What follows belongs to an exercise in optimizing a design on an open flow for small area, a short achievable clock period and few clock cycles; a production flow would make more cautious choices.
Where RTL was checked, it was by simulation tests only, not by an equivalence proof against the original.
Not every run is shown, and edits may drop behaviour that the tests do not exercise.
For runs 2, 3, 7 and 10, only the layout was checked, not whether the RTL still works.

==> design/flow/config.mk <==
export PLATFORM = sky130hd
export DESIGN_NAME = huffman
export DESIGN_NICKNAME = huffman
export VERILOG_FILES = /design/flow/design.v
export SDC_FILE = /design/flow/constraint.sdc
export NUM_CORES = 4
export LEC_CHECK = 0
export CAP_MARGIN = 20
export CORE_MARGIN = 2
export CORE_UTILIZATION = 40
export SLEW_MARGIN = 20
==> design/flow/constraint.sdc <==
create_clock -name core_clock -period 5.0 [get_ports {clk}]
set_input_delay 1.0000 -clock core_clock [delete_from_list [all_inputs] [get_ports {clk}]]
set_output_delay 1.0000 -clock core_clock [all_outputs]
set_load 0.01 [all_outputs]
==> design/flow/design.v <==
module huffman(clk, reset, gray_valid, gray_data, CNT_valid, CNT1, CNT2, CNT3, CNT4, CNT5, CNT6,code_valid, HC1, HC2, HC3, HC4, HC5, HC6, M1, M2, M3, M4, M5, M6);
input clk;
input reset;
input gray_valid;
input [7:0] gray_data;
output reg CNT_valid;
output reg [7:0] CNT1, CNT2, CNT3, CNT4, CNT5, CNT6;
output reg code_valid;
output reg [7:0] HC1, HC2, HC3, HC4, HC5, HC6;
output reg [7:0] M1, M2, M3, M4, M5, M6;
reg			sort_index;
reg	[2:0]	comb_cnt;
reg	[2:0]	sort_cnt;
reg	[6:0]	num_cnt;
reg	[6:0]	A1_cnt;
reg	[6:0]	A2_cnt;
reg	[6:0]	A3_cnt;
reg	[6:0]	A4_cnt;
reg	[6:0]	A5_cnt;
reg	[6:0]	A6_cnt;
reg	[7:0]	Queue		[0:5];
reg	[5:0]	Member		[0:5];
reg	[7:0]	HC_Queue	[0:5];
reg	[7:0]	M_Queue		[0:5];
reg	[2:0]	current_state;
reg	[2:0]	next_state;
integer i;
parameter	IDLE	=	3'd0;
parameter	READ	=	3'd1;
parameter	SORT 	=	3'd2;
parameter	COMB 	=	3'd3;
parameter	SPLIT 	=	3'd4;
parameter	FINISH 	=	3'd5;
always @(posedge clk or posedge reset)
	begin
		if(reset)
			begin
				current_state <= IDLE;
			end
		else
			begin
				current_state <= next_state;
			end
	end
always @(*)
	begin
		case(current_state)
				IDLE:	next_state = (gray_valid) ? READ : IDLE;
				READ:	next_state = (num_cnt == 7'd100) ? SORT : READ;
				SORT:	next_state = (sort_cnt == 3'd6) ? COMB : SORT;
				COMB:	next_state = (comb_cnt == 3'd4) ? SPLIT : COMB;
				SPLIT:	next_state = FINISH;
				FINISH:	next_state = FINISH;
		default:
			begin
				next_state = IDLE;
			end
		endcase
	end
always @(posedge clk or posedge reset)
	begin
		if(reset)
			begin
				num_cnt <= 7'd0;
			end
		else
			begin
				case(current_state)
					IDLE:
						begin
							num_cnt <= (gray_valid) ? 7'd1 : 7'd0;
						end
					READ:
						begin
							num_cnt <= (num_cnt == 7'd100) ? num_cnt : num_cnt + 7'd1;
						end
				default:
					begin
						num_cnt <= num_cnt;
					end
				endcase
			end
	end
always @(posedge clk or posedge reset)
	begin
		if(reset)
			begin
				A1_cnt <= 7'd0;
				A2_cnt <= 7'd0;
				A3_cnt <= 7'd0;
				A4_cnt <= 7'd0;
				A5_cnt <= 7'd0;
				A6_cnt <= 7'd0;
			end
		else
			begin
				case(current_state)
					IDLE:
						begin
							A1_cnt <= ( (gray_data == 8'd1) && (gray_valid) )  ? 7'd1 : 7'd0;
							A2_cnt <= ( (gray_data == 8'd2) && (gray_valid) )  ? 7'd1 : 7'd0;
							A3_cnt <= ( (gray_data == 8'd3) && (gray_valid) )  ? 7'd1 : 7'd0;
							A4_cnt <= ( (gray_data == 8'd4) && (gray_valid) )  ? 7'd1 : 7'd0;
							A5_cnt <= ( (gray_data == 8'd5) && (gray_valid) )  ? 7'd1 : 7'd0;
							A6_cnt <= ( (gray_data == 8'd6) && (gray_valid) )  ? 7'd1 : 7'd0;
						end
					READ:
						if(num_cnt != 7'd100)
						begin
							A1_cnt <= (gray_data == 8'd1) ? A1_cnt + 7'd1 : A1_cnt;
							A2_cnt <= (gray_data == 8'd2) ?	A2_cnt + 7'd1 : A2_cnt;
							A3_cnt <= (gray_data == 8'd3) ?	A3_cnt + 7'd1 : A3_cnt;
							A4_cnt <= (gray_data == 8'd4) ?	A4_cnt + 7'd1 : A4_cnt;
							A5_cnt <= (gray_data == 8'd5) ?	A5_cnt + 7'd1 : A5_cnt;
							A6_cnt <= (gray_data == 8'd6) ?	A6_cnt + 7'd1 : A6_cnt;
						end
				default:
					begin
						A1_cnt <= A1_cnt;
						A2_cnt <= A2_cnt;
						A3_cnt <= A3_cnt;
						A4_cnt <= A4_cnt;
						A5_cnt <= A5_cnt;
						A6_cnt <= A6_cnt;
					end
				endcase
			end
	end
always @(posedge clk or posedge reset)
	begin
		if(reset)
			begin
				CNT1 <= 8'd0;
				CNT2 <= 8'd0;
				CNT3 <= 8'd0;
				CNT4 <= 8'd0;
				CNT5 <= 8'd0;
				CNT6 <= 8'd0;
			end
		else if((current_state == READ) && (num_cnt == 7'd100))
			begin
				CNT1 <= {1'b0, A1_cnt};
				CNT2 <= {1'b0, A2_cnt};
				CNT3 <= {1'b0, A3_cnt};
				CNT4 <= {1'b0, A4_cnt};
				CNT5 <= {1'b0, A5_cnt};
				CNT6 <= {1'b0, A6_cnt};
			end
	end
always@(posedge clk or posedge reset)
	begin
        if(reset)
        	begin
        		sort_index <= 1'd0;
        		sort_cnt <= 3'd0;
        		comb_cnt <= 3'd0;
        	end
        else
        	begin
        		case(current_state)
        			SORT:
        				begin
        					sort_index <= ~sort_index;
        					sort_cnt <= sort_cnt + 3'd1;
        				end
        			COMB:
        				begin
        					comb_cnt <= comb_cnt + 3'd1;
        				end
        		default:
        			begin
        				sort_index <= 1'd0;
        				sort_cnt <= 3'd0;
        				comb_cnt <= 3'd0;
        			end
        		endcase
        	end
     end
wire	[7:0]	new_node	=	Queue[0] + Queue[1];
wire	[5:0]	new_member	=	Member[0] | Member[1];
always @(posedge clk or posedge reset)
	begin
		if(reset)
			begin
				for(i=0 ; i<6 ; i=i+1)
					begin
						Queue[i] <= 8'd0;
						Member[i] <= 6'd0;
					end
			end
		else
			begin
				case(current_state)
					READ:
						begin
							Member[0] <= 6'b100000;
							Member[1] <= 6'b010000;
							Member[2] <= 6'b001000;
							Member[3] <= 6'b000100;
							Member[4] <= 6'b000010;
							Member[5] <= 6'b000001;
						end
					SORT:
						begin
							if( sort_cnt == 3'd0 )
								begin
									Queue[0] <= CNT6;
									Queue[1] <= CNT5;
									Queue[2] <= CNT4;
									Queue[3] <= CNT3;
									Queue[4] <= CNT2;
									Queue[5] <= CNT1;
								end
							else if( sort_index == 1'd1 )
								begin
    								for(i=0 ; i<6 ; i=i+2)
    									begin
    										if(Queue[i] > Queue[i+1])
    											begin
    												Queue[i] <= Queue[i+1];
    												Queue[i+1] <= Queue[i];
    												Member[i] <= Member[i+1];
    												Member[i+1] <= Member[i];
    											end
    									end
								end
							else
								begin
    								for(i=1 ; i<4 ; i=i+2)
    									begin
    										if(Queue[i] > Queue[i+1])
    											begin
    												Queue[i] <= Queue[i+1];
    												Queue[i+1] <= Queue[i];
    												Member[i] <= Member[i+1];
    												Member[i+1] <= Member[i];
    											end
    									end
 								end
						end
					COMB:
						begin
							for(i=0 ; i<4 ; i=i+1)
								begin
									if(Queue[i+2] < new_node)
										begin
											Queue[i] <= Queue[i+2];
											Member[i] <= Member[i+2];
										end
									else if( (i == 0) || (Queue[i+1] < new_node) )
										begin
											Queue[i] <= new_node;
											Member[i] <= new_member;
										end
									else
										begin
											Queue[i] <= Queue[i+1];
											Member[i] <= Member[i+1];
										end
								end
							Queue[4] <= (Queue[5] < new_node) ? new_node : Queue[5];
							Member[4] <= (Queue[5] < new_node) ? new_member : Member[5];
							Queue[5] <= 8'hff;
							Member[5] <= 6'd0;
						end
				default:
					begin
						for(i=0 ; i<6 ; i=i+1)
							begin
								Queue[i] <= Queue[i];
								Member[i] <= Member[i];
							end
					end
				endcase
			end
	end
always @(posedge clk or posedge reset)
	begin
		if(reset)
			begin
				for(i=0 ; i<6 ; i=i+1)
					begin
						HC_Queue[i] <= 8'd0;
						M_Queue[i] <= 8'd0;
					end
			end
		else
			begin
				case(current_state)
					READ:
						begin
							for(i=0 ; i<6 ; i=i+1)
								begin
									HC_Queue[i] <= 8'd0;
									M_Queue[i] <= 8'd0;
								end
						end
					COMB:
						begin
							for(i=0 ; i<6 ; i=i+1)
								begin
									if(Member[0][i])
										begin
											HC_Queue[i] <= HC_Queue[i] | (M_Queue[i] + 8'd1);
											M_Queue[i] <= {M_Queue[i][6:0], 1'b1};
										end
									else if(Member[1][i])
										begin
											M_Queue[i] <= {M_Queue[i][6:0], 1'b1};
										end
								end
						end
				default:
					begin
						for(i=0 ; i<6 ; i=i+1)
							begin
								HC_Queue[i] <= HC_Queue[i];
								M_Queue[i] <= M_Queue[i];
							end
					end
				endcase
			end
	end
always @(posedge clk or posedge reset)
	begin
		if(reset)
			begin
				HC1 <= 8'd0;	M1 <= 8'd0;
				HC2 <= 8'd0;	M2 <= 8'd0;
				HC3 <= 8'd0;	M3 <= 8'd0;
				HC4 <= 8'd0;	M4 <= 8'd0;
				HC5 <= 8'd0;	M5 <= 8'd0;
				HC6 <= 8'd0;	M6 <= 8'd0;
			end
		else if(current_state == SPLIT)
			begin
				HC1 <= HC_Queue[0];	M1 <= M_Queue[0];
				HC2 <= HC_Queue[1];	M2 <= M_Queue[1];
				HC3 <= HC_Queue[2];	M3 <= M_Queue[2];
				HC4 <= HC_Queue[3];	M4 <= M_Queue[3];
				HC5 <= HC_Queue[4];	M5 <= M_Queue[4];
				HC6 <= HC_Queue[5];	M6 <= M_Queue[5];
			end
	end
always @(posedge clk or posedge reset)
	begin
		if(reset)
			begin
				CNT_valid <= 1'd0;
				code_valid <= 1'd0;
			end
		else
			begin
				CNT_valid <= (current_state == READ) && (num_cnt == 7'd100);
				code_valid <= (current_state == SPLIT);
			end
	end
endmodule
==> design/flow/run.sh <==
#!/bin/bash
# synth_recipe.tcl (not shown) runs the flow's synth.tcl, then flattens the netlist and writes it again
# the make line also repeats each setting of config.mk as NAME=value (left out here)
make -C /OpenROAD-flow-scripts/flow DESIGN_CONFIG=/design/flow/config.mk WORK_HOME=/design/flow/orfs CLKGATE_MAP_FILE= SYNTH_SCRIPT=/design/flow/synth_recipe.tcl finish
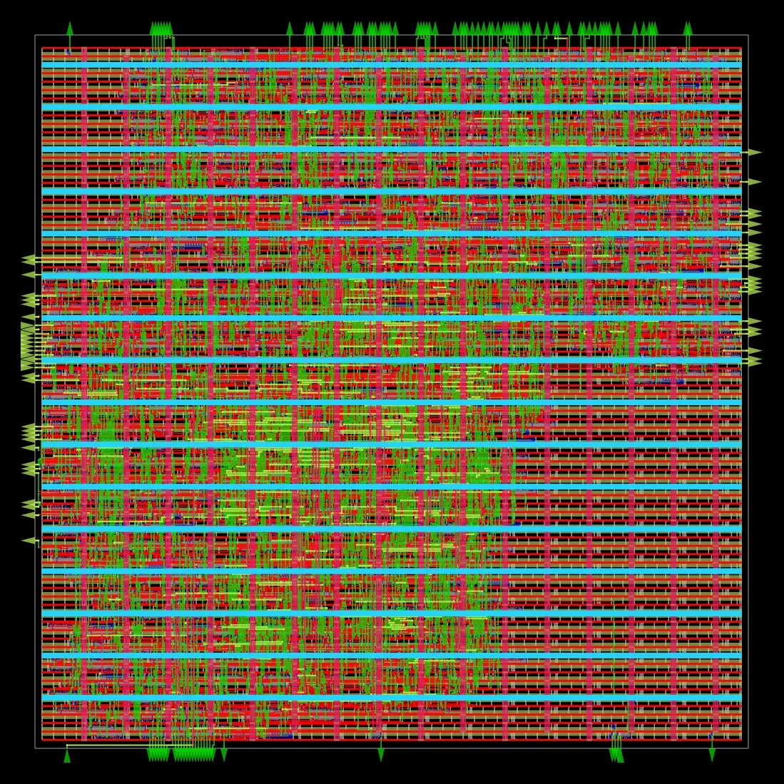
*Full-chip view from the flow's report step, run 1*
final instance area: 24,200 um^2
site row count: 82
horizontal die dimension: 230 um
final instance count without filler cells: 2,830
number of top-level pins: 157

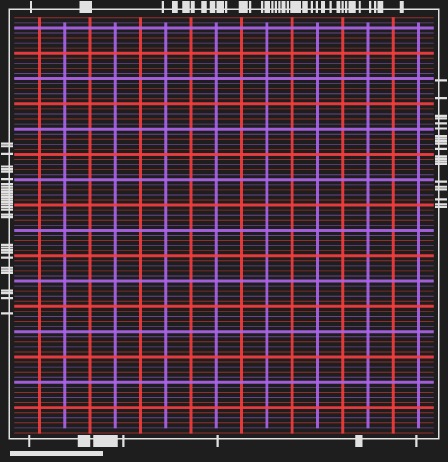
*PDN straps and rails, run 1*
Scale bar: 50 um. Pins as bars on the die edge.
colour	net
purple	VDD
red	VSS
rows	82
met1 rails	83
met5 straps	16
met4 straps	16
placeable core region: 50,300 um^2
Vert. Die Dim: 230 um

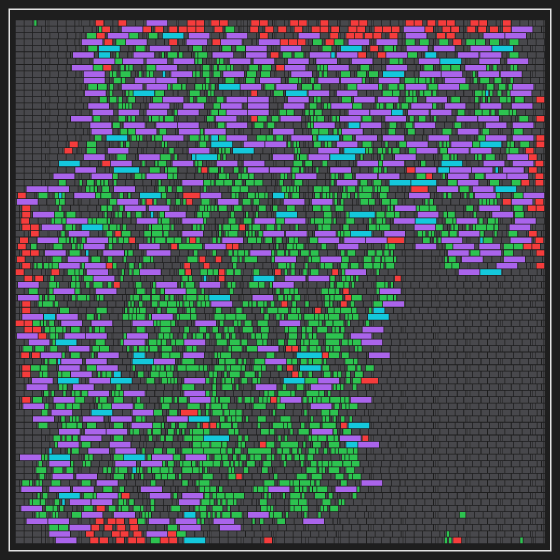
*Cell classes on the final placement, run 1*
Fill, decap, tap and diode cells in grey.
colour	class	cells	share of their area
red	other buffers and delay cells	197	8.2%
green	combinational and other logic	1,507	45%
purple	flops	379	41%
cyan	clock drivers and dummy loads	75	6.2%
utilization of the core after routing: 0.482
sequential share of cell area: 0.392

==> results list, run 1 <==
- Status: complete, no violations
* Final ANT Viol Nets: 0
- Relative to the synthesized area, the layout overhead comes to 18.6%.
- After detailed routing, the number of remaining DRC violations is 0.
* Unrepaired setup endpoints after global routing: no
- Summing all multi-input logic gate instances after layout gives 10,200 um^2.
- Hold Crit Class: reg2reg
- CP Class: reg2reg
* Nets: 2,225
- Setup Slack @ Placement: 0.643 ns
- Biggest area consumer among cell classes: multi-input combinational cells
- RD Place Congestion: 0.905
* Number of global-route vias before repair: around 16,000
- Standard cell area after detailed placement: 22,700 um^2
- Sum of routed wire length over all layers: 57,400 um
- Input and output buffers added on the ports amount to 150.
- Vias after detailed routing: approximately 16,000
* Half-perimeter wire length after detailed placement: slightly below 40,000 um
- Setup violation total in the final timing report: 0
- Sorting the synthesized cells by how often they occur yields sky130_fd_sc_hd__dfrtp_1 (379), sky130_fd_sc_hd__nor2_1 (198), sky130_fd_sc_hd__nand2_1 (155).
* Buffers & Inverters on Critical Path: 3
- Broken down by cell family, the worst path's largest delay share belongs to simple AND/OR/NAND/NOR gates.
- Along the worst path, the maximum fanout reaches 11.
- At the pin with the least slew margin, the transition time is 0.889 ns.
- After synthesis, the share of flip-flops with an asynchronous set or reset is 1.00.
Testbench counts for the RTL of run 1, summed over its fixed seeds: cycles 45,600.
==> run 1: per-layer routing <==
metal / GRT usage / routed length (um)
met4: 0.0704 / 1600
met3: 0.0327 / 3070
met2: 0.339 / 26100
met5: 0 / 0
met1: 0.309 / 26600
==> run 1: worst register-to-register path: stages, from the launching register on <==
cell                       delay [ns]
sky130_fd_sc_hd__dfrtp_1         0.40
sky130_fd_sc_hd__inv_1           0.10
sky130_fd_sc_hd__ha_1            0.37
sky130_fd_sc_hd__nor3_1          0.27
sky130_fd_sc_hd__o21a_1          0.30
sky130_fd_sc_hd__nor3_1          0.11
sky130_fd_sc_hd__o31ai_1         0.25
sky130_fd_sc_hd__xnor2_1         0.33
sky130_fd_sc_hd__inv_1           0.22
sky130_fd_sc_hd__ha_1            0.40
sky130_fd_sc_hd__o21ai_0         0.16
sky130_fd_sc_hd__nor4_2          0.07
sky130_fd_sc_hd__buf_4           0.16
sky130_fd_sc_hd__nor2_2          0.67
sky130_fd_sc_hd__nor2_2          0.31
sky130_fd_sc_hd__a221oi_2        0.31
==> run 1: kinds of logic after synthesis <==
| group | Yosys count | synth area share |
|---|---|---|
| and+or+nand+nor | 518 | 0.113 |
| AOI/OAI and AO/OA | 482 | 0.161 |
| DFF | 379 | 0.464 |
| muxes | 261 | 0.137 |
| buffers and inverters | 197 | 0.0396 |
| adders and majority gates | 87 | 0.0537 |
| xor gates and xnor gates | 71 | 0.0305 |
| other | 1 | 0.000184 |
==> run 1: path summary, 6_finish.rpt <==
check / from / endpoint / slack, ns
max reg2reg: Queue[1][2]$_DFFE_PP0P_ / Queue[2][6]$_DFFE_PP0P_ / 0.44
max: Queue[1][2]$_DFFE_PP0P_ / Queue[2][6]$_DFFE_PP0P_ / 0.44
min in group asynchronous: reset / Queue[4][4]$_DFFE_PP0P_ / 0.85
min reg2reg: HC_Queue[2][5]$_DFFE_PP0P_ / HC_Queue[2][5]$_DFFE_PP0P_ / 0.49
min: HC_Queue[2][5]$_DFFE_PP0P_ / HC_Queue[2][5]$_DFFE_PP0P_ / 0.49
max in group asynchronous: reset / HC4[6]$_DFFE_PP0P_ / 3.11
### Cells by drive strength, run 1

Scale bar: 50 um.
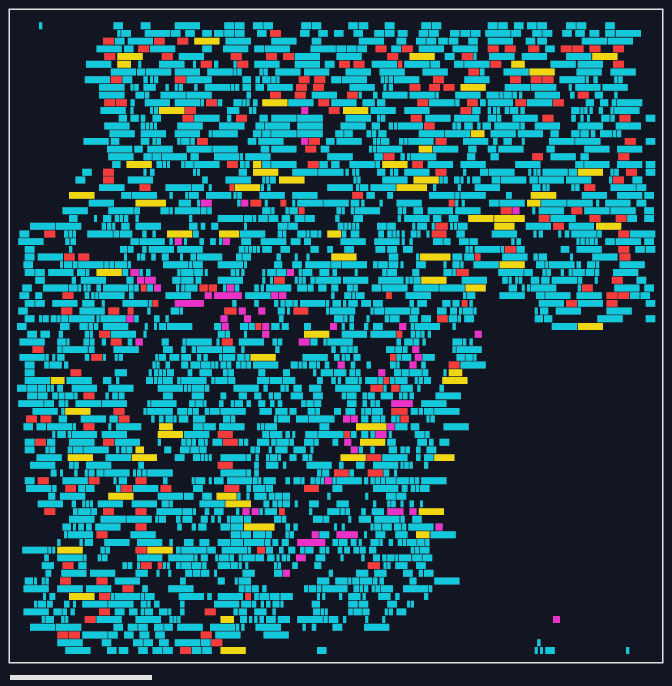

--- run 2 (diff from run 1) ---
==> design/flow/design.v (replaced) <==
module huffman(clk, reset, gray_valid, gray_data, CNT_valid, CNT1, CNT2, CNT3, CNT4, CNT5, CNT6,code_valid, HC1, HC2, HC3, HC4, HC5, HC6, M1, M2, M3, M4, M5, M6);
input clk;
input reset;
input gray_valid;
input [7:0] gray_data;
output reg CNT_valid;
output [7:0] CNT1, CNT2, CNT3, CNT4, CNT5, CNT6;
output reg code_valid;
output [7:0] HC1, HC2, HC3, HC4, HC5, HC6;
output [7:0] M1, M2, M3, M4, M5, M6;
integer i;
reg [3:0] st;
wire sort_ev = (st == 4'd2) | (st == 4'd4) | (st == 4'd6);
wire sort_od = (st == 4'd3) | (st == 4'd5) | (st == 4'd7);
wire sort_last = (st == 4'd7);
wire merging = (st >= 4'd8) & (st <= 4'd12);
always @(posedge clk or posedge reset)
	if (reset) begin
		st <= 4'd0;
		CNT_valid <= 1'b0;
		code_valid <= 1'b0;
	end else begin
		CNT_valid <= (st == 4'd1) & ~gray_valid;
		code_valid <= (st == 4'd12);
		case (st)
			4'd0:	st <= gray_valid ? 4'd1 : 4'd0;
			4'd1:	st <= gray_valid ? 4'd1 : 4'd2;
			4'd13:	st <= 4'd13;
			default: st <= st + 4'd1;
		endcase
	end
reg [6:0] Q [0:5];
assign CNT6 = {1'b0, Q[0]};
assign CNT5 = {1'b0, Q[1]};
assign CNT4 = {1'b0, Q[2]};
assign CNT3 = {1'b0, Q[3]};
assign CNT2 = {1'b0, Q[4]};
assign CNT1 = {1'b0, Q[5]};
wire [2:0] ef = {Q[4] > Q[5], Q[2] > Q[3], Q[0] > Q[1]};
wire [1:0] of = {Q[3] > Q[4], Q[1] > Q[2]};
wire [6:0] S = Q[0];
wire [5:2] lt = {Q[5] < S, Q[4] < S, Q[3] < S, Q[2] < S};
wire [2:0] ins = {2'b00, lt[2]} + {2'b00, lt[3]} + {2'b00, lt[4]} + {2'b00, lt[5]};
wire [6:0] addA = Q[0] + Q[2];
wire [6:0] addB = sort_last ? (Q[0] + Q[1]) : (Q[2] + Q[3]);
always @(posedge clk or posedge reset)
	if (reset) begin
		for (i = 0; i < 6; i = i + 1)
			Q[i] <= 7'd0;
	end else if (sort_ev) begin
		for (i = 0; i < 6; i = i + 2)
			if (ef[i/2]) begin
				Q[i] <= Q[i+1];
				Q[i+1] <= Q[i];
			end
	end else if (sort_od) begin
		for (i = 1; i < 5; i = i + 2)
			if (of[i/2]) begin
				Q[i] <= Q[i+1];
				Q[i+1] <= Q[i];
			end
		if (sort_last)
			Q[0] <= of[0] ? addA : addB;
	end else if (merging) begin
		Q[0] <= lt[3] ? addB : addA;
		Q[2] <= lt[4] ? Q[4] : (lt[3] ? S : Q[3]);
		Q[3] <= lt[5] ? Q[5] : (lt[4] ? S : Q[4]);
		Q[4] <= lt[5] ? S : Q[5];
		Q[5] <= 7'h7f;
	end else if (gray_valid) begin
		for (i = 0; i < 6; i = i + 1)
			if (gray_data[2:0] == 3'd6 - i)
				Q[i] <= Q[i] + 7'd1;
	end
reg [2:0] P [0:5];
reg [4:0] T [0:5];
reg [4:0] H [0:5];
reg [2:0] np;
always @(posedge clk or posedge reset)
	if (reset) begin
		for (i = 0; i < 6; i = i + 1) begin
			P[i] <= 3'd5 - i;
			T[i] <= 5'd0;
			H[i] <= 5'd0;
		end
	end else begin
		for (i = 0; i < 6; i = i + 1) begin
			np = P[i];
			if (sort_ev) begin
				np[0] = P[i][0] ^ ef[P[i][2:1]];
			end else if (sort_od) begin
				case (P[i])
					3'd1: if (of[0]) np = 3'd2;
					3'd2: if (of[0]) np = 3'd1;
					3'd3: if (of[1]) np = 3'd4;
					3'd4: if (of[1]) np = 3'd3;
					default: ;
				endcase
			end else if (merging) begin
				if (P[i] <= 3'd1) begin
					np = ins;
					T[i] <= {T[i][3:0], 1'b1};
					if (P[i] == 3'd0)
						H[i] <= H[i] | (T[i] ^ {T[i][3:0], 1'b1});
				end else if (lt[P[i]])
					np = P[i] - 3'd2;
				else
					np = P[i] - 3'd1;
			end
			P[i] <= np;
		end
	end
assign HC1 = {3'b0, H[0]};	assign M1 = {3'b0, T[0]};
assign HC2 = {3'b0, H[1]};	assign M2 = {3'b0, T[1]};
assign HC3 = {3'b0, H[2]};	assign M3 = {3'b0, T[2]};
assign HC4 = {3'b0, H[3]};	assign M4 = {3'b0, T[3]};
assign HC5 = {3'b0, H[4]};	assign M5 = {3'b0, T[4]};
assign HC6 = {3'b0, H[5]};	assign M6 = {3'b0, T[5]};
endmodule
--- a/design/flow/config.mk
+++ b/design/flow/config.mk
@@ -5,7 +5,9 @@
 export SDC_FILE = /design/flow/constraint.sdc
 export NUM_CORES = 4
 export LEC_CHECK = 0
+export ABC_CLOCK_PERIOD_IN_PS = 2000
 export CAP_MARGIN = 20
 export CORE_MARGIN = 2
 export CORE_UTILIZATION = 40
+export SETUP_SLACK_MARGIN = 2.8
 export SLEW_MARGIN = 20
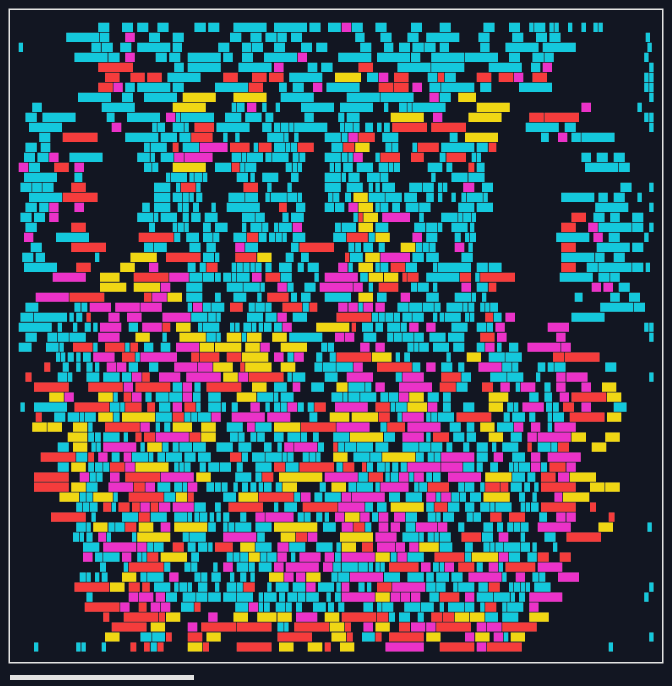
*Cells by drive strength, run 2*
Scale bar: 50 um.
colour	size	cells	most used
red	_2 cells	220	dfrtp_2
magenta	_3 and _4 cells	257	buf_4
yellow	_6 and larger	141	buf_6
cyan	_0 and _1 cells	1,106	ha_1
Worst Setup Slack, final: 1.79 ns
final instance area: 17,400 um^2
Area Growth Syn to Fin: 44.4%

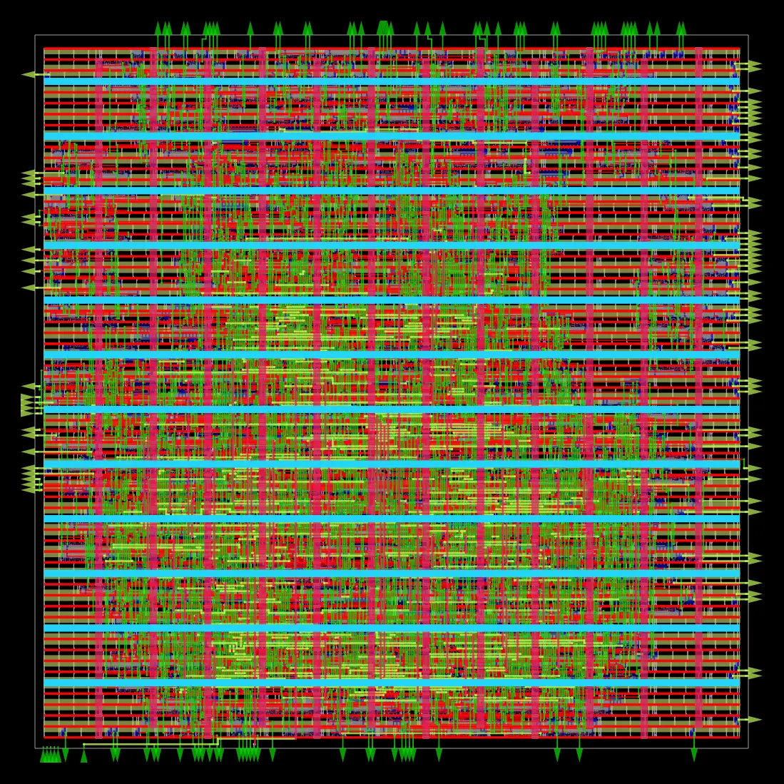
*Full-chip view from the flow's report step, run 2*
sum of routed wire length over all layers: 45,700 um
utilization of the core after routing: 0.586
Die Outline Area: 31,500 um^2

==> results list, run 2 <==
- Share of synthesized flip-flops with an asynchronous set or reset: 1.00 (unchanged)
* Resized Gates After CTS: 484
- The synthesized-area fraction occupied by xor and xnor cells was 0.0327 (+0.00229).
* Clock slew at reported path FFs: 0.07 ns
- The most critical setup path has its endpoint at P[1][0]$_DFFE_PP0P_.
* Maximum level of the CTS H-tree: 4
- Launch instance of the worst min-delay path: H[4][2]$_DFFE_PP0P_
* Hold Crit Class: reg2reg
- The synthesized-area fraction occupied by adder cells came to 0.150 (+0.0964).
- Launching instance or port of the critical path: Q[0][4]$_DFFE_PP0P_
* Proportion of synthesized area in mux cells: 0.0714 (-0.0655)
- The worst register-to-register path begins at Q[0][4]$_DFFE_PP0P_.
- Vert. Die Dim: 177 um (-23%)
* Number of global-route vias before repair: 12,244 (-24%)
* Synth top area share: 0.247
- Endpoint of the worst-slack reg-to-reg timing path: P[1][0]$_DFFE_PP0P_
- For the worst setup path, the data required time is around 5.3 ns.
- The routed via count came to 12,742 (-20%).
- The setup path with the least slack is of type reg2reg.
- Hold Path End: H[4][2]$_DFFE_PP0P_
- The slew at the pin closest to its max-slew limit is 0.887 ns (-0.00229 ns).
* Area share of and/or/nand/nor cells after synthesis: 0.155 (+0.0419)
- RD Place Congestion: 0.908 (+0.35%)
* Site row count: 63 (-23%)
- The number of nets at the end of the flow came to 1,864 (-16%).
- Number of buffers inserted during clock tree synthesis: 17
* Setup Slack @ Placement: 1.19 ns (+0.544 ns)
- Standard cell area after detailed placement: 13,500 um^2 (-41%)
- Across the run, the number of max-cap violations was 0.
- Status: complete, no violations
- Placeable core region: 29,600 um^2 (-41%)
- Type of element capturing the critical path: flop
* Headroom to the max-slew limit: 0.406
- The commonest cells after synthesis are sky130_fd_sc_hd__ha_1 (138), sky130_fd_sc_hd__dfrtp_1 (119), sky130_fd_sc_hd__nand2_1 (104).
* Half-perimeter wire length after detailed placement: 27,200 um (-31%)
- The I/O pin count is 157 (unchanged).
- Cell at the root of the clock tree: sky130_fd_sc_hd__clkbuf_16
* Maximum fanout encountered on the critical timing path: 5 (-6)
- Combinational family with the most area after synthesis: compound AO/OA/AOI/OAI gates
* Final instance count without filler cells: 2,116 (-25%)
- Number of buffers added on ports: 109 (-27%)
* Count of unresolved DRC violations after routing: 0 (unchanged)
- The compound-gate portion of the synthesized area is 0.246 (+0.0843).
- The final number of setup-violating endpoints was 0 (unchanged).
* Final ANT Viol Nets: 0 (unchanged)
==> run 2: cell count changes after synthesis, sizes merged, moves of 21 or more <==
| cell | before | now |
|---|---|---|
| nor2 | 201 | 71 |
| xor2 | 43 | 4 |
| o21bai | 4 | 40 |
| a22o | 46 | 4 |
| nor3 | 12 | 33 |
| a21oi | 130 | 82 |
| nand2 | 156 | 106 |
| mux2i | 115 | 51 |
| clkbuf | 79 | 42 |
| ha | 86 | 138 |
| mux2 | 146 | 31 |
| dfrtp | 379 | 119 |
| buf | 36 | 73 |
==> run 2: critical path: stages, from the launching register on <==
cell and delay (ns):
sky130_fd_sc_hd__dfrtp_2 0.39, sky130_fd_sc_hd__clkinv_4 0.09, sky130_fd_sc_hd__buf_4 0.16, sky130_fd_sc_hd__ha_1 0.29, sky130_fd_sc_hd__and4_1 0.19, sky130_fd_sc_hd__a21oi_2 0.18
sky130_fd_sc_hd__inv_2 0.09, sky130_fd_sc_hd__fa_1 0.57, sky130_fd_sc_hd__inv_2 0.05, sky130_fd_sc_hd__ha_4 0.24, sky130_fd_sc_hd__a32oi_2 0.20, sky130_fd_sc_hd__o21ai_1 0.10
sky130_fd_sc_hd__o41a_1 0.32, sky130_fd_sc_hd__a31o_1 0.20
==> run 2: final cells by class <==
class                   instances  area (um^2)  share of cell area
well taps                     390          488              0.0281
clock buffers                  20          447              0.0257
flip-flops and latches        126         3230               0.186
multi-input cells            1110         9280               0.534
clock inverters                12         88.8             0.00511
repair inverters                1         5.00            0.000288
repair buffers                363         3450               0.198
diodes                          2         5.00            0.000288
inverters                      92          394              0.0227
==> run 2: logic make-up (layout without fill, tap and decap cells) <==
group / Yosys count / in the layout
AOI/OAI and AO/OA: 428 / 428
and+or+nand+nor: 370 / 371
buffers and inverters: 207 / 488
adders and majority gates: 142 / 142
DFF: 126 / 126
muxes: 82 / 82
xor gates and xnor gates: 45 / 45
other: 1 / 44
==> run 2: layer usage <==
metal	vias to the layer above	routed length, um	GRT usage
li1	5745	-	-
met5	-	0	0
met1	6194	19200	0.371
met3	123	4050	0.0636
met4	0	1610	0.120
met2	680	20900	0.442
### PDN straps and rails, run 2

Scale bar: 50 um. Pins as bars on the die edge.
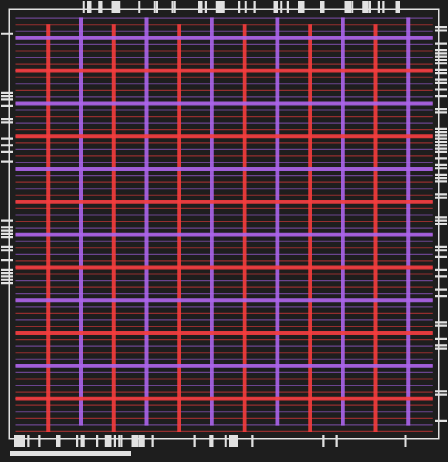

--- run 3 (diff from run 2) ---
==> design/flow/config.mk (replaced) <==
export PLATFORM = sky130hd
export DESIGN_NAME = huffman
export DESIGN_NICKNAME = huffman
export VERILOG_FILES = /design/flow/design.v
export SDC_FILE = /design/flow/constraint.sdc
export NUM_CORES = 4
export LEC_CHECK = 0
export CAP_MARGIN = 20
export CORE_MARGIN = 2
export CORE_UTILIZATION = 40
export SLEW_MARGIN = 20
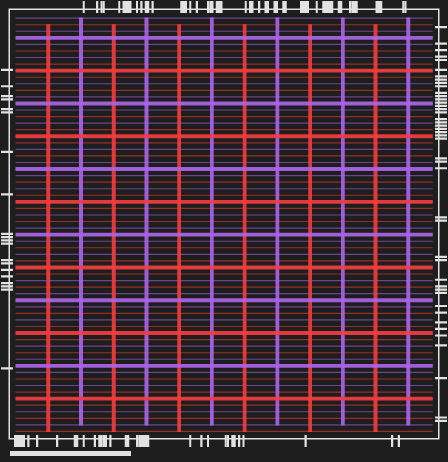
*PDN straps and rails, run 3*
Scale bar: 50 um. Pins as bars on the die edge.
colour	net
red	VSS
purple	VDD
met4 straps	12
signal pins	157
met5 straps	12
met1 rails	64
rows	63
placeable core region: 29,600 um^2
Vert. Die Dim: 177 um
horizontal die dimension: 177 um

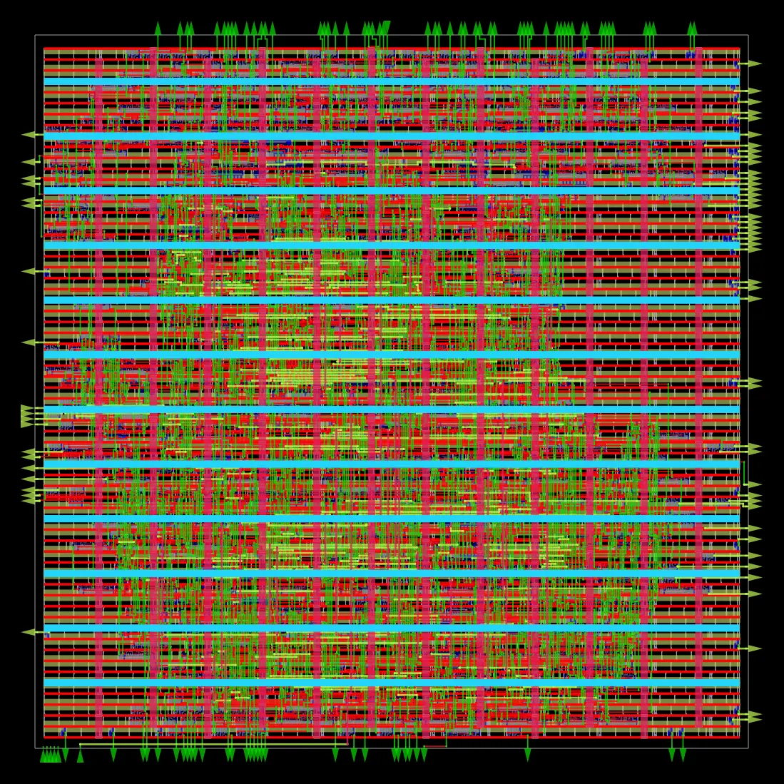
*Full-chip view from the flow's report step, run 3*
final instance count without filler cells: 1,889
utilization of the core after routing: 0.473
site row count: 63

==> results list, run 3 <==
* Hold Crit Class: reg2reg
* Resized Gates After CTS: 0 (-100%)
* Vias after detailed routing: 11,243 (-12%)
- The TritonCTS buffer count came to 17 (unchanged).
- The worst path buffer plus inverter count was 3 (-1).
* Antenna cell count: 0 (-2)
* Endpoint of the worst-slack reg-to-reg timing path: P[1][0]$_DFFE_PP0P_
- Headroom to the max-slew limit: 0.299 (-0.106)
- Maximum cell stage delay along the critical path: 0.56 ns (about the same)
- In this run the most critical hold path is launched from H[2][2]$_DFFE_PP0P_.
* Ordered cell list for the critical path: inv_1, ha_1, a21oi_1, a21oi_1, nor3_4, inv_1, fa_1, inv_1, ha_1, a32oi_1, o21ai_0, o41a_1, a31o_1
* Cell at the root of the clock tree: sky130_fd_sc_hd__clkbuf_16
- The via count of the first global-routing pass came to 10,646 (-13%).
- The layer flagged by global routing as most heavily used is met2.
* Maximum fanout encountered on the critical timing path: 9 (+4)
- The final number of setup-violating endpoints came to 0 (unchanged).
- The maximum level of the CTS H-tree is 4 (unchanged).
- The number of port buffers is 109 (unchanged).
- The worst setup path is of the reg2reg kind.
* Global Route met3 Usage: 0.0388 (-0.0249)
- Half-perimeter wire length after detailed placement: 27,100 um (-0.39%)
- Max-Cap Viols: 0 (unchanged)
* Met1 Resource Use GR: 0.341 (-0.0304)
* RD Place Congestion: 0.894 (-1.6%)
* Final ANT Viol Nets: 0 (unchanged)
* Number of top-level pins: 157 (unchanged)
* Worst path slowest cell: sky130_fd_sc_hd__fa_1
* Die Outline Area: 31,500 um^2 (unchanged)
* Share of synthesized flip-flops with an asynchronous set or reset: 1.00 (unchanged)
- Type of element capturing the critical path: flop
- Post-CTS timing repair inserted 0 buffers for setup.
- Hold Path End: H[2][2]$_DFFE_PP0P_
- The met2 track utilization from global routing is 0.380 (-0.0623).
- The total length of routed wires is 38,400 um (-16%).
* Status: complete, no violations
- Compared with the post-synthesis result, the final layout area differs by 16.5%.
- The cell that appears most often on the critical path is sky130_fd_sc_hd__inv_1.
- The post-detailed-route DRC marker count came to 0 (unchanged).
* Synthesized area per cell: 8.59 um^2
* Leading registers by flop count: Q x42, H x30, T x30
* Data required time at the worst endpoint: 5.33 ns (about the same)
- Synth top area share: 0.247 (unchanged)
[run 3: layout make-up]
cell class                 count  area (um^2)  area share
clock buffer                  19          453      0.0323
multi-input combinational   1109         8070       0.576
inverter                      92          350      0.0250
sequential                   126         3160       0.226
clock inverter                13          174      0.0124
timing repair buffer         140         1320      0.0944
tap                          390          488      0.0348
[run 3: cell families (layout without fill, tap and decap cells)]
kind of cell / after synthesis / after routing / share of synthesized area
AO/OA/AOI/OAI: 428 / 428 / 0.246
AND/OR/NAND/NOR: 370 / 370 / 0.155
buffers and inverters: 207 / 264 / 0.0819
adder cells (fa/ha/maj): 142 / 142 / 0.150
flip-flops: 126 / 126 / 0.263
multiplexers: 82 / 82 / 0.0714
XOR/XNOR: 45 / 45 / 0.0327
other: 1 / 42 / 0.000312
[run 3: how the worst max path moves through the flow]
stage / depth (start not counted) / to / from / slack [ns]
detailed placement: 13 / P[1][0]$_DFFE_PP0P_ / Q[0][2]$_DFFE_PP0P_ / 1.05
finish: 13 / P[1][0]$_DFFE_PP0P_ / Q[0][2]$_DFFE_PP0P_ / 0.99
CTS: 13 / P[1][0]$_DFFE_PP0P_ / Q[0][2]$_DFFE_PP0P_ / 1.06
global route: 13 / P[1][0]$_DFFE_PP0P_ / Q[0][2]$_DFFE_PP0P_ / 0.77
global placement: 13 / P[1][0]$_DFFE_PP0P_ / Q[0][2]$_DFFE_PP0P_ / 1.14
floorplan: 1 / CNT_valid$_DFF_PP0_ / reset / 0.66
[run 3: per-stage QoR]
step	setup slack [ns]	instance area, um^2	util
floorplan	0.656	12200	-
detailed placement	1.05	13400	0.452
global route	0.773	14000	0.473
CTS	1.06	14000	0.473
global placement	1.14	13400	0.452
finish	0.988	14000	0.473
[run 3: layer usage]
layer / wire [um] / vias to the layer above
li1: - / 5261
met1: 17000 / 5417
met2: 17100 / 485
met3: 3080 / 80
met4: 1210 / 0
met5: 0 / -
### Cell classes on the final placement, run 3

Fill, decap, tap and diode cells in grey.
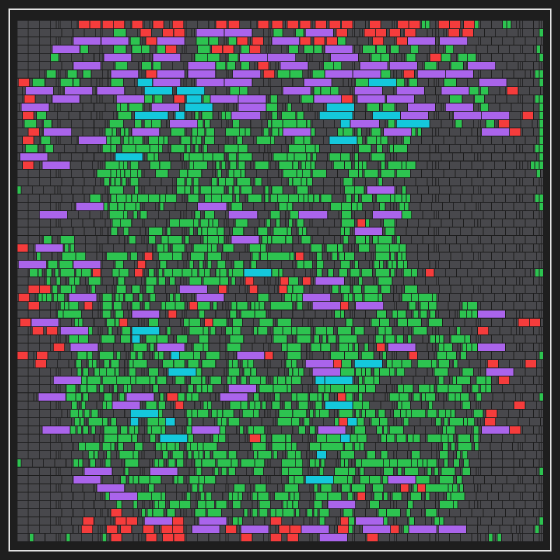

--- run 4 (diff from run 3) ---
==> design/flow/design.v (replaced) <==
module huffman(clk, reset, gray_valid, gray_data, CNT_valid, CNT1, CNT2, CNT3, CNT4, CNT5, CNT6,code_valid, HC1, HC2, HC3, HC4, HC5, HC6, M1, M2, M3, M4, M5, M6);
input clk;
input reset;
input gray_valid;
input [7:0] gray_data;
output reg CNT_valid;
output [7:0] CNT1, CNT2, CNT3, CNT4, CNT5, CNT6;
output reg code_valid;
output [7:0] HC1, HC2, HC3, HC4, HC5, HC6;
output [7:0] M1, M2, M3, M4, M5, M6;
integer i;
reg [3:0] st;
wire sorting = (st == 4'd2) | (st == 4'd3) | (st == 4'd4);
wire merging = (st == 4'd5) | (st == 4'd6) | (st == 4'd7) | (st == 4'd8) | (st == 4'd9);
always @(posedge clk or posedge reset)
	if (reset) begin
		st <= 4'd0;
		CNT_valid <= 1'b0;
		code_valid <= 1'b0;
	end else begin
		CNT_valid <= (st == 4'd1) & ~gray_valid;
		code_valid <= (st == 4'd9);
		case (st)
			4'd0:	st <= gray_valid ? 4'd1 : 4'd0;
			4'd1:	st <= gray_valid ? 4'd1 : 4'd2;
			4'd10:	st <= 4'd10;
			default: st <= st + 4'd1;
		endcase
	end
reg [6:0] Q [0:5];
reg [5:0] Mem [0:5];
assign CNT6 = {1'b0, Q[0]};
assign CNT5 = {1'b0, Q[1]};
assign CNT4 = {1'b0, Q[2]};
assign CNT3 = {1'b0, Q[3]};
assign CNT2 = {1'b0, Q[4]};
assign CNT1 = {1'b0, Q[5]};
reg [6:0] ev [0:5];
reg [5:0] evm [0:5];
reg [6:0] od [0:5];
reg [5:0] odm [0:5];
always @(*) begin
	for (i = 0; i < 6; i = i + 2) begin
		if (Q[i] > Q[i+1]) begin
			ev[i] = Q[i+1]; ev[i+1] = Q[i];
			evm[i] = Mem[i+1]; evm[i+1] = Mem[i];
		end else begin
			ev[i] = Q[i]; ev[i+1] = Q[i+1];
			evm[i] = Mem[i]; evm[i+1] = Mem[i+1];
		end
	end
	od[0] = ev[0]; odm[0] = evm[0];
	od[5] = ev[5]; odm[5] = evm[5];
	for (i = 1; i < 5; i = i + 2) begin
		if (ev[i] > ev[i+1]) begin
			od[i] = ev[i+1]; od[i+1] = ev[i];
			odm[i] = evm[i+1]; odm[i+1] = evm[i];
		end else begin
			od[i] = ev[i]; od[i+1] = ev[i+1];
			odm[i] = evm[i]; odm[i+1] = evm[i+1];
		end
	end
end
wire [6:0] sum = Q[0] + Q[1];
wire [5:0] smem = Mem[0] | Mem[1];
reg [5:0] lt;
reg [6:0] mg [0:5];
reg [5:0] mgm [0:5];
always @(*) begin
	lt = 6'd0;
	for (i = 2; i < 6; i = i + 1)
		lt[i] = Q[i] < sum;
	for (i = 0; i < 4; i = i + 1) begin
		if (lt[i+2]) begin
			mg[i] = Q[i+2]; mgm[i] = Mem[i+2];
		end else if ((i == 0) || lt[i+1]) begin
			mg[i] = sum; mgm[i] = smem;
		end else begin
			mg[i] = Q[i+1]; mgm[i] = Mem[i+1];
		end
	end
	mg[4] = lt[5] ? sum : Q[5];
	mgm[4] = lt[5] ? smem : Mem[5];
	mg[5] = 7'h7f;
	mgm[5] = 6'd0;
end
always @(posedge clk or posedge reset)
	if (reset) begin
		for (i = 0; i < 6; i = i + 1) begin
			Q[i] <= 7'd0;
			Mem[i] <= 6'b100000 >> i;
		end
	end else if (sorting) begin
		for (i = 0; i < 6; i = i + 1) begin
			Q[i] <= od[i];
			Mem[i] <= odm[i];
		end
	end else if (merging) begin
		for (i = 0; i < 6; i = i + 1) begin
			Q[i] <= mg[i];
			Mem[i] <= mgm[i];
		end
	end else if (gray_valid) begin
		for (i = 0; i < 6; i = i + 1)
			if (gray_data[2:0] == 3'd6 - i)
				Q[i] <= Q[i] + 7'd1;
	end
reg [4:0] T [0:5];
reg [4:0] H [0:5];
always @(posedge clk or posedge reset)
	if (reset) begin
		for (i = 0; i < 6; i = i + 1) begin
			T[i] <= 5'd0;
			H[i] <= 5'd0;
		end
	end else if (merging) begin
		for (i = 0; i < 6; i = i + 1)
			if (Mem[0][i] | Mem[1][i]) begin
				T[i] <= {T[i][3:0], 1'b1};
				if (Mem[0][i])
					H[i] <= H[i] | (T[i] ^ {T[i][3:0], 1'b1});
			end
	end
assign HC1 = {3'b0, H[0]};	assign M1 = {3'b0, T[0]};
assign HC2 = {3'b0, H[1]};	assign M2 = {3'b0, T[1]};
assign HC3 = {3'b0, H[2]};	assign M3 = {3'b0, T[2]};
assign HC4 = {3'b0, H[3]};	assign M4 = {3'b0, T[3]};
assign HC5 = {3'b0, H[4]};	assign M5 = {3'b0, T[4]};
assign HC6 = {3'b0, H[5]};	assign M6 = {3'b0, T[5]};
endmodule
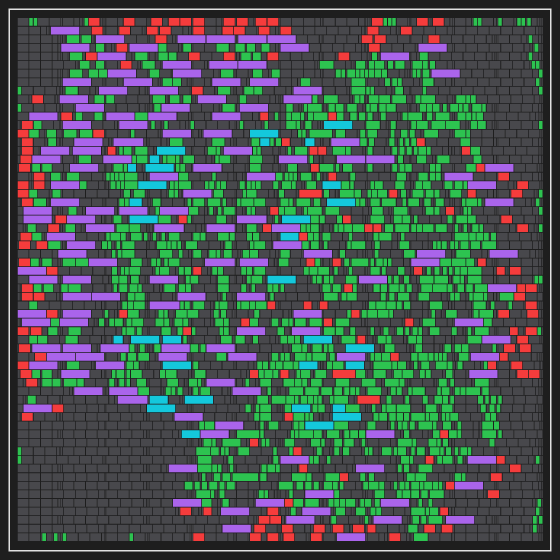
*Cell classes on the final placement, run 4*
Fill, decap, tap and diode cells in grey.
colour	class	cells	share of their area
purple	flops	144	28%
green	combinational and other logic	1,067	55%
red	other buffers and delay cells	170	12%
cyan	clock drivers and dummy loads	32	4.8%

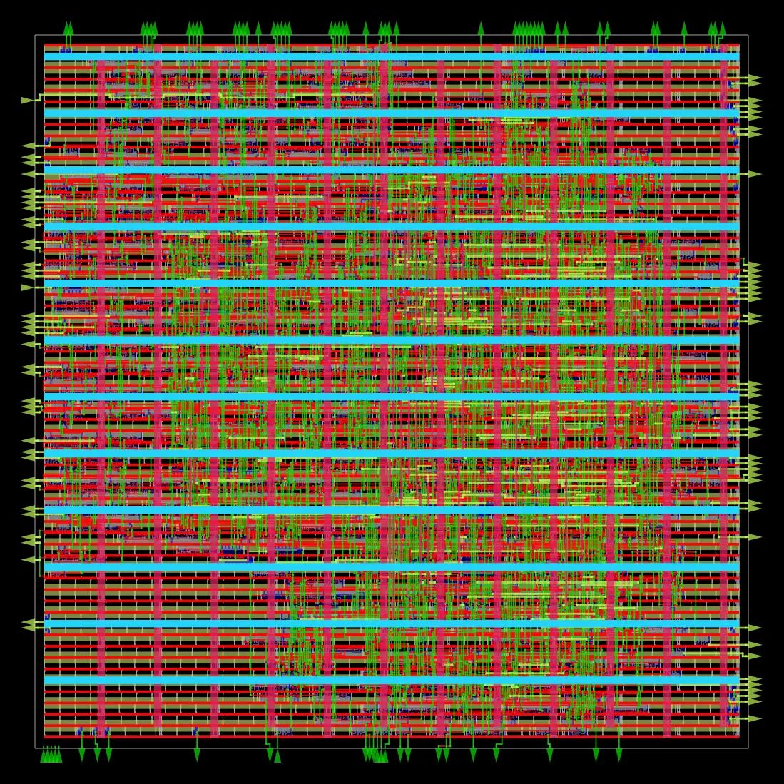
*Full-chip view from the flow's report step, run 4*
site row count: 61
sum of routed wire length over all layers: 34,400 um

==> results list, run 4 <==
- Status: complete, no violations
- Area Growth Syn to Fin: 20.2%
* Maximum fanout encountered on the critical timing path: 13 (+4)
- Number of distinct library cells after synthesis: 73
* Share of synthesized flip-flops with an asynchronous set or reset: 1.00 (unchanged)
- Total area of multi-input combinational cells: 6940 um^2 (-14%)
* Synthesized area per cell: 8.68 um^2 (+0.98%)
- Cell at the root of the clock tree: sky130_fd_sc_hd__clkbuf_16
- Utilization of the core after routing: 0.486 (+0.0127)
* Vias after detailed routing: 10,320 (-8.2%)
- The number of resized instances in the post-cts repair step was 0 (unchanged).
- FF+latch area: 3610 um^2 (+14%)
- Hold Crit Class: reg2reg
* Final instance area: 13,400 um^2 (-4.3%)
* Standard cell area after detailed placement: 12,800 um^2 (-4.4%)
- The relative slew slack is 0.253 (-0.0464).
- Count of unresolved DRC violations after routing: 0 (unchanged)
* Antenna cell count: 0 (unchanged)
- Horizontal die dimension: 171 um (-3.6%)
* Number of buffers inserted during clock tree synthesis: 17 (unchanged)
* Type of element capturing the critical path: flop
- The signal on the critical path passes through inv_1, ha_1, nor2b_1, o21ai_1, a21oi_1, o31ai_2, buf_4, mux2i_1, ha_1, nor2b_1, o21ai_0, a21oi_1, or2_2, a21oi_1, a221oi_1, o21ai_0, a21boi_0.
- Worst path slowest cell: sky130_fd_sc_hd__dfrtp_1
- The area share of the largest cell type after synthesis is 0.309 (+0.0619).
* Number of global-route vias before repair: 10,063 (-5.5%)
* Die Outline Area: 29,300 um^2 (-7.1%)
- CP Class: reg2reg
- The final number of setup-violating endpoints came to 0 (unchanged).
- Final ANT Viol Nets: 0 (unchanged)
- Leading registers by flop count: Q x42, Mem x36
- The y dimension of the die came to 171 um (-3.6%).
- The post-CTS setup buffer count came to 0 (unchanged).
* Maximum level of the CTS H-tree: 4 (unchanged)
- The number of max-capacitance violations reported is 0 (unchanged).
Testbench counts for the RTL of run 4, summed over its fixed seeds: cycles 43,600.
run 4: routing by layer:
metal	vias to the layer above	track usage	wire length (um)
met2	413	0.382	15800
met5	-	0	0
met4	0	0.0932	995
met1	4980	0.325	15400
li1	4852	-	-
met3	75	0.0354	2240
run 4: cells by family (layout without fill, tap and decap cells):
group	after synthesis	in the layout	synth area share
AO/OA/AOI/OAI	408	408	0.242
AND/OR/NAND/NOR	333	333	0.135
buffers and inverters	167	252	0.0736
flip-flops	144	144	0.323
multiplexers	108	108	0.101
adder cells (fa/ha/maj)	73	73	0.0824
XOR/XNOR	53	53	0.0416
other	1	42	0.000336
run 4: path summary, 6_finish.rpt:
kind	slack (ns)	end	depth (start not counted)	from
worst max register to register	0.48	Q[3][4]$_DFFE_PP0P_	17	Q[5][1]$_DFFE_PP0P_
worst max-delay path	0.48	Q[3][4]$_DFFE_PP0P_	17	Q[5][1]$_DFFE_PP0P_
worst min-delay path	0.48	H[2][3]$_DFFE_PP0P_	1	H[2][3]$_DFFE_PP0P_
min in group asynchronous	1.13	H[4][3]$_DFFE_PP0P_	2	reset
max in group asynchronous	3.04	Mem[2][3]$_DFFE_PP1N_	3	reset
worst min register to register	0.48	H[2][3]$_DFFE_PP0P_	1	H[2][3]$_DFFE_PP0P_
run 4: per-stage QoR:
stage | hold WS [ns] | std cells | setup WS, ns
5_1_grt | 0.497 | 1791 | 0.152
4_1_cts | 0.480 | 1791 | 0.548
3_5_place_dp | 0.461 | 1759 | 0.645
6_report | 0.475 | 1791 | 0.476
3_3_place_gp | 0.460 | 1759 | 0.688
2_1_floorplan | 0.509 | 1328 | 0.144
run 4: area by class of cell:
cell class,count,area share
Clock buffer,17,0.0317
Tap cell,378,0.0352
Inverter,50,0.0145
Timing Repair Buffer,170,0.118
Sequential cell,144,0.269
Clock inverter,15,0.0145
Multi-Input combinational cell,1017,0.517
run 4: critical path: cells and delay by family (launching register included):
kind | cells | cell delay [ns]
compound gates | 9 | 1.92
mux | 1 | 0.30
fa+ha+maj | 2 | 0.60
flops | 1 | 0.53
simple gates | 3 | 0.63
buf+inv | 2 | 0.41
### Cells by drive strength, run 4

Scale bar: 50 um.
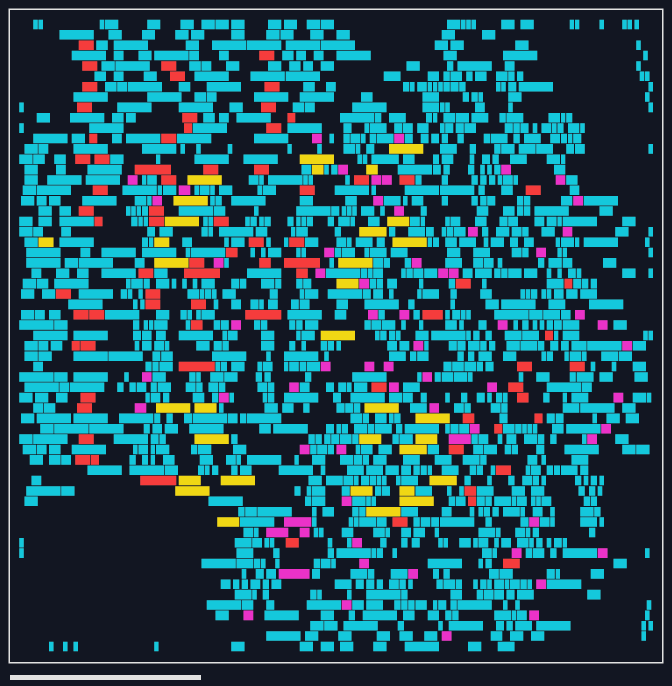

## Run 5: files that changed since run 4, shown whole
==> design/flow/design.v <==
module huffman(clk, reset, gray_valid, gray_data, CNT_valid, CNT1, CNT2, CNT3, CNT4, CNT5, CNT6,code_valid, HC1, HC2, HC3, HC4, HC5, HC6, M1, M2, M3, M4, M5, M6);
input clk;
input reset;
input gray_valid;
input [7:0] gray_data;
output reg CNT_valid;
output [7:0] CNT1, CNT2, CNT3, CNT4, CNT5, CNT6;
output reg code_valid;
output [7:0] HC1, HC2, HC3, HC4, HC5, HC6;
output [7:0] M1, M2, M3, M4, M5, M6;
integer i;
function lt7;
	input [6:0] a, b;
	integer k;
	reg c;
	begin
		c = 1'b0;
		for (k = 0; k < 7; k = k + 1)
			c = (~a[k] & b[k]) | (~(a[k] & ~b[k]) & c);
		lt7 = c;
	end
endfunction
reg [3:0] st;
reg srt, slast, mrg;
wire [3:0] st_n = (st == 4'd0) ? {3'd0, gray_valid} :
		(st == 4'd1) ? (gray_valid ? 4'd1 : 4'd2) :
		(st == 4'd12) ? 4'd12 : st + 4'd1;
always @(posedge clk or posedge reset)
	if (reset) begin
		st <= 4'd0;
		srt <= 1'b0;
		slast <= 1'b0;
		mrg <= 1'b0;
		CNT_valid <= 1'b0;
		code_valid <= 1'b0;
	end else begin
		st <= st_n;
		srt <= (st_n >= 4'd2) & (st_n <= 4'd6);
		slast <= (st_n == 4'd6);
		mrg <= (st_n >= 4'd7) & (st_n <= 4'd11);
		CNT_valid <= (st == 4'd1) & ~gray_valid;
		code_valid <= (st == 4'd11);
	end
reg [6:0] Q [0:5];
assign CNT1 = {1'b0, Q[5]};
assign CNT2 = {1'b0, Q[0]};
assign CNT3 = {1'b0, Q[1]};
assign CNT4 = {1'b0, Q[2]};
assign CNT5 = {1'b0, Q[3]};
assign CNT6 = {1'b0, Q[4]};
wire [5:1] unsorted = {1'b0, st == 4'd2, st <= 4'd3, st <= 4'd4, st <= 4'd5};
wire [7:0] lt;
assign lt[0] = 1'b1;
assign lt[6] = 1'b0;
assign lt[7] = 1'b0;
genvar g;
generate
	for (g = 1; g < 6; g = g + 1) begin : cmp
		assign lt[g] = (srt & unsorted[g]) | lt7(Q[g], Q[0]);
	end
endgenerate
wire [6:0] R1 = slast ? Q[1] : Q[2];
wire [6:0] R2 = slast ? Q[2] : Q[3];
wire [6:0] addA = Q[0] + R1;
wire [6:0] addB = R1 + R2;
wire sumB = slast ? lt[2] : lt[3];
wire [6:0] S = (addA & {7{~sumB}}) | (addB & {7{sumB}});
wire [5:0] inc;
assign inc[0] = gray_valid & (gray_data[2:0] == 3'd2);
assign inc[1] = gray_valid & (gray_data[2:0] == 3'd3);
assign inc[2] = gray_valid & (gray_data[2:0] == 3'd4);
assign inc[3] = gray_valid & (gray_data[2:0] == 3'd5);
assign inc[4] = gray_valid & (gray_data[2:0] == 3'd6);
assign inc[5] = gray_valid & (gray_data[2:0] == 3'd1);
always @(posedge clk or posedge reset)
	if (reset) begin
		for (i = 0; i < 6; i = i + 1)
			Q[i] <= 7'd0;
	end else if (srt) begin
		Q[0] <= slast ? S : (lt[1] ? Q[1] : Q[0]);
		for (i = 1; i < 6; i = i + 1)
			Q[i] <= lt[i+1] ? Q[(i+1)%6] : (lt[i] ? Q[0] : Q[i]);
	end else if (mrg) begin
		Q[0] <= S;
		for (i = 2; i < 6; i = i + 1)
			Q[i] <= lt[i+2] ? Q[(i+2)%6] : (lt[i+1] ? Q[0] : ((i == 5) ? 7'h7f : Q[(i+1)%6]));
	end else begin
		for (i = 0; i < 6; i = i + 1)
			Q[i] <= Q[i] + {6'd0, inc[i]};
	end
wire [2:0] ins_s = {lt[4], lt[2] & ~lt[4], (lt[1] & ~lt[2]) | (lt[3] & ~lt[4]) | lt[5]};
wire [2:0] ins_m = {lt[5], lt[3] & ~lt[5], (lt[2] & ~lt[3]) | (lt[4] & ~lt[5])};
reg [2:0] nv [0:7];
always @(*) begin
	if (mrg) begin
		nv[0] = ins_m;
		nv[1] = ins_m;
		for (i = 2; i < 6; i = i + 1)
			nv[i] = lt[i] ? i - 2 : i - 1;
	end else begin
		nv[0] = ins_s;
		for (i = 1; i < 6; i = i + 1)
			nv[i] = lt[i] ? i - 1 : i;
	end
	nv[6] = 3'd0;
	nv[7] = 3'd0;
end
reg [2:0] P [0:5];
reg [4:0] T [0:5];
reg [4:0] H [0:5];
always @(posedge clk or posedge reset)
	if (reset) begin
		P[0] <= 3'd5;
		for (i = 1; i < 6; i = i + 1)
			P[i] <= i - 1;
		for (i = 0; i < 6; i = i + 1) begin
			T[i] <= 5'd0;
			H[i] <= 5'd0;
		end
	end else begin
		for (i = 0; i < 6; i = i + 1) begin
			if (srt | mrg)
				P[i] <= nv[P[i]];
			if (mrg & (P[i] <= 3'd1)) begin
				T[i] <= {T[i][3:0], 1'b1};
				if (P[i] == 3'd0)
					H[i] <= H[i] | ({T[i][3:0], 1'b1} & ~T[i]);
			end
		end
	end
assign HC1 = {3'b0, H[0]};	assign M1 = {3'b0, T[0][4:1], 1'b1};
assign HC2 = {3'b0, H[1]};	assign M2 = {3'b0, T[1][4:1], 1'b1};
assign HC3 = {3'b0, H[2]};	assign M3 = {3'b0, T[2][4:1], 1'b1};
assign HC4 = {3'b0, H[3]};	assign M4 = {3'b0, T[3][4:1], 1'b1};
assign HC5 = {3'b0, H[4]};	assign M5 = {3'b0, T[4][4:1], 1'b1};
assign HC6 = {3'b0, H[5]};	assign M6 = {3'b0, T[5][4:1], 1'b1};
endmodule
==> design/flow/config.mk <==
export PLATFORM = sky130hd
export DESIGN_NAME = huffman
export DESIGN_NICKNAME = huffman
export VERILOG_FILES = /design/flow/design.v
export SDC_FILE = /design/flow/constraint.sdc
export NUM_CORES = 4
export LEC_CHECK = 0
export CAP_MARGIN = 20
export CORE_MARGIN = 2
export CORE_UTILIZATION = 40
export SETUP_SLACK_MARGIN = 2.0
export SLEW_MARGIN = 20
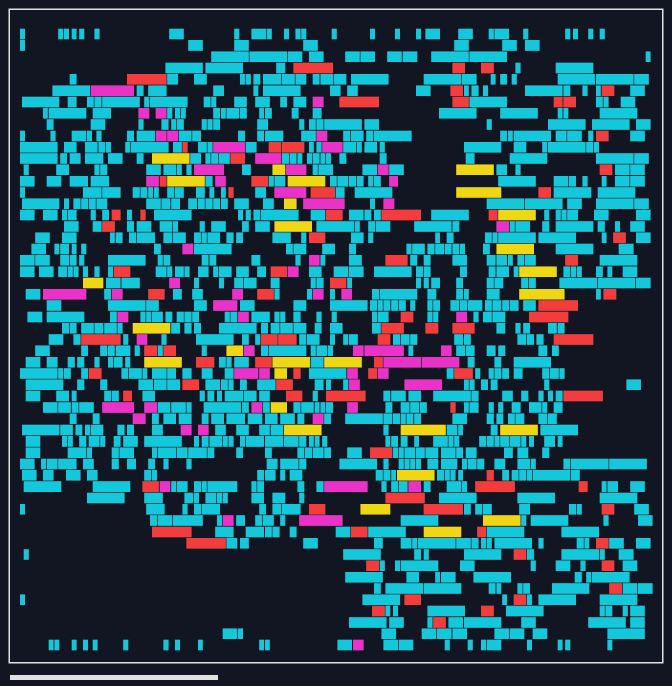
*Cells by drive strength, run 5*
Scale bar: 50 um.
colour	size	cells	most used
red	_2 cells	87	a31o_2
yellow	_6 and larger	27	clkbuf_16
magenta	_3 and _4 cells	60	buf_4
cyan	_0 and _1 cells	1,026	dfrtp_1

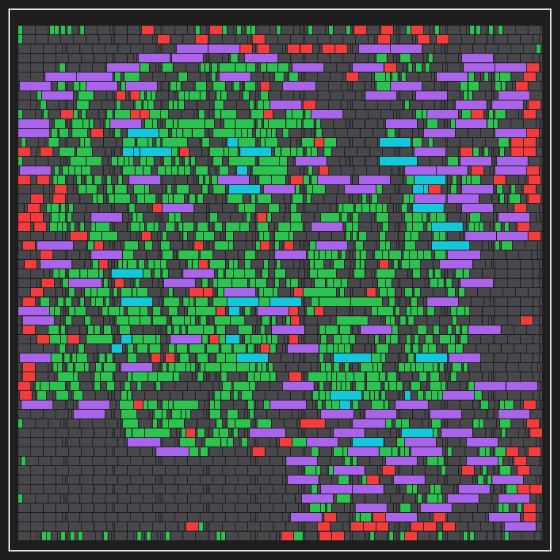
*Cell classes on the final placement, run 5*
Fill, decap, tap and diode cells in grey.
colour	class	cells	share of their area
purple	flops	129	30%
red	other buffers and delay cells	140	12%
cyan	clock drivers and dummy loads	32	5.6%
green	combinational and other logic	899	52%
site row count: 55
placeable core region: 22,800 um^2

==> results list, run 5 <==
* Utilization of the core after routing: 0.492 (+0.00667)
- Worst path slowest cell: sky130_fd_sc_hd__dfrtp_4
- The final antenna-violating net count is 0 (unchanged).
- The share of synthesized registers carrying an async set or reset is 1.00 (unchanged).
- CP Class: reg2reg
- Leading registers by flop count: Q x42, H x30, T x30
* Die Outline Area: 24,600 um^2 (-16%)
* Maximum level of the CTS H-tree: 4 (unchanged)
- The via count of the first global-routing pass was 7,859 (-22%).
- Sum of routed wire length over all layers: 26,900 um (-22%)
- The worst setup path is captured at a flop.
- Antenna cell count: 0 (unchanged)
- The relative slew slack came to 0.314 (+0.0615).
* Maximum fanout encountered on the critical timing path: 10 (-3)
* Cell at the root of the clock tree: sky130_fd_sc_hd__clkbuf_16
- Cell class contributing the biggest share of worst-path delay: adder cells
- Synth top area share: 0.327 (+0.0178)
- Number of buffers inserted during clock tree synthesis: 17 (unchanged)
- Area Growth Syn to Fin: 20.2% (about the same)
- Ordered cell list for the critical path: inv_2, maj3_2, maj3_2, o21ai_4, buf_4, mux2_2, mux2i_1, nor2_1, a221oi_1, o21ai_0
* Register-to-register setup slack: 2.06 ns (+1.59 ns)
* Final instance area: 11,200 um^2 (-16%)
- The number of distinct library cell variants in the gate-level netlist after synthesis was 82 (+12%).
- The tightest min-delay check is of the reg2reg type.
- The startpoint identified for the worst register-to-register timing path is Q[0][3]$_DFFE_PP0P_.
- The floorplan die width came to 157 um (-8.4%).
- Vert. Die Dim: 157 um (-8.4%)
- The startpoint identified for the worst hold timing path is H[2][3]$_DFFE_PP0P_.
- In this run the worst setup path begins at Q[0][3]$_DFFE_PP0P_.
* Status: complete, no violations
- The final number of setup-violating endpoints was 0 (unchanged).
* Vias after detailed routing: 8,368 (-19%)
* Synthesized area per cell: 8.35 um^2 (-3.8%)
- Standard cell area after detailed placement: 10,300 um^2 (-20%)
* Max-Cap Viols: 0 (unchanged)
Testbench counts for the RTL of run 5, summed over its fixed seeds: cycles 44,400.
run 5: through the flow:
stage | instances | setup slack, ns | hold WS [ns]
CTS | 1499 | 2.01 | 0.462
floorplan | 1164 | 1.99 | 0.456
detailed placement | 1455 | 1.17 | 0.448
global placement | 1455 | 1.23 | 0.439
finish | 1513 | 2.06 | 0.459
global route | 1513 | 1.93 | 0.477
run 5: layout make-up:
cell class	instances	area (um^2)	share of cell area
tap	313	392	0.0349
sequential	129	3260	0.291
clock buffer	18	429	0.0383
timing repair buffer	140	1330	0.119
inverter	69	270	0.0241
multi-input combinational	830	5350	0.477
clock inverter	14	181	0.0162
run 5: worst min-delay path, cell delays in order, from the launching register on:
cell                      delay (ns)
sky130_fd_sc_hd__dfrtp_1        0.34
sky130_fd_sc_hd__inv_1          0.04
sky130_fd_sc_hd__o41ai_1        0.05
run 5: metal layers:
layer,track usage,part of all wire,vias to the layer above
li1,-,-,3996
met3,0.0501,0.070,58
met1,0.306,0.45,3999
met2,0.349,0.46,315
met5,0,0,-
met4,0.0725,0.022,0
run 5: logic make-up (layout without fill, tap and decap cells):
| kind of cell | count (synthesis) | count (layout) | synth area share |
|---|---|---|---|
| fa+ha+maj | 44 | 44 | 0.0591 |
| simple gates | 329 | 329 | 0.165 |
| compound gates | 340 | 340 | 0.242 |
| mux | 38 | 38 | 0.0425 |
| buf+inv | 205 | 241 | 0.115 |
| other cells | 2 | 48 | 0.000805 |
| xor+xnor | 31 | 31 | 0.0291 |
| flops | 129 | 129 | 0.347 |
run 5: worst paths after layout:
check / to / cells after the start
max: Q[2][3]$_DFFE_PP0P_ / 10
min: H[2][3]$_DFFE_PP0P_ / 2
max reg2reg: Q[2][3]$_DFFE_PP0P_ / 10
min reg2reg: H[2][3]$_DFFE_PP0P_ / 2
max in group asynchronous: srt$_DFF_PP0_ / 3
min in group asynchronous: H[2][2]$_DFFE_PP0P_ / 2
run 5: timing repair:
action / 4_1_cts / 5_1_grt
pin swaps: 5 / 7
endpoints found under the setup margin: 38 / 19
resized for setup: 19 / 21
buffers inserted: 12 / 14
### Full-chip view from the flow's report step, run 5

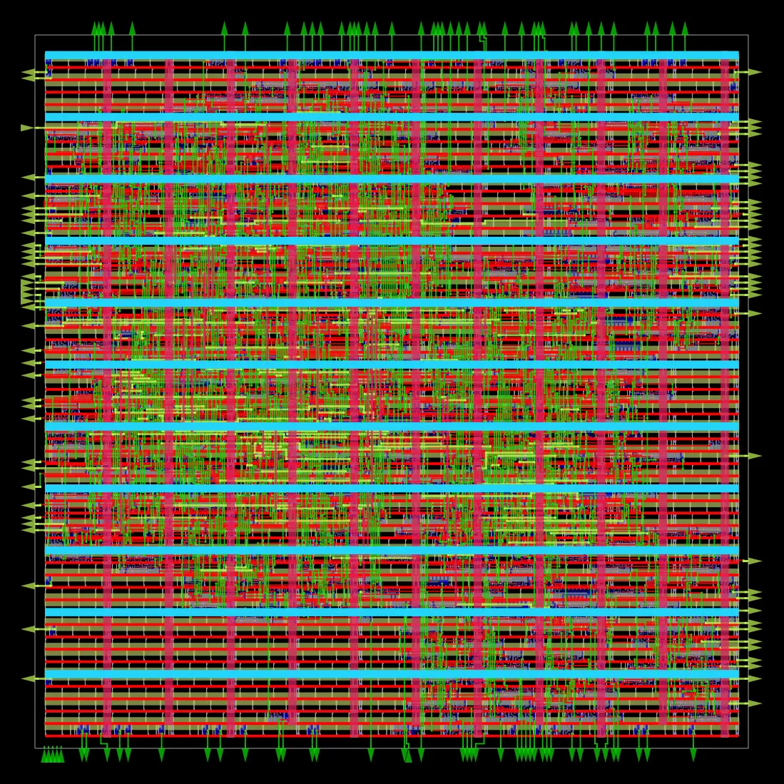

--- run 6 (diff from run 5) ---
--- a/design/flow/config.mk
+++ b/design/flow/config.mk
@@ -8,5 +8,4 @@
 export CAP_MARGIN = 20
 export CORE_MARGIN = 2
 export CORE_UTILIZATION = 40
-export SETUP_SLACK_MARGIN = 2.0
 export SLEW_MARGIN = 20
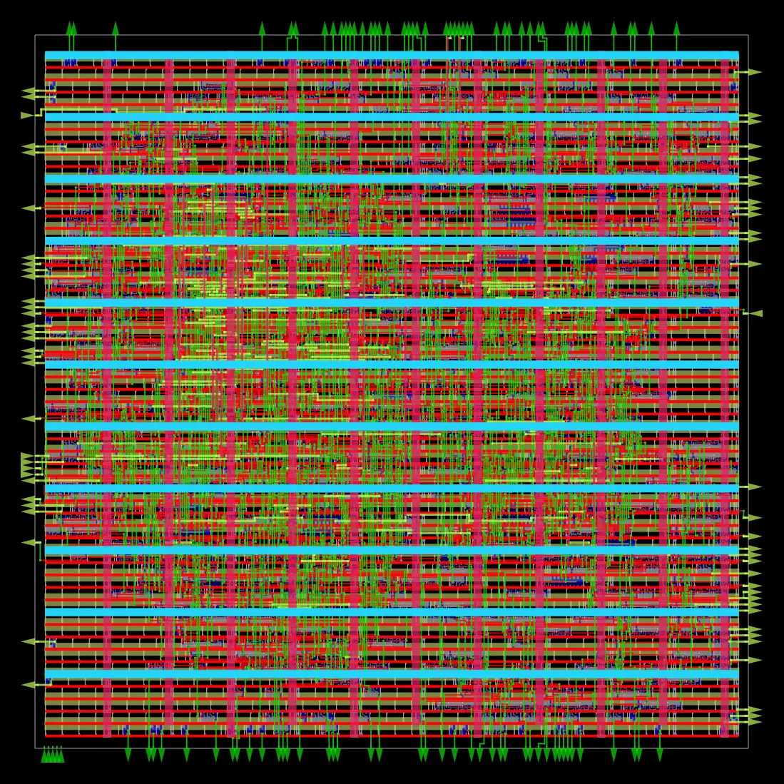
*Full-chip view from the flow's report step, run 6*
final instance count without filler cells: 1,493
Die Outline Area: 24,600 um^2
horizontal die dimension: 157 um
utilization of the core after routing: 0.476

==> results list, run 6 <==
- The synthesized-area fraction occupied by adder cells was 0.0591 (unchanged).
- Status: complete, no violations
- Number of global-route vias before repair: 7,586 (-3.5%)
* Maximum level of the CTS H-tree: 4 (unchanged)
- Site row count: 55 (unchanged)
- The relative slew slack was 0.273 (-0.0413).
* Vias after detailed routing: 8,247 (-1.4%)
- Ordered cell list for the critical path: clkinv_1, o22ai_1, a22oi_1, a22oi_2, o21a_1, a21oi_2, ha_1, nor4bb_1, a2111o_1, o21a_1, a41oi_1, o21ai_1
- Worst path slowest cell: sky130_fd_sc_hd__dfrtp_1
- The largest fanout on the critical path was 12 (+2).
- From synthesis to final layout, the design area changed by 16.2%.
- The share of cell area taken by muxes after synthesis was 0.0425 (unchanged).
- The area share of the largest cell type after synthesis came to 0.327 (unchanged).
- Number of distinct library cells after synthesis: 82 (unchanged)
- Leading registers by flop count: Q x42, H x30, T x30
- After synthesis, the largest family of logic cells by area is compound AO/OA/AOI/OAI gates.
- The synthesized-area fraction occupied by xor and xnor cells came to 0.0291 (unchanged).
* Antenna cell count: 0 (unchanged)
- The post-placement setup slack was 1.37 ns (+0.199 ns).
- Type of element capturing the critical path: flop
- Area share of and/or/nand/nor cells after synthesis: 0.164 (unchanged)
* Hold Crit Class: reg2reg
* Synthesized area per cell: 8.35 um^2 (unchanged)
- The final setup slack of the worst path was 1.23 ns (-0.830 ns).
* Post-Route Hold Slack: 0.455 ns (-0.00395 ns)
- The total length of routed wires came to 26,400 um (-1.9%).
- The post-CTS setup buffer count is 0 (-12).
* Final instance area: 10,800 um^2 (-3.3%)
* CP Class: reg2reg
- The compound-gate portion of the synthesized area came to 0.242 (unchanged).
- Setup violation total in the final timing report: 0 (unchanged)
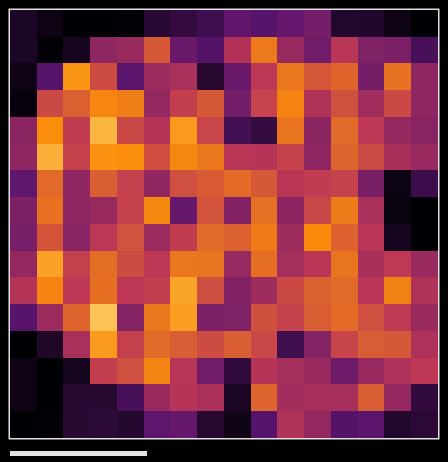
*Cell area per tile, run 6*
Scale bar: 50 um. The die is cut into 16 by 16 equal tiles; black is low, pale yellow is high, 0 to 100% covered.
emptiest ninth of the die	bottom left
mean over tiles	43%
nearly empty tiles	4.7%
fullest tile	87%
tiles over 75% full	4.7%
Initial Util: 0.410

-- run 6: cells by family after synthesis --
kind of cell | Yosys count
adder cells (fa/ha/maj) | 44
flip-flops | 129
buffers and inverters | 205
XOR/XNOR | 31
other | 2
AO/OA/AOI/OAI | 340
AND/OR/NAND/NOR | 329
multiplexers | 38
-- run 6: worst paths after layout --
kind / cells past startpoint / end / slack (ns) / start
worst min-delay path: 1 / H[3][0]$_DFFE_PP0P_ / 0.46 / H[3][0]$_DFFE_PP0P_
worst max-delay path: 12 / P[4][0]$_DFFE_PP1P_ / 1.23 / Q[0][4]$_DFFE_PP0P_
max in group asynchronous: 3 / H[5][0]$_DFFE_PP0P_ / 3.00 / reset
worst min register to register: 1 / H[3][0]$_DFFE_PP0P_ / 0.46 / H[3][0]$_DFFE_PP0P_
worst max register to register: 12 / P[4][0]$_DFFE_PP1P_ / 1.23 / Q[0][4]$_DFFE_PP0P_
min in group asynchronous: 2 / T[5][4]$_DFFE_PP0P_ / 1.10 / reset
-- run 6: layout make-up --
type | instances | area [um^2] | area share
Sequential cell | 129 | 3240 | 0.299
Multi-Input combinational cell | 830 | 5210 | 0.480
Clock buffer | 18 | 439 | 0.0405
Inverter | 69 | 267 | 0.0246
Timing Repair Buffer | 120 | 1160 | 0.107
Tap cell | 313 | 392 | 0.0361
Clock inverter | 14 | 143 | 0.0132
-- run 6: through the flow --
| step | instances | util |
|---|---|---|
| after global routing | 1493 | 0.476 |
| after detailed placement | 1461 | 0.450 |
| after CTS | 1493 | 0.476 |
| after floorplan | 1164 | - |
| final | 1493 | 0.476 |
| after global placement | 1461 | 0.450 |
-- run 6: critical path: cells and delay by family (launching register included) --
kind,cells,cell delay [ns]
buf+inv,1,0.53
simple gates,1,0.16
compound gates,9,1.80
flops,1,0.75
fa+ha+maj,1,0.44
-- run 6: metal layers --
metal / vias up / track usage / routed length, um
met1: 3925 / 0.292 / 11600
met2: 304 / 0.361 / 12600
met5: - / 0 / 0
met4: 0 / 0.0642 / 572
met3: 47 / 0.0393 / 1670
li1: 3971 / - / -
### PDN straps and rails, run 6

Scale bar: 50 um. Pins as bars on the die edge.
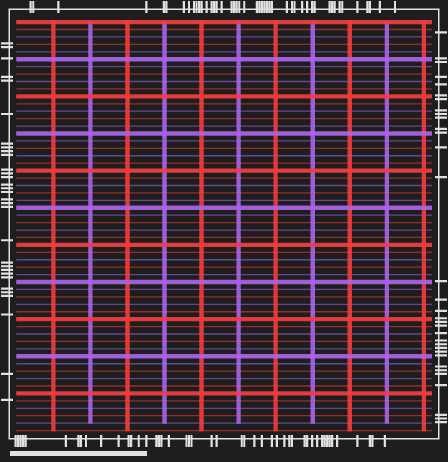

--- run 7 (diff from run 6) ---
--- a/design/flow/design.v
+++ b/design/flow/design.v
@@ -11,13 +11,17 @@
 integer i;
 function lt7;
 	input [6:0] a, b;
-	integer k;
-	reg c;
+	reg [6:0] l, g;
+	reg l10, g10, l32, g32, l54, g54, l30, g30, l64, g64;
 	begin
-		c = 1'b0;
-		for (k = 0; k < 7; k = k + 1)
-			c = (~a[k] & b[k]) | (~(a[k] & ~b[k]) & c);
-		lt7 = c;
+		l = ~a & b;
+		g = a & ~b;
+		l10 = l[1] | (~g[1] & l[0]);	g10 = g[1] | (~l[1] & g[0]);
+		l32 = l[3] | (~g[3] & l[2]);	g32 = g[3] | (~l[3] & g[2]);
+		l54 = l[5] | (~g[5] & l[4]);	g54 = g[5] | (~l[5] & g[4]);
+		l30 = l32 | (~g32 & l10);	g30 = g32 | (~l32 & g10);
+		l64 = l[6] | (~g[6] & l54);	g64 = g[6] | (~l[6] & g54);
+		lt7 = l64 | (~g64 & l30);
 	end
 endfunction
 reg [3:0] st;
@@ -72,21 +76,32 @@
 assign inc[3] = gray_valid & (gray_data[2:0] == 3'd5);
 assign inc[4] = gray_valid & (gray_data[2:0] == 3'd6);
 assign inc[5] = gray_valid & (gray_data[2:0] == 3'd1);
+reg [6:0] Qn [0:5];
+reg [6:0] Qc [0:5];
+reg selB, selC, selD;
+always @(*) begin
+	for (i = 0; i < 6; i = i + 1)
+		Qc[i] = Q[i] + {6'd0, inc[i]};
+	selB = srt & ~slast & lt[1];
+	selD = slast | mrg;
+	Qn[0] = (Qc[0] & {7{~(selB | selD)}}) | (Q[1] & {7{selB}}) | (S & {7{selD}});
+	for (i = 1; i < 5; i = i + 1) begin
+		selB = (srt & lt[i+1]) | (mrg & (i > 1) & ~lt[i+2] & ~lt[i+1]);
+		selC = mrg & (i > 1) & lt[i+2];
+		selD = (srt & ~lt[i+1] & lt[i]) | (mrg & (i > 1) & ~lt[i+2] & lt[i+1]);
+		Qn[i] = (Qc[i] & {7{~(selB | selC | selD)}}) | (Q[(i+1)%6] & {7{selB}})
+			| (Q[(i+2)%6] & {7{selC}}) | (Q[0] & {7{selD}});
+	end
+	selD = srt & lt[5];
+	Qn[5] = (Qc[5] & {7{~(selD | mrg)}}) | (Q[0] & {7{selD}}) | {7{mrg}};
+end
 always @(posedge clk or posedge reset)
 	if (reset) begin
 		for (i = 0; i < 6; i = i + 1)
 			Q[i] <= 7'd0;
-	end else if (srt) begin
-		Q[0] <= slast ? S : (lt[1] ? Q[1] : Q[0]);
-		for (i = 1; i < 6; i = i + 1)
-			Q[i] <= lt[i+1] ? Q[(i+1)%6] : (lt[i] ? Q[0] : Q[i]);
-	end else if (mrg) begin
-		Q[0] <= S;
-		for (i = 2; i < 6; i = i + 1)
-			Q[i] <= lt[i+2] ? Q[(i+2)%6] : (lt[i+1] ? Q[0] : ((i == 5) ? 7'h7f : Q[(i+1)%6]));
 	end else begin
 		for (i = 0; i < 6; i = i + 1)
-			Q[i] <= Q[i] + {6'd0, inc[i]};
+			Q[i] <= Qn[i];
 	end
 wire [2:0] ins_s = {lt[4], lt[2] & ~lt[4], (lt[1] & ~lt[2]) | (lt[3] & ~lt[4]) | lt[5]};
 wire [2:0] ins_m = {lt[5], lt[3] & ~lt[5], (lt[2] & ~lt[3]) | (lt[4] & ~lt[5])};
--- a/design/flow/config.mk
+++ b/design/flow/config.mk
@@ -8,4 +8,5 @@
 export CAP_MARGIN = 20
 export CORE_MARGIN = 2
 export CORE_UTILIZATION = 40
+export SETUP_SLACK_MARGIN = 2.5
 export SLEW_MARGIN = 20
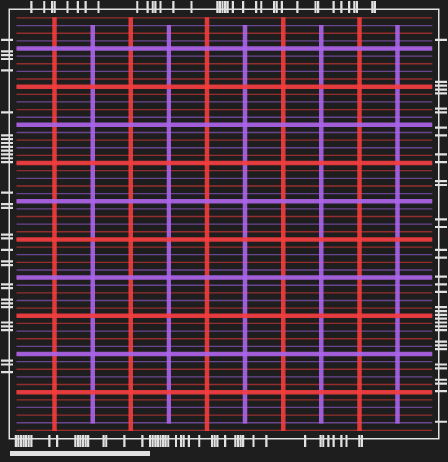
*PDN straps and rails, run 7*
Scale bar: 50 um. Pins as bars on the die edge.
colour	net
purple	VDD
red	VSS
met5 straps	10
signal pins	157
met1 rails	55
horizontal die dimension: 152 um
Vert. Die Dim: 152 um
placeable core region: 21,800 um^2

==> results list, run 7 <==
- The multi-input gate area in the final layout was 5350 um^2 (+2.8%).
* Die Outline Area: 23,200 um^2 (-5.4%)
* Number of top-level pins: 157
- The initial standard-cell utilization of the core was 0.405 (-0.00467).
* Synthesized netlist cell count: 987
* Hold Crit Class: reg2reg
* Antenna cell count: 0 (unchanged)
* Half-perimeter wire length after detailed placement: 17,000 um
* Ys Warns: 8
- The via count of the first global-routing pass came to 7,477 (-1.4%).
- The worst setup path is captured at a flop.
- Buffers & Inverters on Critical Path: 5 (+4)
- Synthesized area per cell: 8.93 um^2 (+7.0%)
* Ordered cell list for the critical path: buf_6, nand3b_1, a22o_1, maj3_2, maj3_2, o21ai_4, buf_4, buf_6, buf_6, ha_4, inv_6, nand3_1, o311ai_0, o311ai_1, o32ai_1
* Layout fillers: 1,972
* Proportion of synthesized chip area in sequential cells: 0.367
- Path length in cells of the critical path: 15 (+3)
* Synth top area share: 0.346 (+0.0193)
* CP Class: reg2reg
* Site row count: 54 (-1.8%)
- The final number of setup-violating endpoints is 0 (unchanged).
* Final instance area: 11,900 um^2 (+9.9%)
- Post-Route Hold Slack: 0.461 ns (+0.00608 ns)
* FF+latch area: 3300 um^2 (+1.8%)
- The number of distinct library cell variants in the gate-level netlist after synthesis was 80 (-2.4%).
- The depth of the worst register-to-register path was 15 (+3).
- The run finished with no timing, DRC or antenna violations.
* Area Growth Syn to Fin: 35.2%
- Cell class contributing the biggest share of worst-path delay: compound AO/OA/AOI/OAI gates
- Number of cells traversed by the worst hold path: 1 (unchanged)
- Leading registers by flop count: Q x42, H x30, T x30
- The total length of routed wires was 26,400 um (-0.16%).
* Headroom to the max-slew limit: 0.397 (+0.124)
* Vias after detailed routing: 8,005 (-2.9%)
- GR Overflow Total: 0
- Maximum fanout encountered on the critical timing path: 5 (-7)
- Max Slew Vio Count: 0
- The slowest stage of the critical path is the sky130_fd_sc_hd__dfrtp_2 cell.
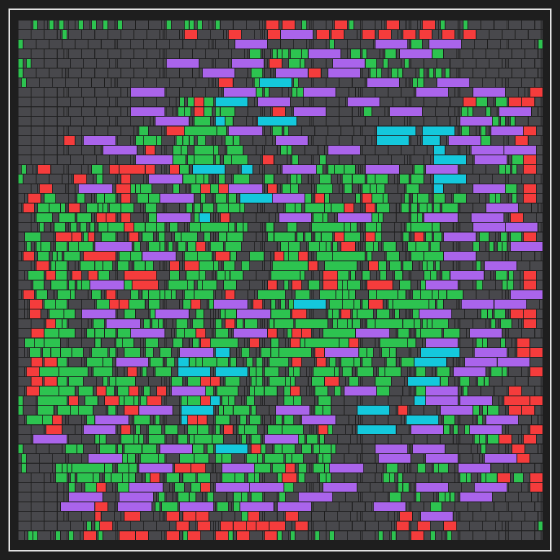
*Cell classes on the final placement, run 7*
Fill, decap, tap and diode cells in grey.
colour	class	cells	share of their area
purple	flops	129	29%
green	combinational and other logic	787	49%
red	other buffers and delay cells	205	17%
cyan	clock drivers and dummy loads	32	5.6%

## run 7: layout make-up
class,instances,share of cell area
Timing Repair Buffer,205,0.163
Tap cell,280,0.0294
Inverter,80,0.0272
Sequential cell,129,0.277
Clock buffer,18,0.0369
Multi-Input combinational cell,706,0.449
Timing Repair inverter,1,0.000420
Clock inverter,14,0.0170
## run 7: cell families (layout without fill, tap and decap cells)
kind of cell	after synthesis	count (layout)	synth area share
multiplexers	27	27	0.0325
AND/OR/NAND/NOR	223	223	0.123
XOR/XNOR	42	42	0.0417
adder cells (fa/ha/maj)	52	52	0.0730
buffers and inverters	198	318	0.117
AO/OA/AOI/OAI	314	314	0.245
flip-flops	129	129	0.367
other	2	48	0.000852
## run 7: what timing repair did
item	in CTS	in global routing
gates cloned	1	3
hold buffers	0	0
setup endpoints to repair	130	76
resized for setup	109	110
pin swaps	31	61
buffers inserted	50	42
## run 7: per-layer routing
metal | global-route usage | routed length (um) | vias to the layer above
li1 | - | - | 3742
met1 | 0.286 | 11500 | 3928
met2 | 0.349 | 12800 | 294
met3 | 0.0404 | 1470 | 41
met4 | 0.0705 | 569 | 0
met5 | 0 | 0 | -
## run 7: final timing paths
path / startpoint / end / slack (ns)
max: Q[0][1]$_DFF_PP0_ / P[5][0]$_DFFE_PP0P_ / 2.03
min reg2reg: H[2][0]$_DFFE_PP0P_ / H[2][0]$_DFFE_PP0P_ / 0.46
min: H[2][0]$_DFFE_PP0P_ / H[2][0]$_DFFE_PP0P_ / 0.46
max in group asynchronous: reset / Q[1][6]$_DFF_PP0_ / 2.91
min in group asynchronous: reset / H[1][2]$_DFFE_PP0P_ / 1.11
max reg2reg: Q[0][1]$_DFF_PP0_ / P[5][0]$_DFFE_PP0P_ / 2.03
## run 7: metrics by stage
stage                util  std cells  setup slack [ns]
global route        0.548       1433              1.95
global placement    0.450       1305              1.53
finish              0.548       1433              2.03
CTS                 0.512       1388              2.08
detailed placement  0.450       1305              1.47
floorplan               -       1033              2.22
### Cells by drive strength, run 7

Scale bar: 50 um.
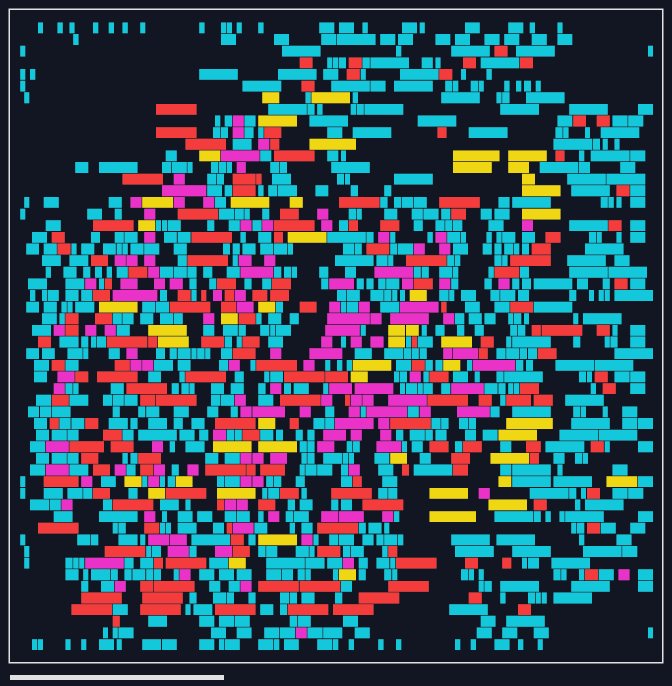

--- run 8 (diff from run 7) ---
--- a/design/flow/design.v
+++ b/design/flow/design.v
@@ -25,13 +25,15 @@
 	end
 endfunction
 reg [3:0] st;
+reg mv;
 reg srt, slast, mrg;
 wire [3:0] st_n = (st == 4'd0) ? {3'd0, gray_valid} :
 		(st == 4'd1) ? (gray_valid ? 4'd1 : 4'd2) :
-		(st == 4'd12) ? 4'd12 : st + 4'd1;
+		(st == 4'd12) ? 4'd12 : (mv ? st + 4'd1 : st);
 always @(posedge clk or posedge reset)
 	if (reset) begin
 		st <= 4'd0;
+		mv <= 1'b0;
 		srt <= 1'b0;
 		slast <= 1'b0;
 		mrg <= 1'b0;
@@ -39,11 +41,12 @@
 		code_valid <= 1'b0;
 	end else begin
 		st <= st_n;
+		mv <= (srt | mrg) & ~mv;
 		srt <= (st_n >= 4'd2) & (st_n <= 4'd6);
 		slast <= (st_n == 4'd6);
 		mrg <= (st_n >= 4'd7) & (st_n <= 4'd11);
 		CNT_valid <= (st == 4'd1) & ~gray_valid;
-		code_valid <= (st == 4'd11);
+		code_valid <= (st == 4'd11) & mv;
 	end
 reg [6:0] Q [0:5];
 assign CNT1 = {1'b0, Q[5]};
@@ -53,16 +56,20 @@
 assign CNT5 = {1'b0, Q[3]};
 assign CNT6 = {1'b0, Q[4]};
 wire [5:1] unsorted = {1'b0, st == 4'd2, st <= 4'd3, st <= 4'd4, st <= 4'd5};
-wire [7:0] lt;
-assign lt[0] = 1'b1;
-assign lt[6] = 1'b0;
-assign lt[7] = 1'b0;
+wire [5:1] lt_c;
 genvar g;
 generate
 	for (g = 1; g < 6; g = g + 1) begin : cmp
-		assign lt[g] = (srt & unsorted[g]) | lt7(Q[g], Q[0]);
+		assign lt_c[g] = (srt & unsorted[g]) | lt7(Q[g], Q[0]);
 	end
 endgenerate
+reg [5:1] lt_r;
+always @(posedge clk or posedge reset)
+	if (reset)
+		lt_r <= 5'd0;
+	else
+		lt_r <= lt_c;
+wire [7:0] lt = {2'b00, lt_r, 1'b1};
 wire [6:0] R1 = slast ? Q[1] : Q[2];
 wire [6:0] R2 = slast ? Q[2] : Q[3];
 wire [6:0] addA = Q[0] + R1;
@@ -82,18 +89,18 @@
 always @(*) begin
 	for (i = 0; i < 6; i = i + 1)
 		Qc[i] = Q[i] + {6'd0, inc[i]};
-	selB = srt & ~slast & lt[1];
-	selD = slast | mrg;
+	selB = mv & srt & ~slast & lt[1];
+	selD = mv & (slast | mrg);
 	Qn[0] = (Qc[0] & {7{~(selB | selD)}}) | (Q[1] & {7{selB}}) | (S & {7{selD}});
 	for (i = 1; i < 5; i = i + 1) begin
-		selB = (srt & lt[i+1]) | (mrg & (i > 1) & ~lt[i+2] & ~lt[i+1]);
-		selC = mrg & (i > 1) & lt[i+2];
-		selD = (srt & ~lt[i+1] & lt[i]) | (mrg & (i > 1) & ~lt[i+2] & lt[i+1]);
+		selB = mv & ((srt & lt[i+1]) | (mrg & (i > 1) & ~lt[i+2] & ~lt[i+1]));
+		selC = mv & mrg & (i > 1) & lt[i+2];
+		selD = mv & ((srt & ~lt[i+1] & lt[i]) | (mrg & (i > 1) & ~lt[i+2] & lt[i+1]));
 		Qn[i] = (Qc[i] & {7{~(selB | selC | selD)}}) | (Q[(i+1)%6] & {7{selB}})
 			| (Q[(i+2)%6] & {7{selC}}) | (Q[0] & {7{selD}});
 	end
-	selD = srt & lt[5];
-	Qn[5] = (Qc[5] & {7{~(selD | mrg)}}) | (Q[0] & {7{selD}}) | {7{mrg}};
+	selD = mv & srt & lt[5];
+	Qn[5] = (Qc[5] & {7{~(selD | (mv & mrg))}}) | (Q[0] & {7{selD}}) | {7{mv & mrg}};
 end
 always @(posedge clk or posedge reset)
 	if (reset) begin
@@ -134,9 +141,9 @@
 		end
 	end else begin
 		for (i = 0; i < 6; i = i + 1) begin
-			if (srt | mrg)
+			if (mv)
 				P[i] <= nv[P[i]];
-			if (mrg & (P[i] <= 3'd1)) begin
+			if (mv & mrg & (P[i] <= 3'd1)) begin
 				T[i] <= {T[i][3:0], 1'b1};
 				if (P[i] == 3'd0)
 					H[i] <= H[i] | ({T[i][3:0], 1'b1} & ~T[i]);
--- a/design/flow/config.mk
+++ b/design/flow/config.mk
@@ -8,5 +8,5 @@
 export CAP_MARGIN = 20
 export CORE_MARGIN = 2
 export CORE_UTILIZATION = 40
-export SETUP_SLACK_MARGIN = 2.5
+export SETUP_SLACK_MARGIN = 3.5
 export SLEW_MARGIN = 20
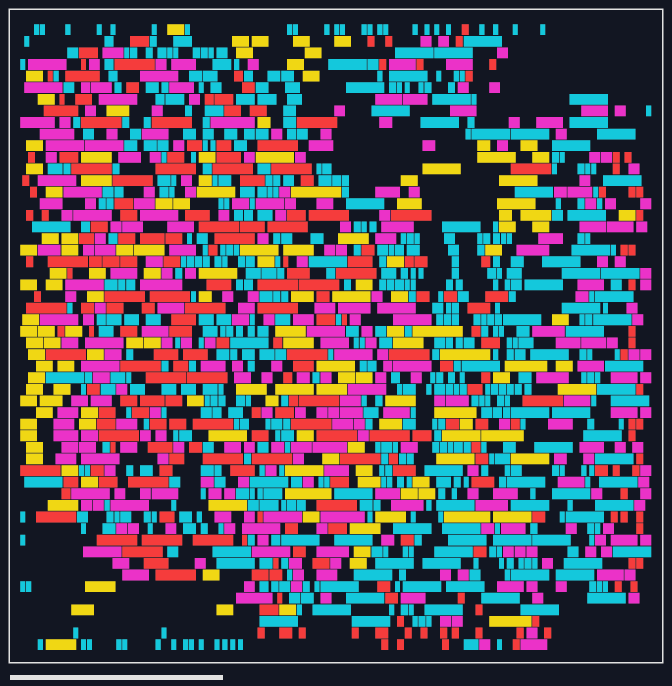
*Cells by drive strength, run 8*
Scale bar: 50 um.
colour	size	cells	most used
cyan	_0 and _1 cells	618	dfrtp_1
red	_2 cells	239	buf_2
yellow	_6 and larger	143	buf_6
magenta	_3 and _4 cells	297	buf_4

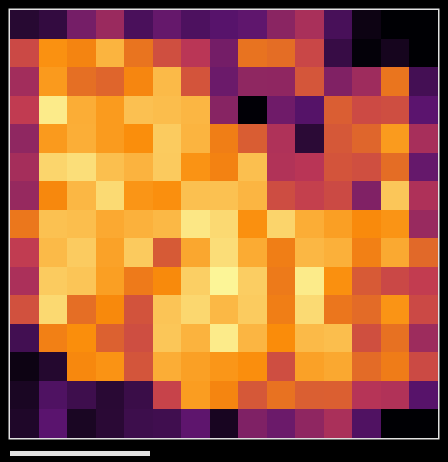
*Cell area per tile, run 8*
Scale bar: 50 um. The die is cut into 15 by 15 equal tiles; black is low, pale yellow is high, 0 to 100% covered.
mean over tiles	59%
tiles over 75% full	37%
fullest tile	98%
emptiest ninth of the die	top right
Initial Util: 0.407
utilization of the core after routing: 0.648

==> results list, run 8 <==
* Status: complete, no violations
- Cell class contributing the biggest share of worst-path delay: adder cells
- Proportion of synthesized area in mux cells: 0.0230 (-0.00950)
- The startpoint identified for the worst register-to-register timing path is slast$_DFF_PP0_.
- The via count of the first global-routing pass was 8,263 (+11%).
* CTS hold repair buffers: 0 (unchanged)
- Register-to-register setup slack: 2.78 ns (+0.75 ns)
- Vert. Die Dim: 153 um (+0.29%)
* Maximum fanout encountered on the critical timing path: 10 (+5)
- Number of cells traversed by the worst hold path: 1 (unchanged)
- Post-Route Hold Slack: 0.452 ns (-0.00936 ns)
- Worst path slowest cell: sky130_fd_sc_hd__dfrtp_1
- Worst setup endpoint: Q[0][6]$_DFF_PP0_
- Endpoint of the worst-slack reg-to-reg timing path: Q[0][6]$_DFF_PP0_
* Setup violation total in the final timing report: 0 (unchanged)
- Setup Slack @ Placement: 1.61 ns (+0.134 ns)
- The number of warning messages in the yosys log is 8 (unchanged).
- The count of mapped cells out of synthesis came to 1,015 (+2.8%).
- The sum of overflow across all layers after global routing came to 0 (unchanged).
* Synthesized area per cell: 8.73 um^2 (-2.2%)
- Buffers & Inverters on Critical Path: 2 (-3)
* Horizontal die dimension: 153 um (+0.29%)
- The final setup slack of the worst path is 2.78 ns (+0.755 ns).
* Synth Area in Compound Gates: 0.216 (-0.0291)
* Depth of the worst register-to-register path: 11 (-4)
- Xor-xnor portion of the synthesized cell area: 0.0435 (+0.00173)
- Antenna cell count: 0 (unchanged)
* Number of top-level pins: 157 (unchanged)
* Max Slew Vio Count: 0 (unchanged)
* Adder and majority gate portion of the synthesized area: 0.0769 (+0.00395)
- The routed via count is 8,632 (+7.8%).
- Path length in cells of the critical path: 11 (-4)
* Combinational family with the most area after synthesis: compound AO/OA/AOI/OAI gates
- The placed instance count was 1,319 (+1.1%).
- Half-perimeter wire length after detailed placement: 15,900 um (-6.1%)
- Type of element capturing the critical path: flop
Testbench counts for the RTL of run 8, summed over its fixed seeds: cycles 48,400.
## run 8: changes by cell type after synthesis, sizes merged, moves of 7 or more
cell | previous run | this run
o21ai | 90 | 121
nand2 | 69 | 93
clkbuf | 34 | 47
a21oi | 42 | 30
a22o | 11 | 1
nor2 | 43 | 53
nor2b | 7 | 17
maj3 | 10 | 19
mux2i | 17 | 8
a21o | 20 | 12
a22oi | 15 | 23
a31oi | 16 | 8
a211oi | 10 | 3
## run 8: worst register-to-register path: stages, from the launching register on
cell and delay [ns]:
sky130_fd_sc_hd__dfrtp_1 0.41, sky130_fd_sc_hd__buf_12 0.16, sky130_fd_sc_hd__mux2_4 0.24, sky130_fd_sc_hd__ha_4 0.14, sky130_fd_sc_hd__inv_2 0.04, sky130_fd_sc_hd__fa_2 0.38, sky130_fd_sc_hd__nor2b_4 0.17, sky130_fd_sc_hd__nor3_4 0.06
sky130_fd_sc_hd__o21bai_1 0.16, sky130_fd_sc_hd__a21oi_2 0.08, sky130_fd_sc_hd__xor2_1 0.14, sky130_fd_sc_hd__o211ai_1 0.16
## run 8: area by class of cell
cell class / count / area (um^2)
inverters: 74 / 299
multi-input cells: 729 / 6370
flip-flops and latches: 135 / 3450
repair buffers: 327 / 3030
clock buffers: 17 / 425
fillers: 1694 / 7650
well taps: 280 / 350
clock inverters: 15 / 176
## run 8: per-layer routing
| metal | wire, um | GRT usage | vias up |
|---|---|---|---|
| li1 | - | - | 4022 |
| met1 | 12000 | 0.296 | 4223 |
| met5 | 0 | 0 | - |
| met2 | 15200 | 0.410 | 321 |
| met3 | 1530 | 0.0403 | 66 |
| met4 | 809 | 0.0877 | 0 |
## run 8: worst min-delay path by stage
stage,to,slack (ns)
3_3_place_gp,H[2][0]$_DFFE_PP0P_,0.44
5_1_grt,H[1][0]$_DFFE_PP0P_,0.48
6_report,H[4][0]$_DFFE_PP0P_,0.45
3_5_place_dp,H[2][0]$_DFFE_PP0P_,0.45
4_1_cts,H[2][0]$_DFFE_PP0P_,0.45
2_1_floorplan,T[1][1]$_DFFE_PP0P_,0.49
## run 8: timing repair
action                     in CTS  in global routing
cloned                         11                  3
resized for setup             728                130
hold endpoints to repair        0                  0
setup buffers                 160                 52
setup endpoints to repair     364                270
pin swaps                     156                110
### Cell classes on the final placement, run 8

Fill, decap, tap and diode cells in grey.
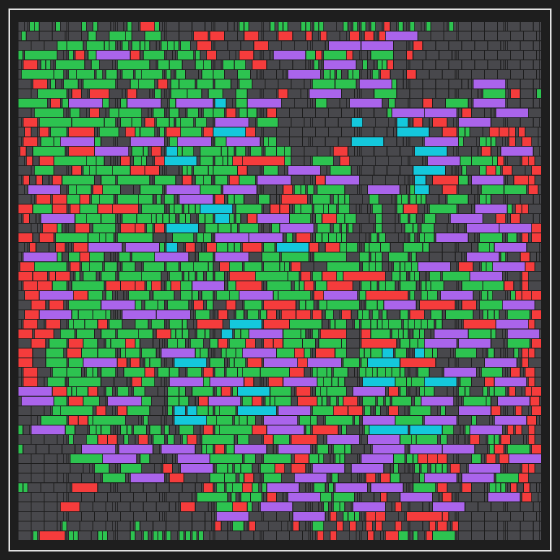

--- run 9 (diff from run 8) ---
--- a/design/flow/config.mk
+++ b/design/flow/config.mk
@@ -8,5 +8,5 @@
 export CAP_MARGIN = 20
 export CORE_MARGIN = 2
 export CORE_UTILIZATION = 40
-export SETUP_SLACK_MARGIN = 3.5
+export SETUP_SLACK_MARGIN = 3.0
 export SLEW_MARGIN = 20
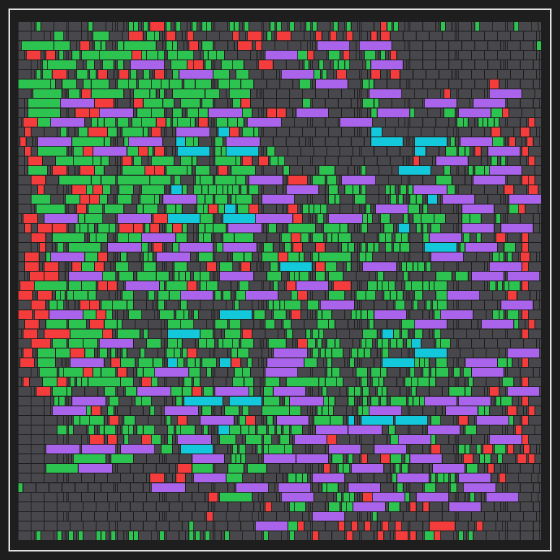
*Cell classes on the final placement, run 9*
Fill, decap, tap and diode cells in grey.
colour	class	cells	share of their area
purple	flops	135	30%
cyan	clock drivers and dummy loads	32	5.0%
green	combinational and other logic	797	50%
red	other buffers and delay cells	218	15%

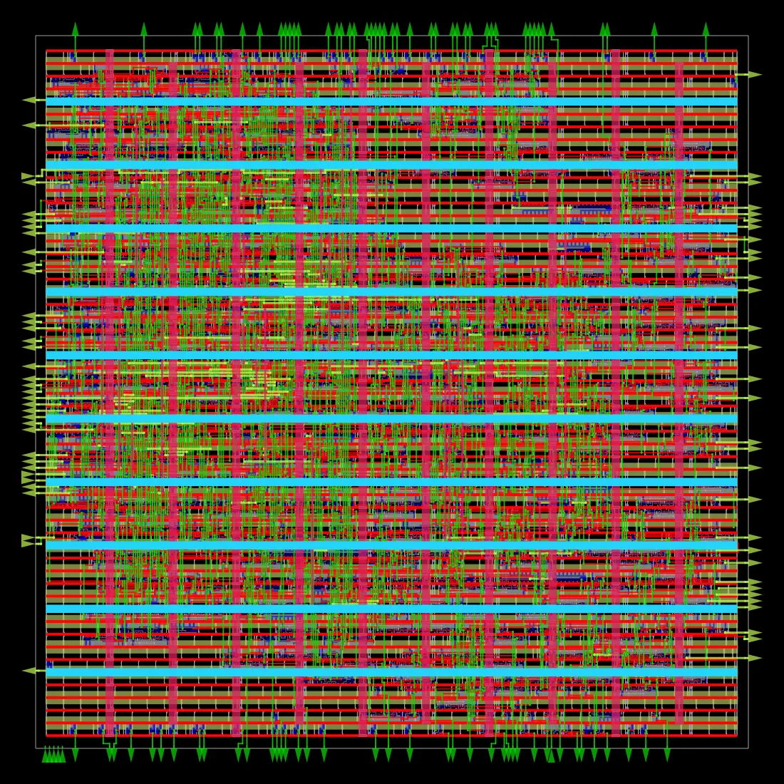
*Full-chip view from the flow's report step, run 9*
site row count: 54
Vert. Die Dim: 153 um

==> results list, run 9 <==
* Status: complete, no violations
* Initial Util: 0.407 (unchanged)
- Depth of the worst register-to-register path: 10 (-1)
- The number of fill cells in the layout is 2,001 (+18%).
- The sum of overflow across all layers after global routing is 0 (unchanged).
* CTS hold repair buffers: 0 (unchanged)
* Path length in cells of the critical path: 10 (-1)
- Reg2Reg Launch Point: slast$_DFF_PP0_
- On the critical path, the stage with the largest delay is an instance of sky130_fd_sc_hd__dfrtp_4.
- The number of antenna cells inserted is 0 (unchanged).
- Horizontal die dimension: 153 um (unchanged)
- Number of global-route vias before repair: 7,713 (-6.7%)
* Number of top-level pins: 157 (unchanged)
- The largest fanout on the critical path came to 6 (-4).
- The worst reg-to-reg setup slack is 2.72 ns (-0.06 ns).
* Post-Route Hold Slack: 0.447 ns (-0.00521 ns)
* Setup violation total in the final timing report: 0 (unchanged)
- The synthesized area per cell was 8.73 um^2 (unchanged).
* Worst Setup Slack, final: 2.72 ns (-0.0627 ns)
- Placed instance count: 1,317 (-0.15%)
- The worst setup path is captured at a flop.
==> run 9: layout make-up <==
| type | count | area, um^2 | share of cell area |
|---|---|---|---|
| Clock buffer | 17 | 425 | 0.0361 |
| Sequential cell | 135 | 3450 | 0.293 |
| Multi-Input combinational cell | 723 | 5430 | 0.461 |
| Timing Repair Buffer | 218 | 1680 | 0.143 |
| Clock inverter | 15 | 144 | 0.0122 |
| Tap cell | 280 | 350 | 0.0297 |
| Inverter | 74 | 298 | 0.0253 |
==> run 9: cell families (layout without fill, tap and decap cells) <==
family	count (synthesis)	in the layout	synth area share
compound gates	292	292	0.216
simple gates	264	264	0.140
buf+inv	203	324	0.118
flops	135	135	0.382
fa+ha+maj	56	56	0.0769
xor+xnor	44	44	0.0435
mux	19	19	0.0230
other cells	2	48	0.000847
==> run 9: worst min-delay path by stage <==
stage	from	to	cells past startpoint
after detailed placement	H[4][0]$_DFFE_PP0P_	H[4][0]$_DFFE_PP0P_	1
after floorplan	st[3]$_DFF_PP0_	CNT_valid$_DFF_PP0_	1
after global placement	H[2][0]$_DFFE_PP0P_	H[2][0]$_DFFE_PP0P_	1
after global routing	H[0][4]$_DFFE_PP0P_	H[0][4]$_DFFE_PP0P_	1
final	H[0][0]$_DFFE_PP0P_	H[0][0]$_DFFE_PP0P_	1
after CTS	H[4][0]$_DFFE_PP0P_	H[4][0]$_DFFE_PP0P_	1
==> run 9: per-layer routing <==
layer / up-vias / part of all wire / GRT usage / wire length, um
li1: 3756 / - / - / -
met1: 3909 / 0.43 / 0.281 / 10900
met2: 245 / 0.49 / 0.363 / 12500
met3: 51 / 0.047 / 0.0346 / 1190
met4: 0 / 0.030 / 0.0750 / 756
met5: - / 0 / 0 / 0
==> run 9: timing repair <==
item,CTS,global route
endpoints found under the setup margin,223,103
buffers inserted,97,16
pin swaps,44,36
gates resized for setup,564,61
### PDN straps and rails, run 9

Scale bar: 50 um. Pins as bars on the die edge.
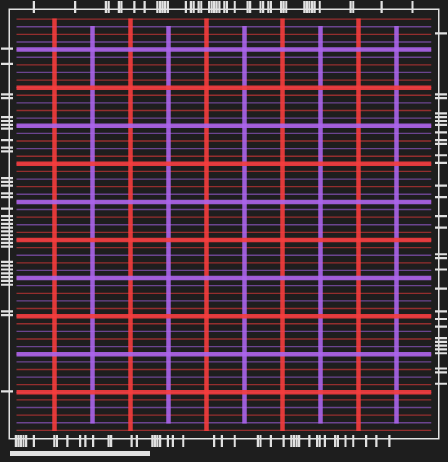

--- run 10 (diff from run 9) ---
--- a/design/flow/design.v
+++ b/design/flow/design.v
@@ -70,12 +70,9 @@
 	else
 		lt_r <= lt_c;
 wire [7:0] lt = {2'b00, lt_r, 1'b1};
-wire [6:0] R1 = slast ? Q[1] : Q[2];
-wire [6:0] R2 = slast ? Q[2] : Q[3];
-wire [6:0] addA = Q[0] + R1;
-wire [6:0] addB = R1 + R2;
-wire sumB = slast ? lt[2] : lt[3];
-wire [6:0] S = (addA & {7{~sumB}}) | (addB & {7{sumB}});
+wire [6:0] addA = Q[0] + Q[1];
+wire [6:0] addB = Q[1] + Q[2];
+wire [6:0] S = (addA & {7{~lt[2]}}) | (addB & {7{lt[2]}});
 wire [5:0] inc;
 assign inc[0] = gray_valid & (gray_data[2:0] == 3'd2);
 assign inc[1] = gray_valid & (gray_data[2:0] == 3'd3);
@@ -83,24 +80,25 @@
 assign inc[3] = gray_valid & (gray_data[2:0] == 3'd5);
 assign inc[4] = gray_valid & (gray_data[2:0] == 3'd6);
 assign inc[5] = gray_valid & (gray_data[2:0] == 3'd1);
+wire sm = mv & srt & ~slast;
+wire mm = mv & (slast | mrg);
 reg [6:0] Qn [0:5];
 reg [6:0] Qc [0:5];
 reg selB, selC, selD;
 always @(*) begin
 	for (i = 0; i < 6; i = i + 1)
 		Qc[i] = Q[i] + {6'd0, inc[i]};
-	selB = mv & srt & ~slast & lt[1];
-	selD = mv & (slast | mrg);
-	Qn[0] = (Qc[0] & {7{~(selB | selD)}}) | (Q[1] & {7{selB}}) | (S & {7{selD}});
+	selB = sm & lt[1];
+	Qn[0] = (Qc[0] & {7{~(selB | mm)}}) | (Q[1] & {7{selB}}) | (S & {7{mm}});
 	for (i = 1; i < 5; i = i + 1) begin
-		selB = mv & ((srt & lt[i+1]) | (mrg & (i > 1) & ~lt[i+2] & ~lt[i+1]));
-		selC = mv & mrg & (i > 1) & lt[i+2];
-		selD = mv & ((srt & ~lt[i+1] & lt[i]) | (mrg & (i > 1) & ~lt[i+2] & lt[i+1]));
+		selB = (sm & lt[i+1]) | (mm & ~lt[i+2] & ~lt[i+1]);
+		selC = mm & lt[i+2];
+		selD = (sm & ~lt[i+1] & lt[i]) | (mm & ~lt[i+2] & lt[i+1]);
 		Qn[i] = (Qc[i] & {7{~(selB | selC | selD)}}) | (Q[(i+1)%6] & {7{selB}})
 			| (Q[(i+2)%6] & {7{selC}}) | (Q[0] & {7{selD}});
 	end
-	selD = mv & srt & lt[5];
-	Qn[5] = (Qc[5] & {7{~(selD | (mv & mrg))}}) | (Q[0] & {7{selD}}) | {7{mv & mrg}};
+	selD = sm & lt[5];
+	Qn[5] = (Qc[5] & {7{~(selD | mm)}}) | (Q[0] & {7{selD}}) | {7{mm}};
 end
 always @(posedge clk or posedge reset)
 	if (reset) begin
@@ -110,17 +108,20 @@
 		for (i = 0; i < 6; i = i + 1)
 			Q[i] <= Qn[i];
 	end
-wire [2:0] ins_s = {lt[4], lt[2] & ~lt[4], (lt[1] & ~lt[2]) | (lt[3] & ~lt[4]) | lt[5]};
-wire [2:0] ins_m = {lt[5], lt[3] & ~lt[5], (lt[2] & ~lt[3]) | (lt[4] & ~lt[5])};
+wire [2:0] ins = {lt[4], lt[2] & ~lt[4], (lt[1] & ~lt[2]) | (lt[3] & ~lt[4]) | lt[5]};
+function [2:0] place;
+	input [2:0] m;
+	place = (m == 3'd0) ? 3'd0 : (m == 3'd1) ? 3'd5 : m - 3'd1;
+endfunction
 reg [2:0] nv [0:7];
 always @(*) begin
-	if (mrg) begin
-		nv[0] = ins_m;
-		nv[1] = ins_m;
-		for (i = 2; i < 6; i = i + 1)
-			nv[i] = lt[i] ? i - 2 : i - 1;
+	if (mm) begin
+		nv[0] = place(ins);
+		for (i = 1; i < 5; i = i + 1)
+			nv[i] = lt[i] ? place(i - 1) : place(i);
+		nv[5] = slast ? (lt[5] ? place(4) : place(5)) : place(ins);
 	end else begin
-		nv[0] = ins_s;
+		nv[0] = ins;
 		for (i = 1; i < 6; i = i + 1)
 			nv[i] = lt[i] ? i - 1 : i;
 	end
@@ -143,7 +144,7 @@
 		for (i = 0; i < 6; i = i + 1) begin
 			if (mv)
 				P[i] <= nv[P[i]];
-			if (mv & mrg & (P[i] <= 3'd1)) begin
+			if (mv & mrg & ((P[i] == 3'd0) | (P[i] == 3'd5))) begin
 				T[i] <= {T[i][3:0], 1'b1};
 				if (P[i] == 3'd0)
 					H[i] <= H[i] | ({T[i][3:0], 1'b1} & ~T[i]);
--- a/design/flow/config.mk
+++ b/design/flow/config.mk
@@ -7,6 +7,6 @@
 export LEC_CHECK = 0
 export CAP_MARGIN = 20
 export CORE_MARGIN = 2
-export CORE_UTILIZATION = 40
+export CORE_UTILIZATION = 60
 export SETUP_SLACK_MARGIN = 3.0
 export SLEW_MARGIN = 20
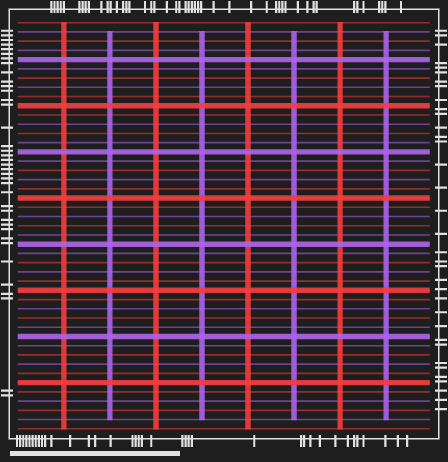
*PDN straps and rails, run 10*
Scale bar: 50 um. Pins as bars on the die edge.
colour	net
purple	VDD
red	VSS
met4 straps	8
met1 rails	45

==> results list, run 10 <==
- The worst reg-to-reg setup slack was 2.78 ns (+0.07 ns).
- After clock tree synthesis, the clock-pin slew on the worst setup and hold paths is 0.06 ns.
- Combinational family with the most area after synthesis: compound AO/OA/AOI/OAI gates
* Largest reg by FF count: Q
* Setup Slack @ Placement: 1.82 ns
- Global Route met3 Usage: 0.0599 (+0.0253)
* Standard cell area after detailed placement: around 9900 um^2
- The compound-gate portion of the synthesized area came to 0.222 (+0.00656).
* Xor-xnor portion of the synthesized cell area: 0.0382 (-0.00532)
* Placed instance count: 1,192 (-9.5%)
* Top Usage Layer GRT: met2
* Antenna cell count: 0 (unchanged)
- Horizontal die dimension: 126 um (-17%)
- CTS hold repair buffers: 0 (unchanged)
- The run finished with no timing, DRC or antenna violations.
- Of the synthesized area, sequential elements account for 0.378.
- The critical path starts at Q[0][5]$_DFF_PP0_.
* Number of top-level pins: 157 (unchanged)
* Unrepaired setup endpoints after global routing: yes
- The initial standard-cell utilization of the core is 0.616 (+0.208).
- The synthesized-area fraction occupied by adder cells was 0.0855 (+0.00861).
* Maximum fanout encountered on the critical timing path: 9 (+3)
- Reg2Reg Launch Point: Q[0][5]$_DFF_PP0_
- Area share of and/or/nand/nor cells after synthesis: 0.135 (-0.00571)
- Vias after detailed routing: 8,346
- The share of cell area taken by muxes after synthesis is 0.0222 (-0.000784).
* Post-Route Hold Slack: 0.451 ns (+0.00442 ns)
* GR Overflow Total: 0 (unchanged)
* Met1 Resource Use GR: 0.394 (+0.113)
- The startpoint identified for the worst hold timing path is H[4][3]$_DFFE_PP0P_.
- Clock tree synthesis inserted a total of 17 buffers.
* Number of global-route vias before repair: 7,831 (+1.5%)
- Number of sinks handled by clock tree synthesis: 135
* Depth of the worst register-to-register path: 9 (-1)
* Synthesized area per cell: 9.21 um^2 (+5.5%)
- Type of element capturing the critical path: flop
- The final setup slack of the worst path came to 2.78 ns (+0.0651 ns).
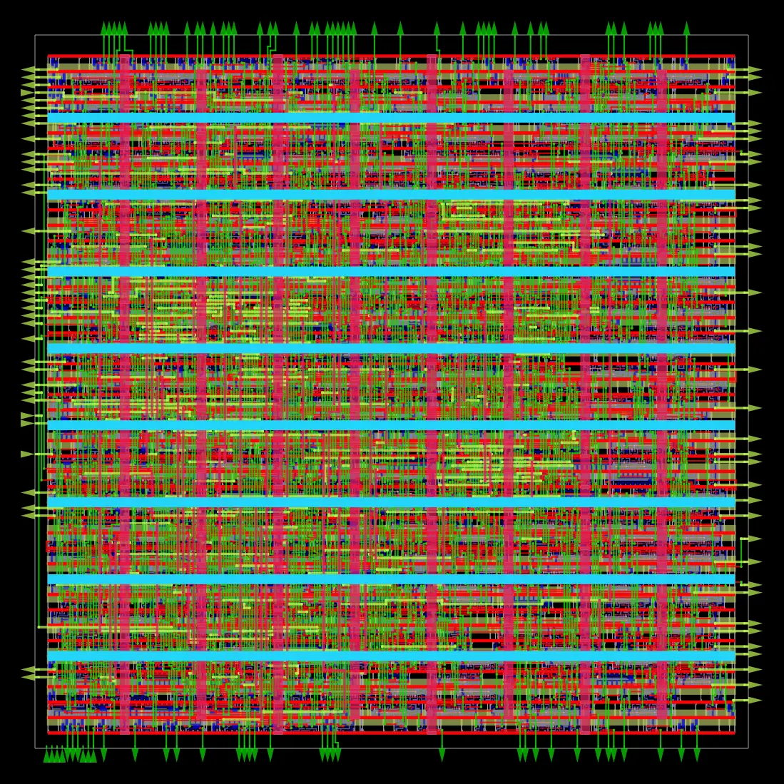
*Full-chip view from the flow's report step, run 10*
site row count: 44
sum of routed wire length over all layers: 27,400 um

## run 10: cell count changes in the layout (fill, tap and decap cells not counted), sizes merged, moves of 12 or more
| cell | change |
|---|---|
| a21oi | +27 |
| a222oi | +14 |
| a22o | +15 |
| a22oi | -20 |
| ha | +15 |
| nand2 | -38 |
| o21ai | -64 |
| o221ai | +12 |
| o41ai | +15 |
## run 10: how the worst min path moves through the flow
stage / to / cells after the start / slack, ns
3_3_place_gp: H[2][2]$_DFFE_PP0P_ / 2 / 0.44
2_1_floorplan: H[0][4]$_DFFE_PP0P_ / 1 / 0.45
5_1_grt: H[3][2]$_DFFE_PP0P_ / 2 / 0.47
3_5_place_dp: H[3][2]$_DFFE_PP0P_ / 2 / 0.45
6_report: H[4][3]$_DFFE_PP0P_ / 2 / 0.45
4_1_cts: H[5][0]$_DFFE_PP0P_ / 1 / 0.46
## run 10: layout make-up
type,instances,area [um^2]
Timing Repair Buffer,215,1630
Clock inverter,11,124
Tap cell,184,230
Fill cell,943,2770
Inverter,86,347
Sequential cell,135,3450
Multi-Input combinational cell,678,5520
Clock buffer,21,460
Timing Repair inverter,1,5.00
## run 10: repair_timing
item | CTS | global route
pin swaps | 35 | 43
buffers inserted | 94 | 11
endpoints found under the setup margin | 177 | 90
cloned | 2 | 0
gates resized for setup | 543 | 119
## run 10: critical path, cell delays in order, from the launching register on
cell                       delay [ns]
sky130_fd_sc_hd__dfrtp_2         0.44
sky130_fd_sc_hd__buf_4           0.18
sky130_fd_sc_hd__clkinv_2        0.17
sky130_fd_sc_hd__ha_4            0.35
sky130_fd_sc_hd__inv_1           0.08
sky130_fd_sc_hd__a21oi_2         0.19
sky130_fd_sc_hd__o31ai_4         0.11
sky130_fd_sc_hd__xor2_1          0.17
sky130_fd_sc_hd__or3_1           0.33
sky130_fd_sc_hd__o211ai_1        0.10
## run 10: cell families (layout without fill, tap and decap cells)
kind of cell             count (synthesis)  after routing
AO/OA/AOI/OAI                          280            280
multiplexers                            18             18
buffers and inverters                  205            334
other                                    2             48
AND/OR/NAND/NOR                        232            232
XOR/XNOR                                39             39
flip-flops                             135            135
adder cells (fa/ha/maj)                 61             61
## run 10: metal layers
layer,share of wire,up-vias
met4,0.052,0
met3,0.073,104
met2,0.50,435
met5,0,-
met1,0.38,4081
li1,-,3726
### Cells by drive strength, run 10

Scale bar: 50 um.
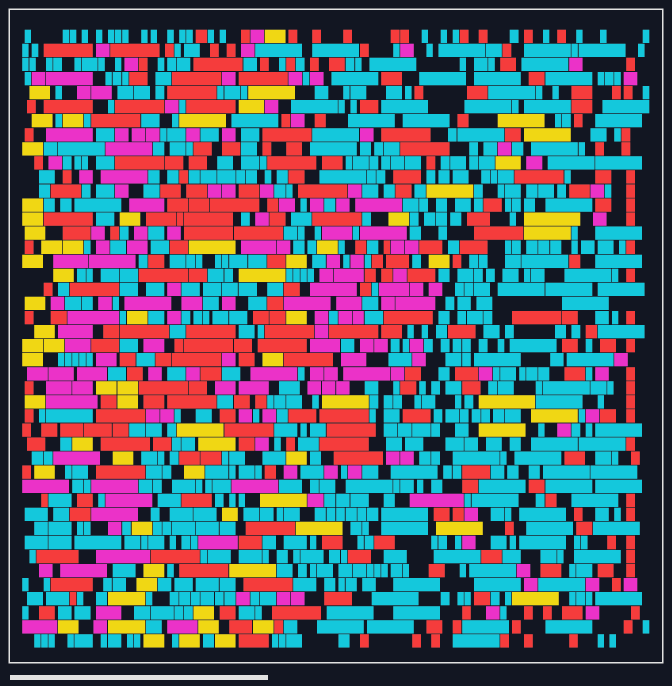

--- run 11 (diff from run 10) ---
--- a/design/flow/design.v
+++ b/design/flow/design.v
@@ -27,6 +27,7 @@
 reg [3:0] st;
 reg mv;
 reg srt, slast, mrg;
+wire img_end = (st == 4'd1) & ~gray_valid;
 wire [3:0] st_n = (st == 4'd0) ? {3'd0, gray_valid} :
 		(st == 4'd1) ? (gray_valid ? 4'd1 : 4'd2) :
 		(st == 4'd12) ? 4'd12 : (mv ? st + 4'd1 : st);
@@ -41,11 +42,11 @@
 		code_valid <= 1'b0;
 	end else begin
 		st <= st_n;
-		mv <= (srt | mrg) & ~mv;
+		mv <= img_end | ((srt | mrg) & (~mv | (st_n == 4'd11)));
 		srt <= (st_n >= 4'd2) & (st_n <= 4'd6);
 		slast <= (st_n == 4'd6);
 		mrg <= (st_n >= 4'd7) & (st_n <= 4'd11);
-		CNT_valid <= (st == 4'd1) & ~gray_valid;
+		CNT_valid <= img_end;
 		code_valid <= (st == 4'd11) & mv;
 	end
 reg [6:0] Q [0:5];
@@ -55,12 +56,12 @@
 assign CNT4 = {1'b0, Q[2]};
 assign CNT5 = {1'b0, Q[3]};
 assign CNT6 = {1'b0, Q[4]};
-wire [5:1] unsorted = {1'b0, st == 4'd2, st <= 4'd3, st <= 4'd4, st <= 4'd5};
+wire [5:1] unsorted = {1'b0, st <= 4'd2, st <= 4'd3, st <= 4'd4, st <= 4'd5};
 wire [5:1] lt_c;
 genvar g;
 generate
 	for (g = 1; g < 6; g = g + 1) begin : cmp
-		assign lt_c[g] = (srt & unsorted[g]) | lt7(Q[g], Q[0]);
+		assign lt_c[g] = unsorted[g] | lt7(Q[g], Q[0]);
 	end
 endgenerate
 reg [5:1] lt_r;
--- a/design/flow/config.mk
+++ b/design/flow/config.mk
@@ -7,6 +7,7 @@
 export LEC_CHECK = 0
 export CAP_MARGIN = 20
 export CORE_MARGIN = 2
-export CORE_UTILIZATION = 60
+export CORE_UTILIZATION = 55
+export CTS_CLUSTER_SIZE = 30
 export SETUP_SLACK_MARGIN = 3.0
 export SLEW_MARGIN = 20
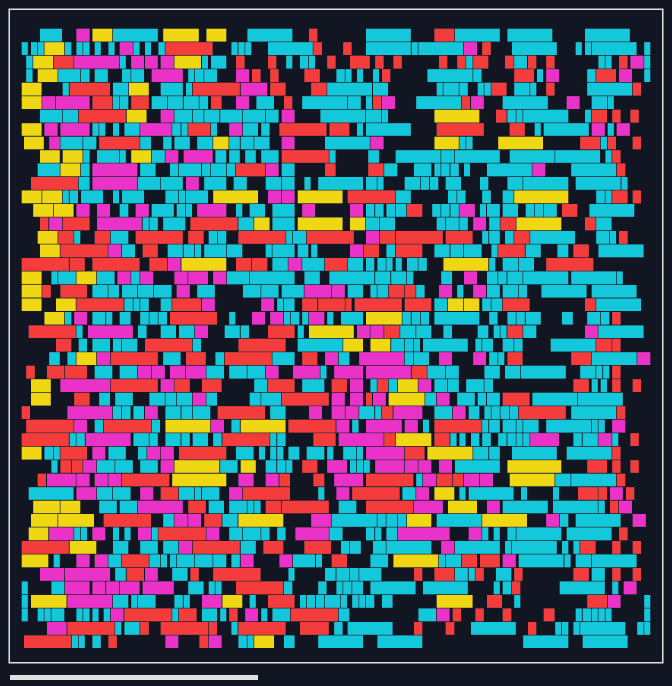
*Cells by drive strength, run 11*
Scale bar: 50 um.
colour	size	cells	most used
red	_2 cells	237	buf_2
yellow	_6 and larger	80	buf_6
magenta	_3 and _4 cells	184	buf_4
cyan	_0 and _1 cells	673	dfrtp_1

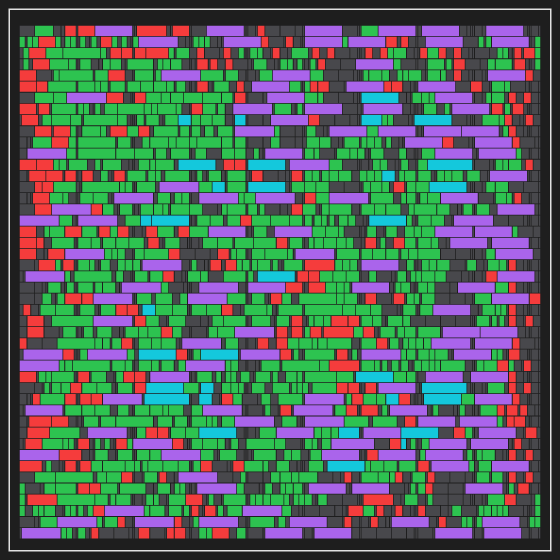
*Cell classes on the final placement, run 11*
Fill, decap, tap and diode cells in grey.
colour	class	cells	share of their area
green	combinational and other logic	763	49%
red	other buffers and delay cells	244	16%
purple	flops	135	29%
cyan	clock drivers and dummy loads	32	5.3%

==> results list, run 11 <==
- The total length of routed wires is 28,200 um (+2.8%).
- Non-clock buffer area fraction after layout: 0.159 (+0.0210)
* FF+latch area: 3450 um^2 (unchanged)
* Sequential share of cell area: 0.287 (-0.00653)
* Site row count: 46 (+4.5%)
- The share of cell area taken by muxes after synthesis came to 0.0285 (+0.00630).
- The number of antenna cells inserted came to 0 (unchanged).
- Number of sinks handled by clock tree synthesis: 135 (unchanged)
- The routed length on met1 is 10,700 um (+3.0%).
- After detailed routing, no signal wire sits above met4.
- The share of the yosys chip area belonging to registers was 0.378 (about the same).
- GR Overflow Total: 0 (unchanged)
- Layout multi-input combinational cell count: 669 (-1.3%)
- Initial Util: 0.563 (-0.0525)
- The number of sequential cells was 135 (unchanged).
- The floorplan die width came to 132 um (+4.3%).
- The non-clock buffer total of the final layout came to 244 (+13%).
* Area share of and/or/nand/nor cells after synthesis: 0.119 (-0.0152)
- Layout fillers: 1,120 (+19%)
- The count of non-CTS inverters in the layout was 94 (+8.0%).
- Vias after detailed routing: 8,480 (+1.6%)
* Synthesized area per cell: 9.25 um^2 (+0.49%)
- Type of element capturing the critical path: flop
* Share of cell area taken by multi-input logic gates: 0.445 (-0.0239)
* Status: complete, no violations
- The post-CTS setup buffer count is 108 (+15%).
- Biggest area consumer among cell classes: multi-input combinational cells
- Count of clock buffers in the final design: 20 (-4.8%)
- The number of resized instances in the post-cts repair step came to 555 (+2.2%).
* Met2 routed WL: 14,200 um (+4.3%)
* Maximum fanout encountered on the critical timing path: 7 (-2)
- The synthesized-area fraction occupied by xor and xnor cells is 0.0391 (+0.000989).
- CTS hold repair buffers: 0 (unchanged)
- The portion of the layout cell area used by clock cells came to 0.0518 (+0.00212).
- The post-placement setup slack was 1.72 ns (-0.101 ns).
- Clock slew at reported path FFs: 0.06 ns (about the same)
Testbench counts for the RTL of run 11, summed over its fixed seeds: cycles 47,600.
run 11: cells by family after synthesis:
family                   Yosys count
multiplexers                      23
buffers and inverters            210
flip-flops                       135
XOR/XNOR                          40
other                              2
adder cells (fa/ha/maj)           55
AND/OR/NAND/NOR                  207
AO/OA/AOI/OAI                    295
run 11: path summary, 6_finish.rpt:
check                                     from                  end  slack [ns]  cells after the start
min in group asynchronous                reset  H[5][4]$_DFFE_PP0P_        1.08                      3
max in group asynchronous                reset    Q[1][5]$_DFF_PP0_        3.22                      3
setup / recovery             lt_r[4]$_DFF_PP0_  P[5][1]$_DFFE_PP0P_        2.81                     11
setup reg to reg             lt_r[4]$_DFF_PP0_  P[5][1]$_DFFE_PP0P_        2.81                     11
hold reg to reg            H[5][0]$_DFFE_PP0P_  H[5][0]$_DFFE_PP0P_        0.45                      1
hold / removal             H[5][0]$_DFFE_PP0P_  H[5][0]$_DFFE_PP0P_        0.45                      1
run 11: worst max-delay path, cell delays in order, from the launching register on:
cell	delay (ns)
sky130_fd_sc_hd__dfrtp_2	0.40
sky130_fd_sc_hd__clkinvlp_4	0.24
sky130_fd_sc_hd__nand2_2	0.24
sky130_fd_sc_hd__ha_4	0.19
sky130_fd_sc_hd__nor2_2	0.05
sky130_fd_sc_hd__nor2_1	0.10
sky130_fd_sc_hd__nor2_2	0.07
sky130_fd_sc_hd__o211ai_1	0.25
sky130_fd_sc_hd__buf_4	0.22
sky130_fd_sc_hd__buf_4	0.12
sky130_fd_sc_hd__o21ai_2	0.04
sky130_fd_sc_hd__a22o_1	0.17
run 11: through the flow:
stage / hold WS (ns) / util / std cells
after floorplan: 0.453 / - / 1013
after global placement: 0.442 / 0.625 / 1218
after detailed placement: 0.452 / 0.625 / 1218
after CTS: 0.462 / 0.718 / 1360
after global routing: 0.470 / 0.757 / 1390
final: 0.454 / 0.757 / 1390
run 11: routing by layer:
layer  vias up  global-route usage
li1       3794                   -
met1      4102               0.379
met2       464               0.540
met4         0               0.153
met5         -                   0
met3       120              0.0532

==> re-timing with driven ports <==
The flow's constraints put no driver on any port. The routed layouts listed below were extracted and timed again, unchanged, in two steps.
Step 1: set_driving_cell puts a clkbuf_16 on clk and a buf_2 on each other input, an assumption about the parent block.
Step 2, shift: input delay + t, output delay - t, t = (earliest + latest rising clock arrival at the registers) / 2. This alone moves slack from input paths to output paths.
Slacks: ideal ports / drivers / drivers and shift; pairs: ideal ports / drivers.
run	shift t [ns]	setup slack, ns	worst setup path after step 2	clock arrival spread, ns
run 1	0.615	0.439 / 0.439 / 0.439	register to register	0.036 / 0.035
run 2	0.484	1.787 / 1.787 / 1.787	register to register	0.018 / 0.018
run 3	0.480	0.988 / 0.988 / 0.988	register to register	0.014 / 0.014
run 4	0.482	0.476 / 0.476 / 0.476	register to register	0.018 / 0.018
run 5	0.477	2.064 / 2.064 / 1.842	input to register	0.013 / 0.013
run 6	0.472	1.234 / 1.234 / 1.234	register to register	0.009 / 0.009
run 7	0.461	2.026 / 2.026 / 1.999	input to register	0.012 / 0.013
run 8	0.471	2.781 / 2.781 / 2.396	input to register	0.016 / 0.016
run 9	0.472	2.718 / 2.718 / 2.412	input to register	0.018 / 0.018
run 10	0.479	2.783 / 2.783 / 2.532	input to register	0.011 / 0.010
run 11	0.467	2.808 / 2.808 / 2.425	input to register	0.013 / 0.013
After both steps every run listed still meets setup and hold. The setup slack of run 8, which loses most, moves by 0.000 ns with the drivers and by -0.385 ns with both steps.
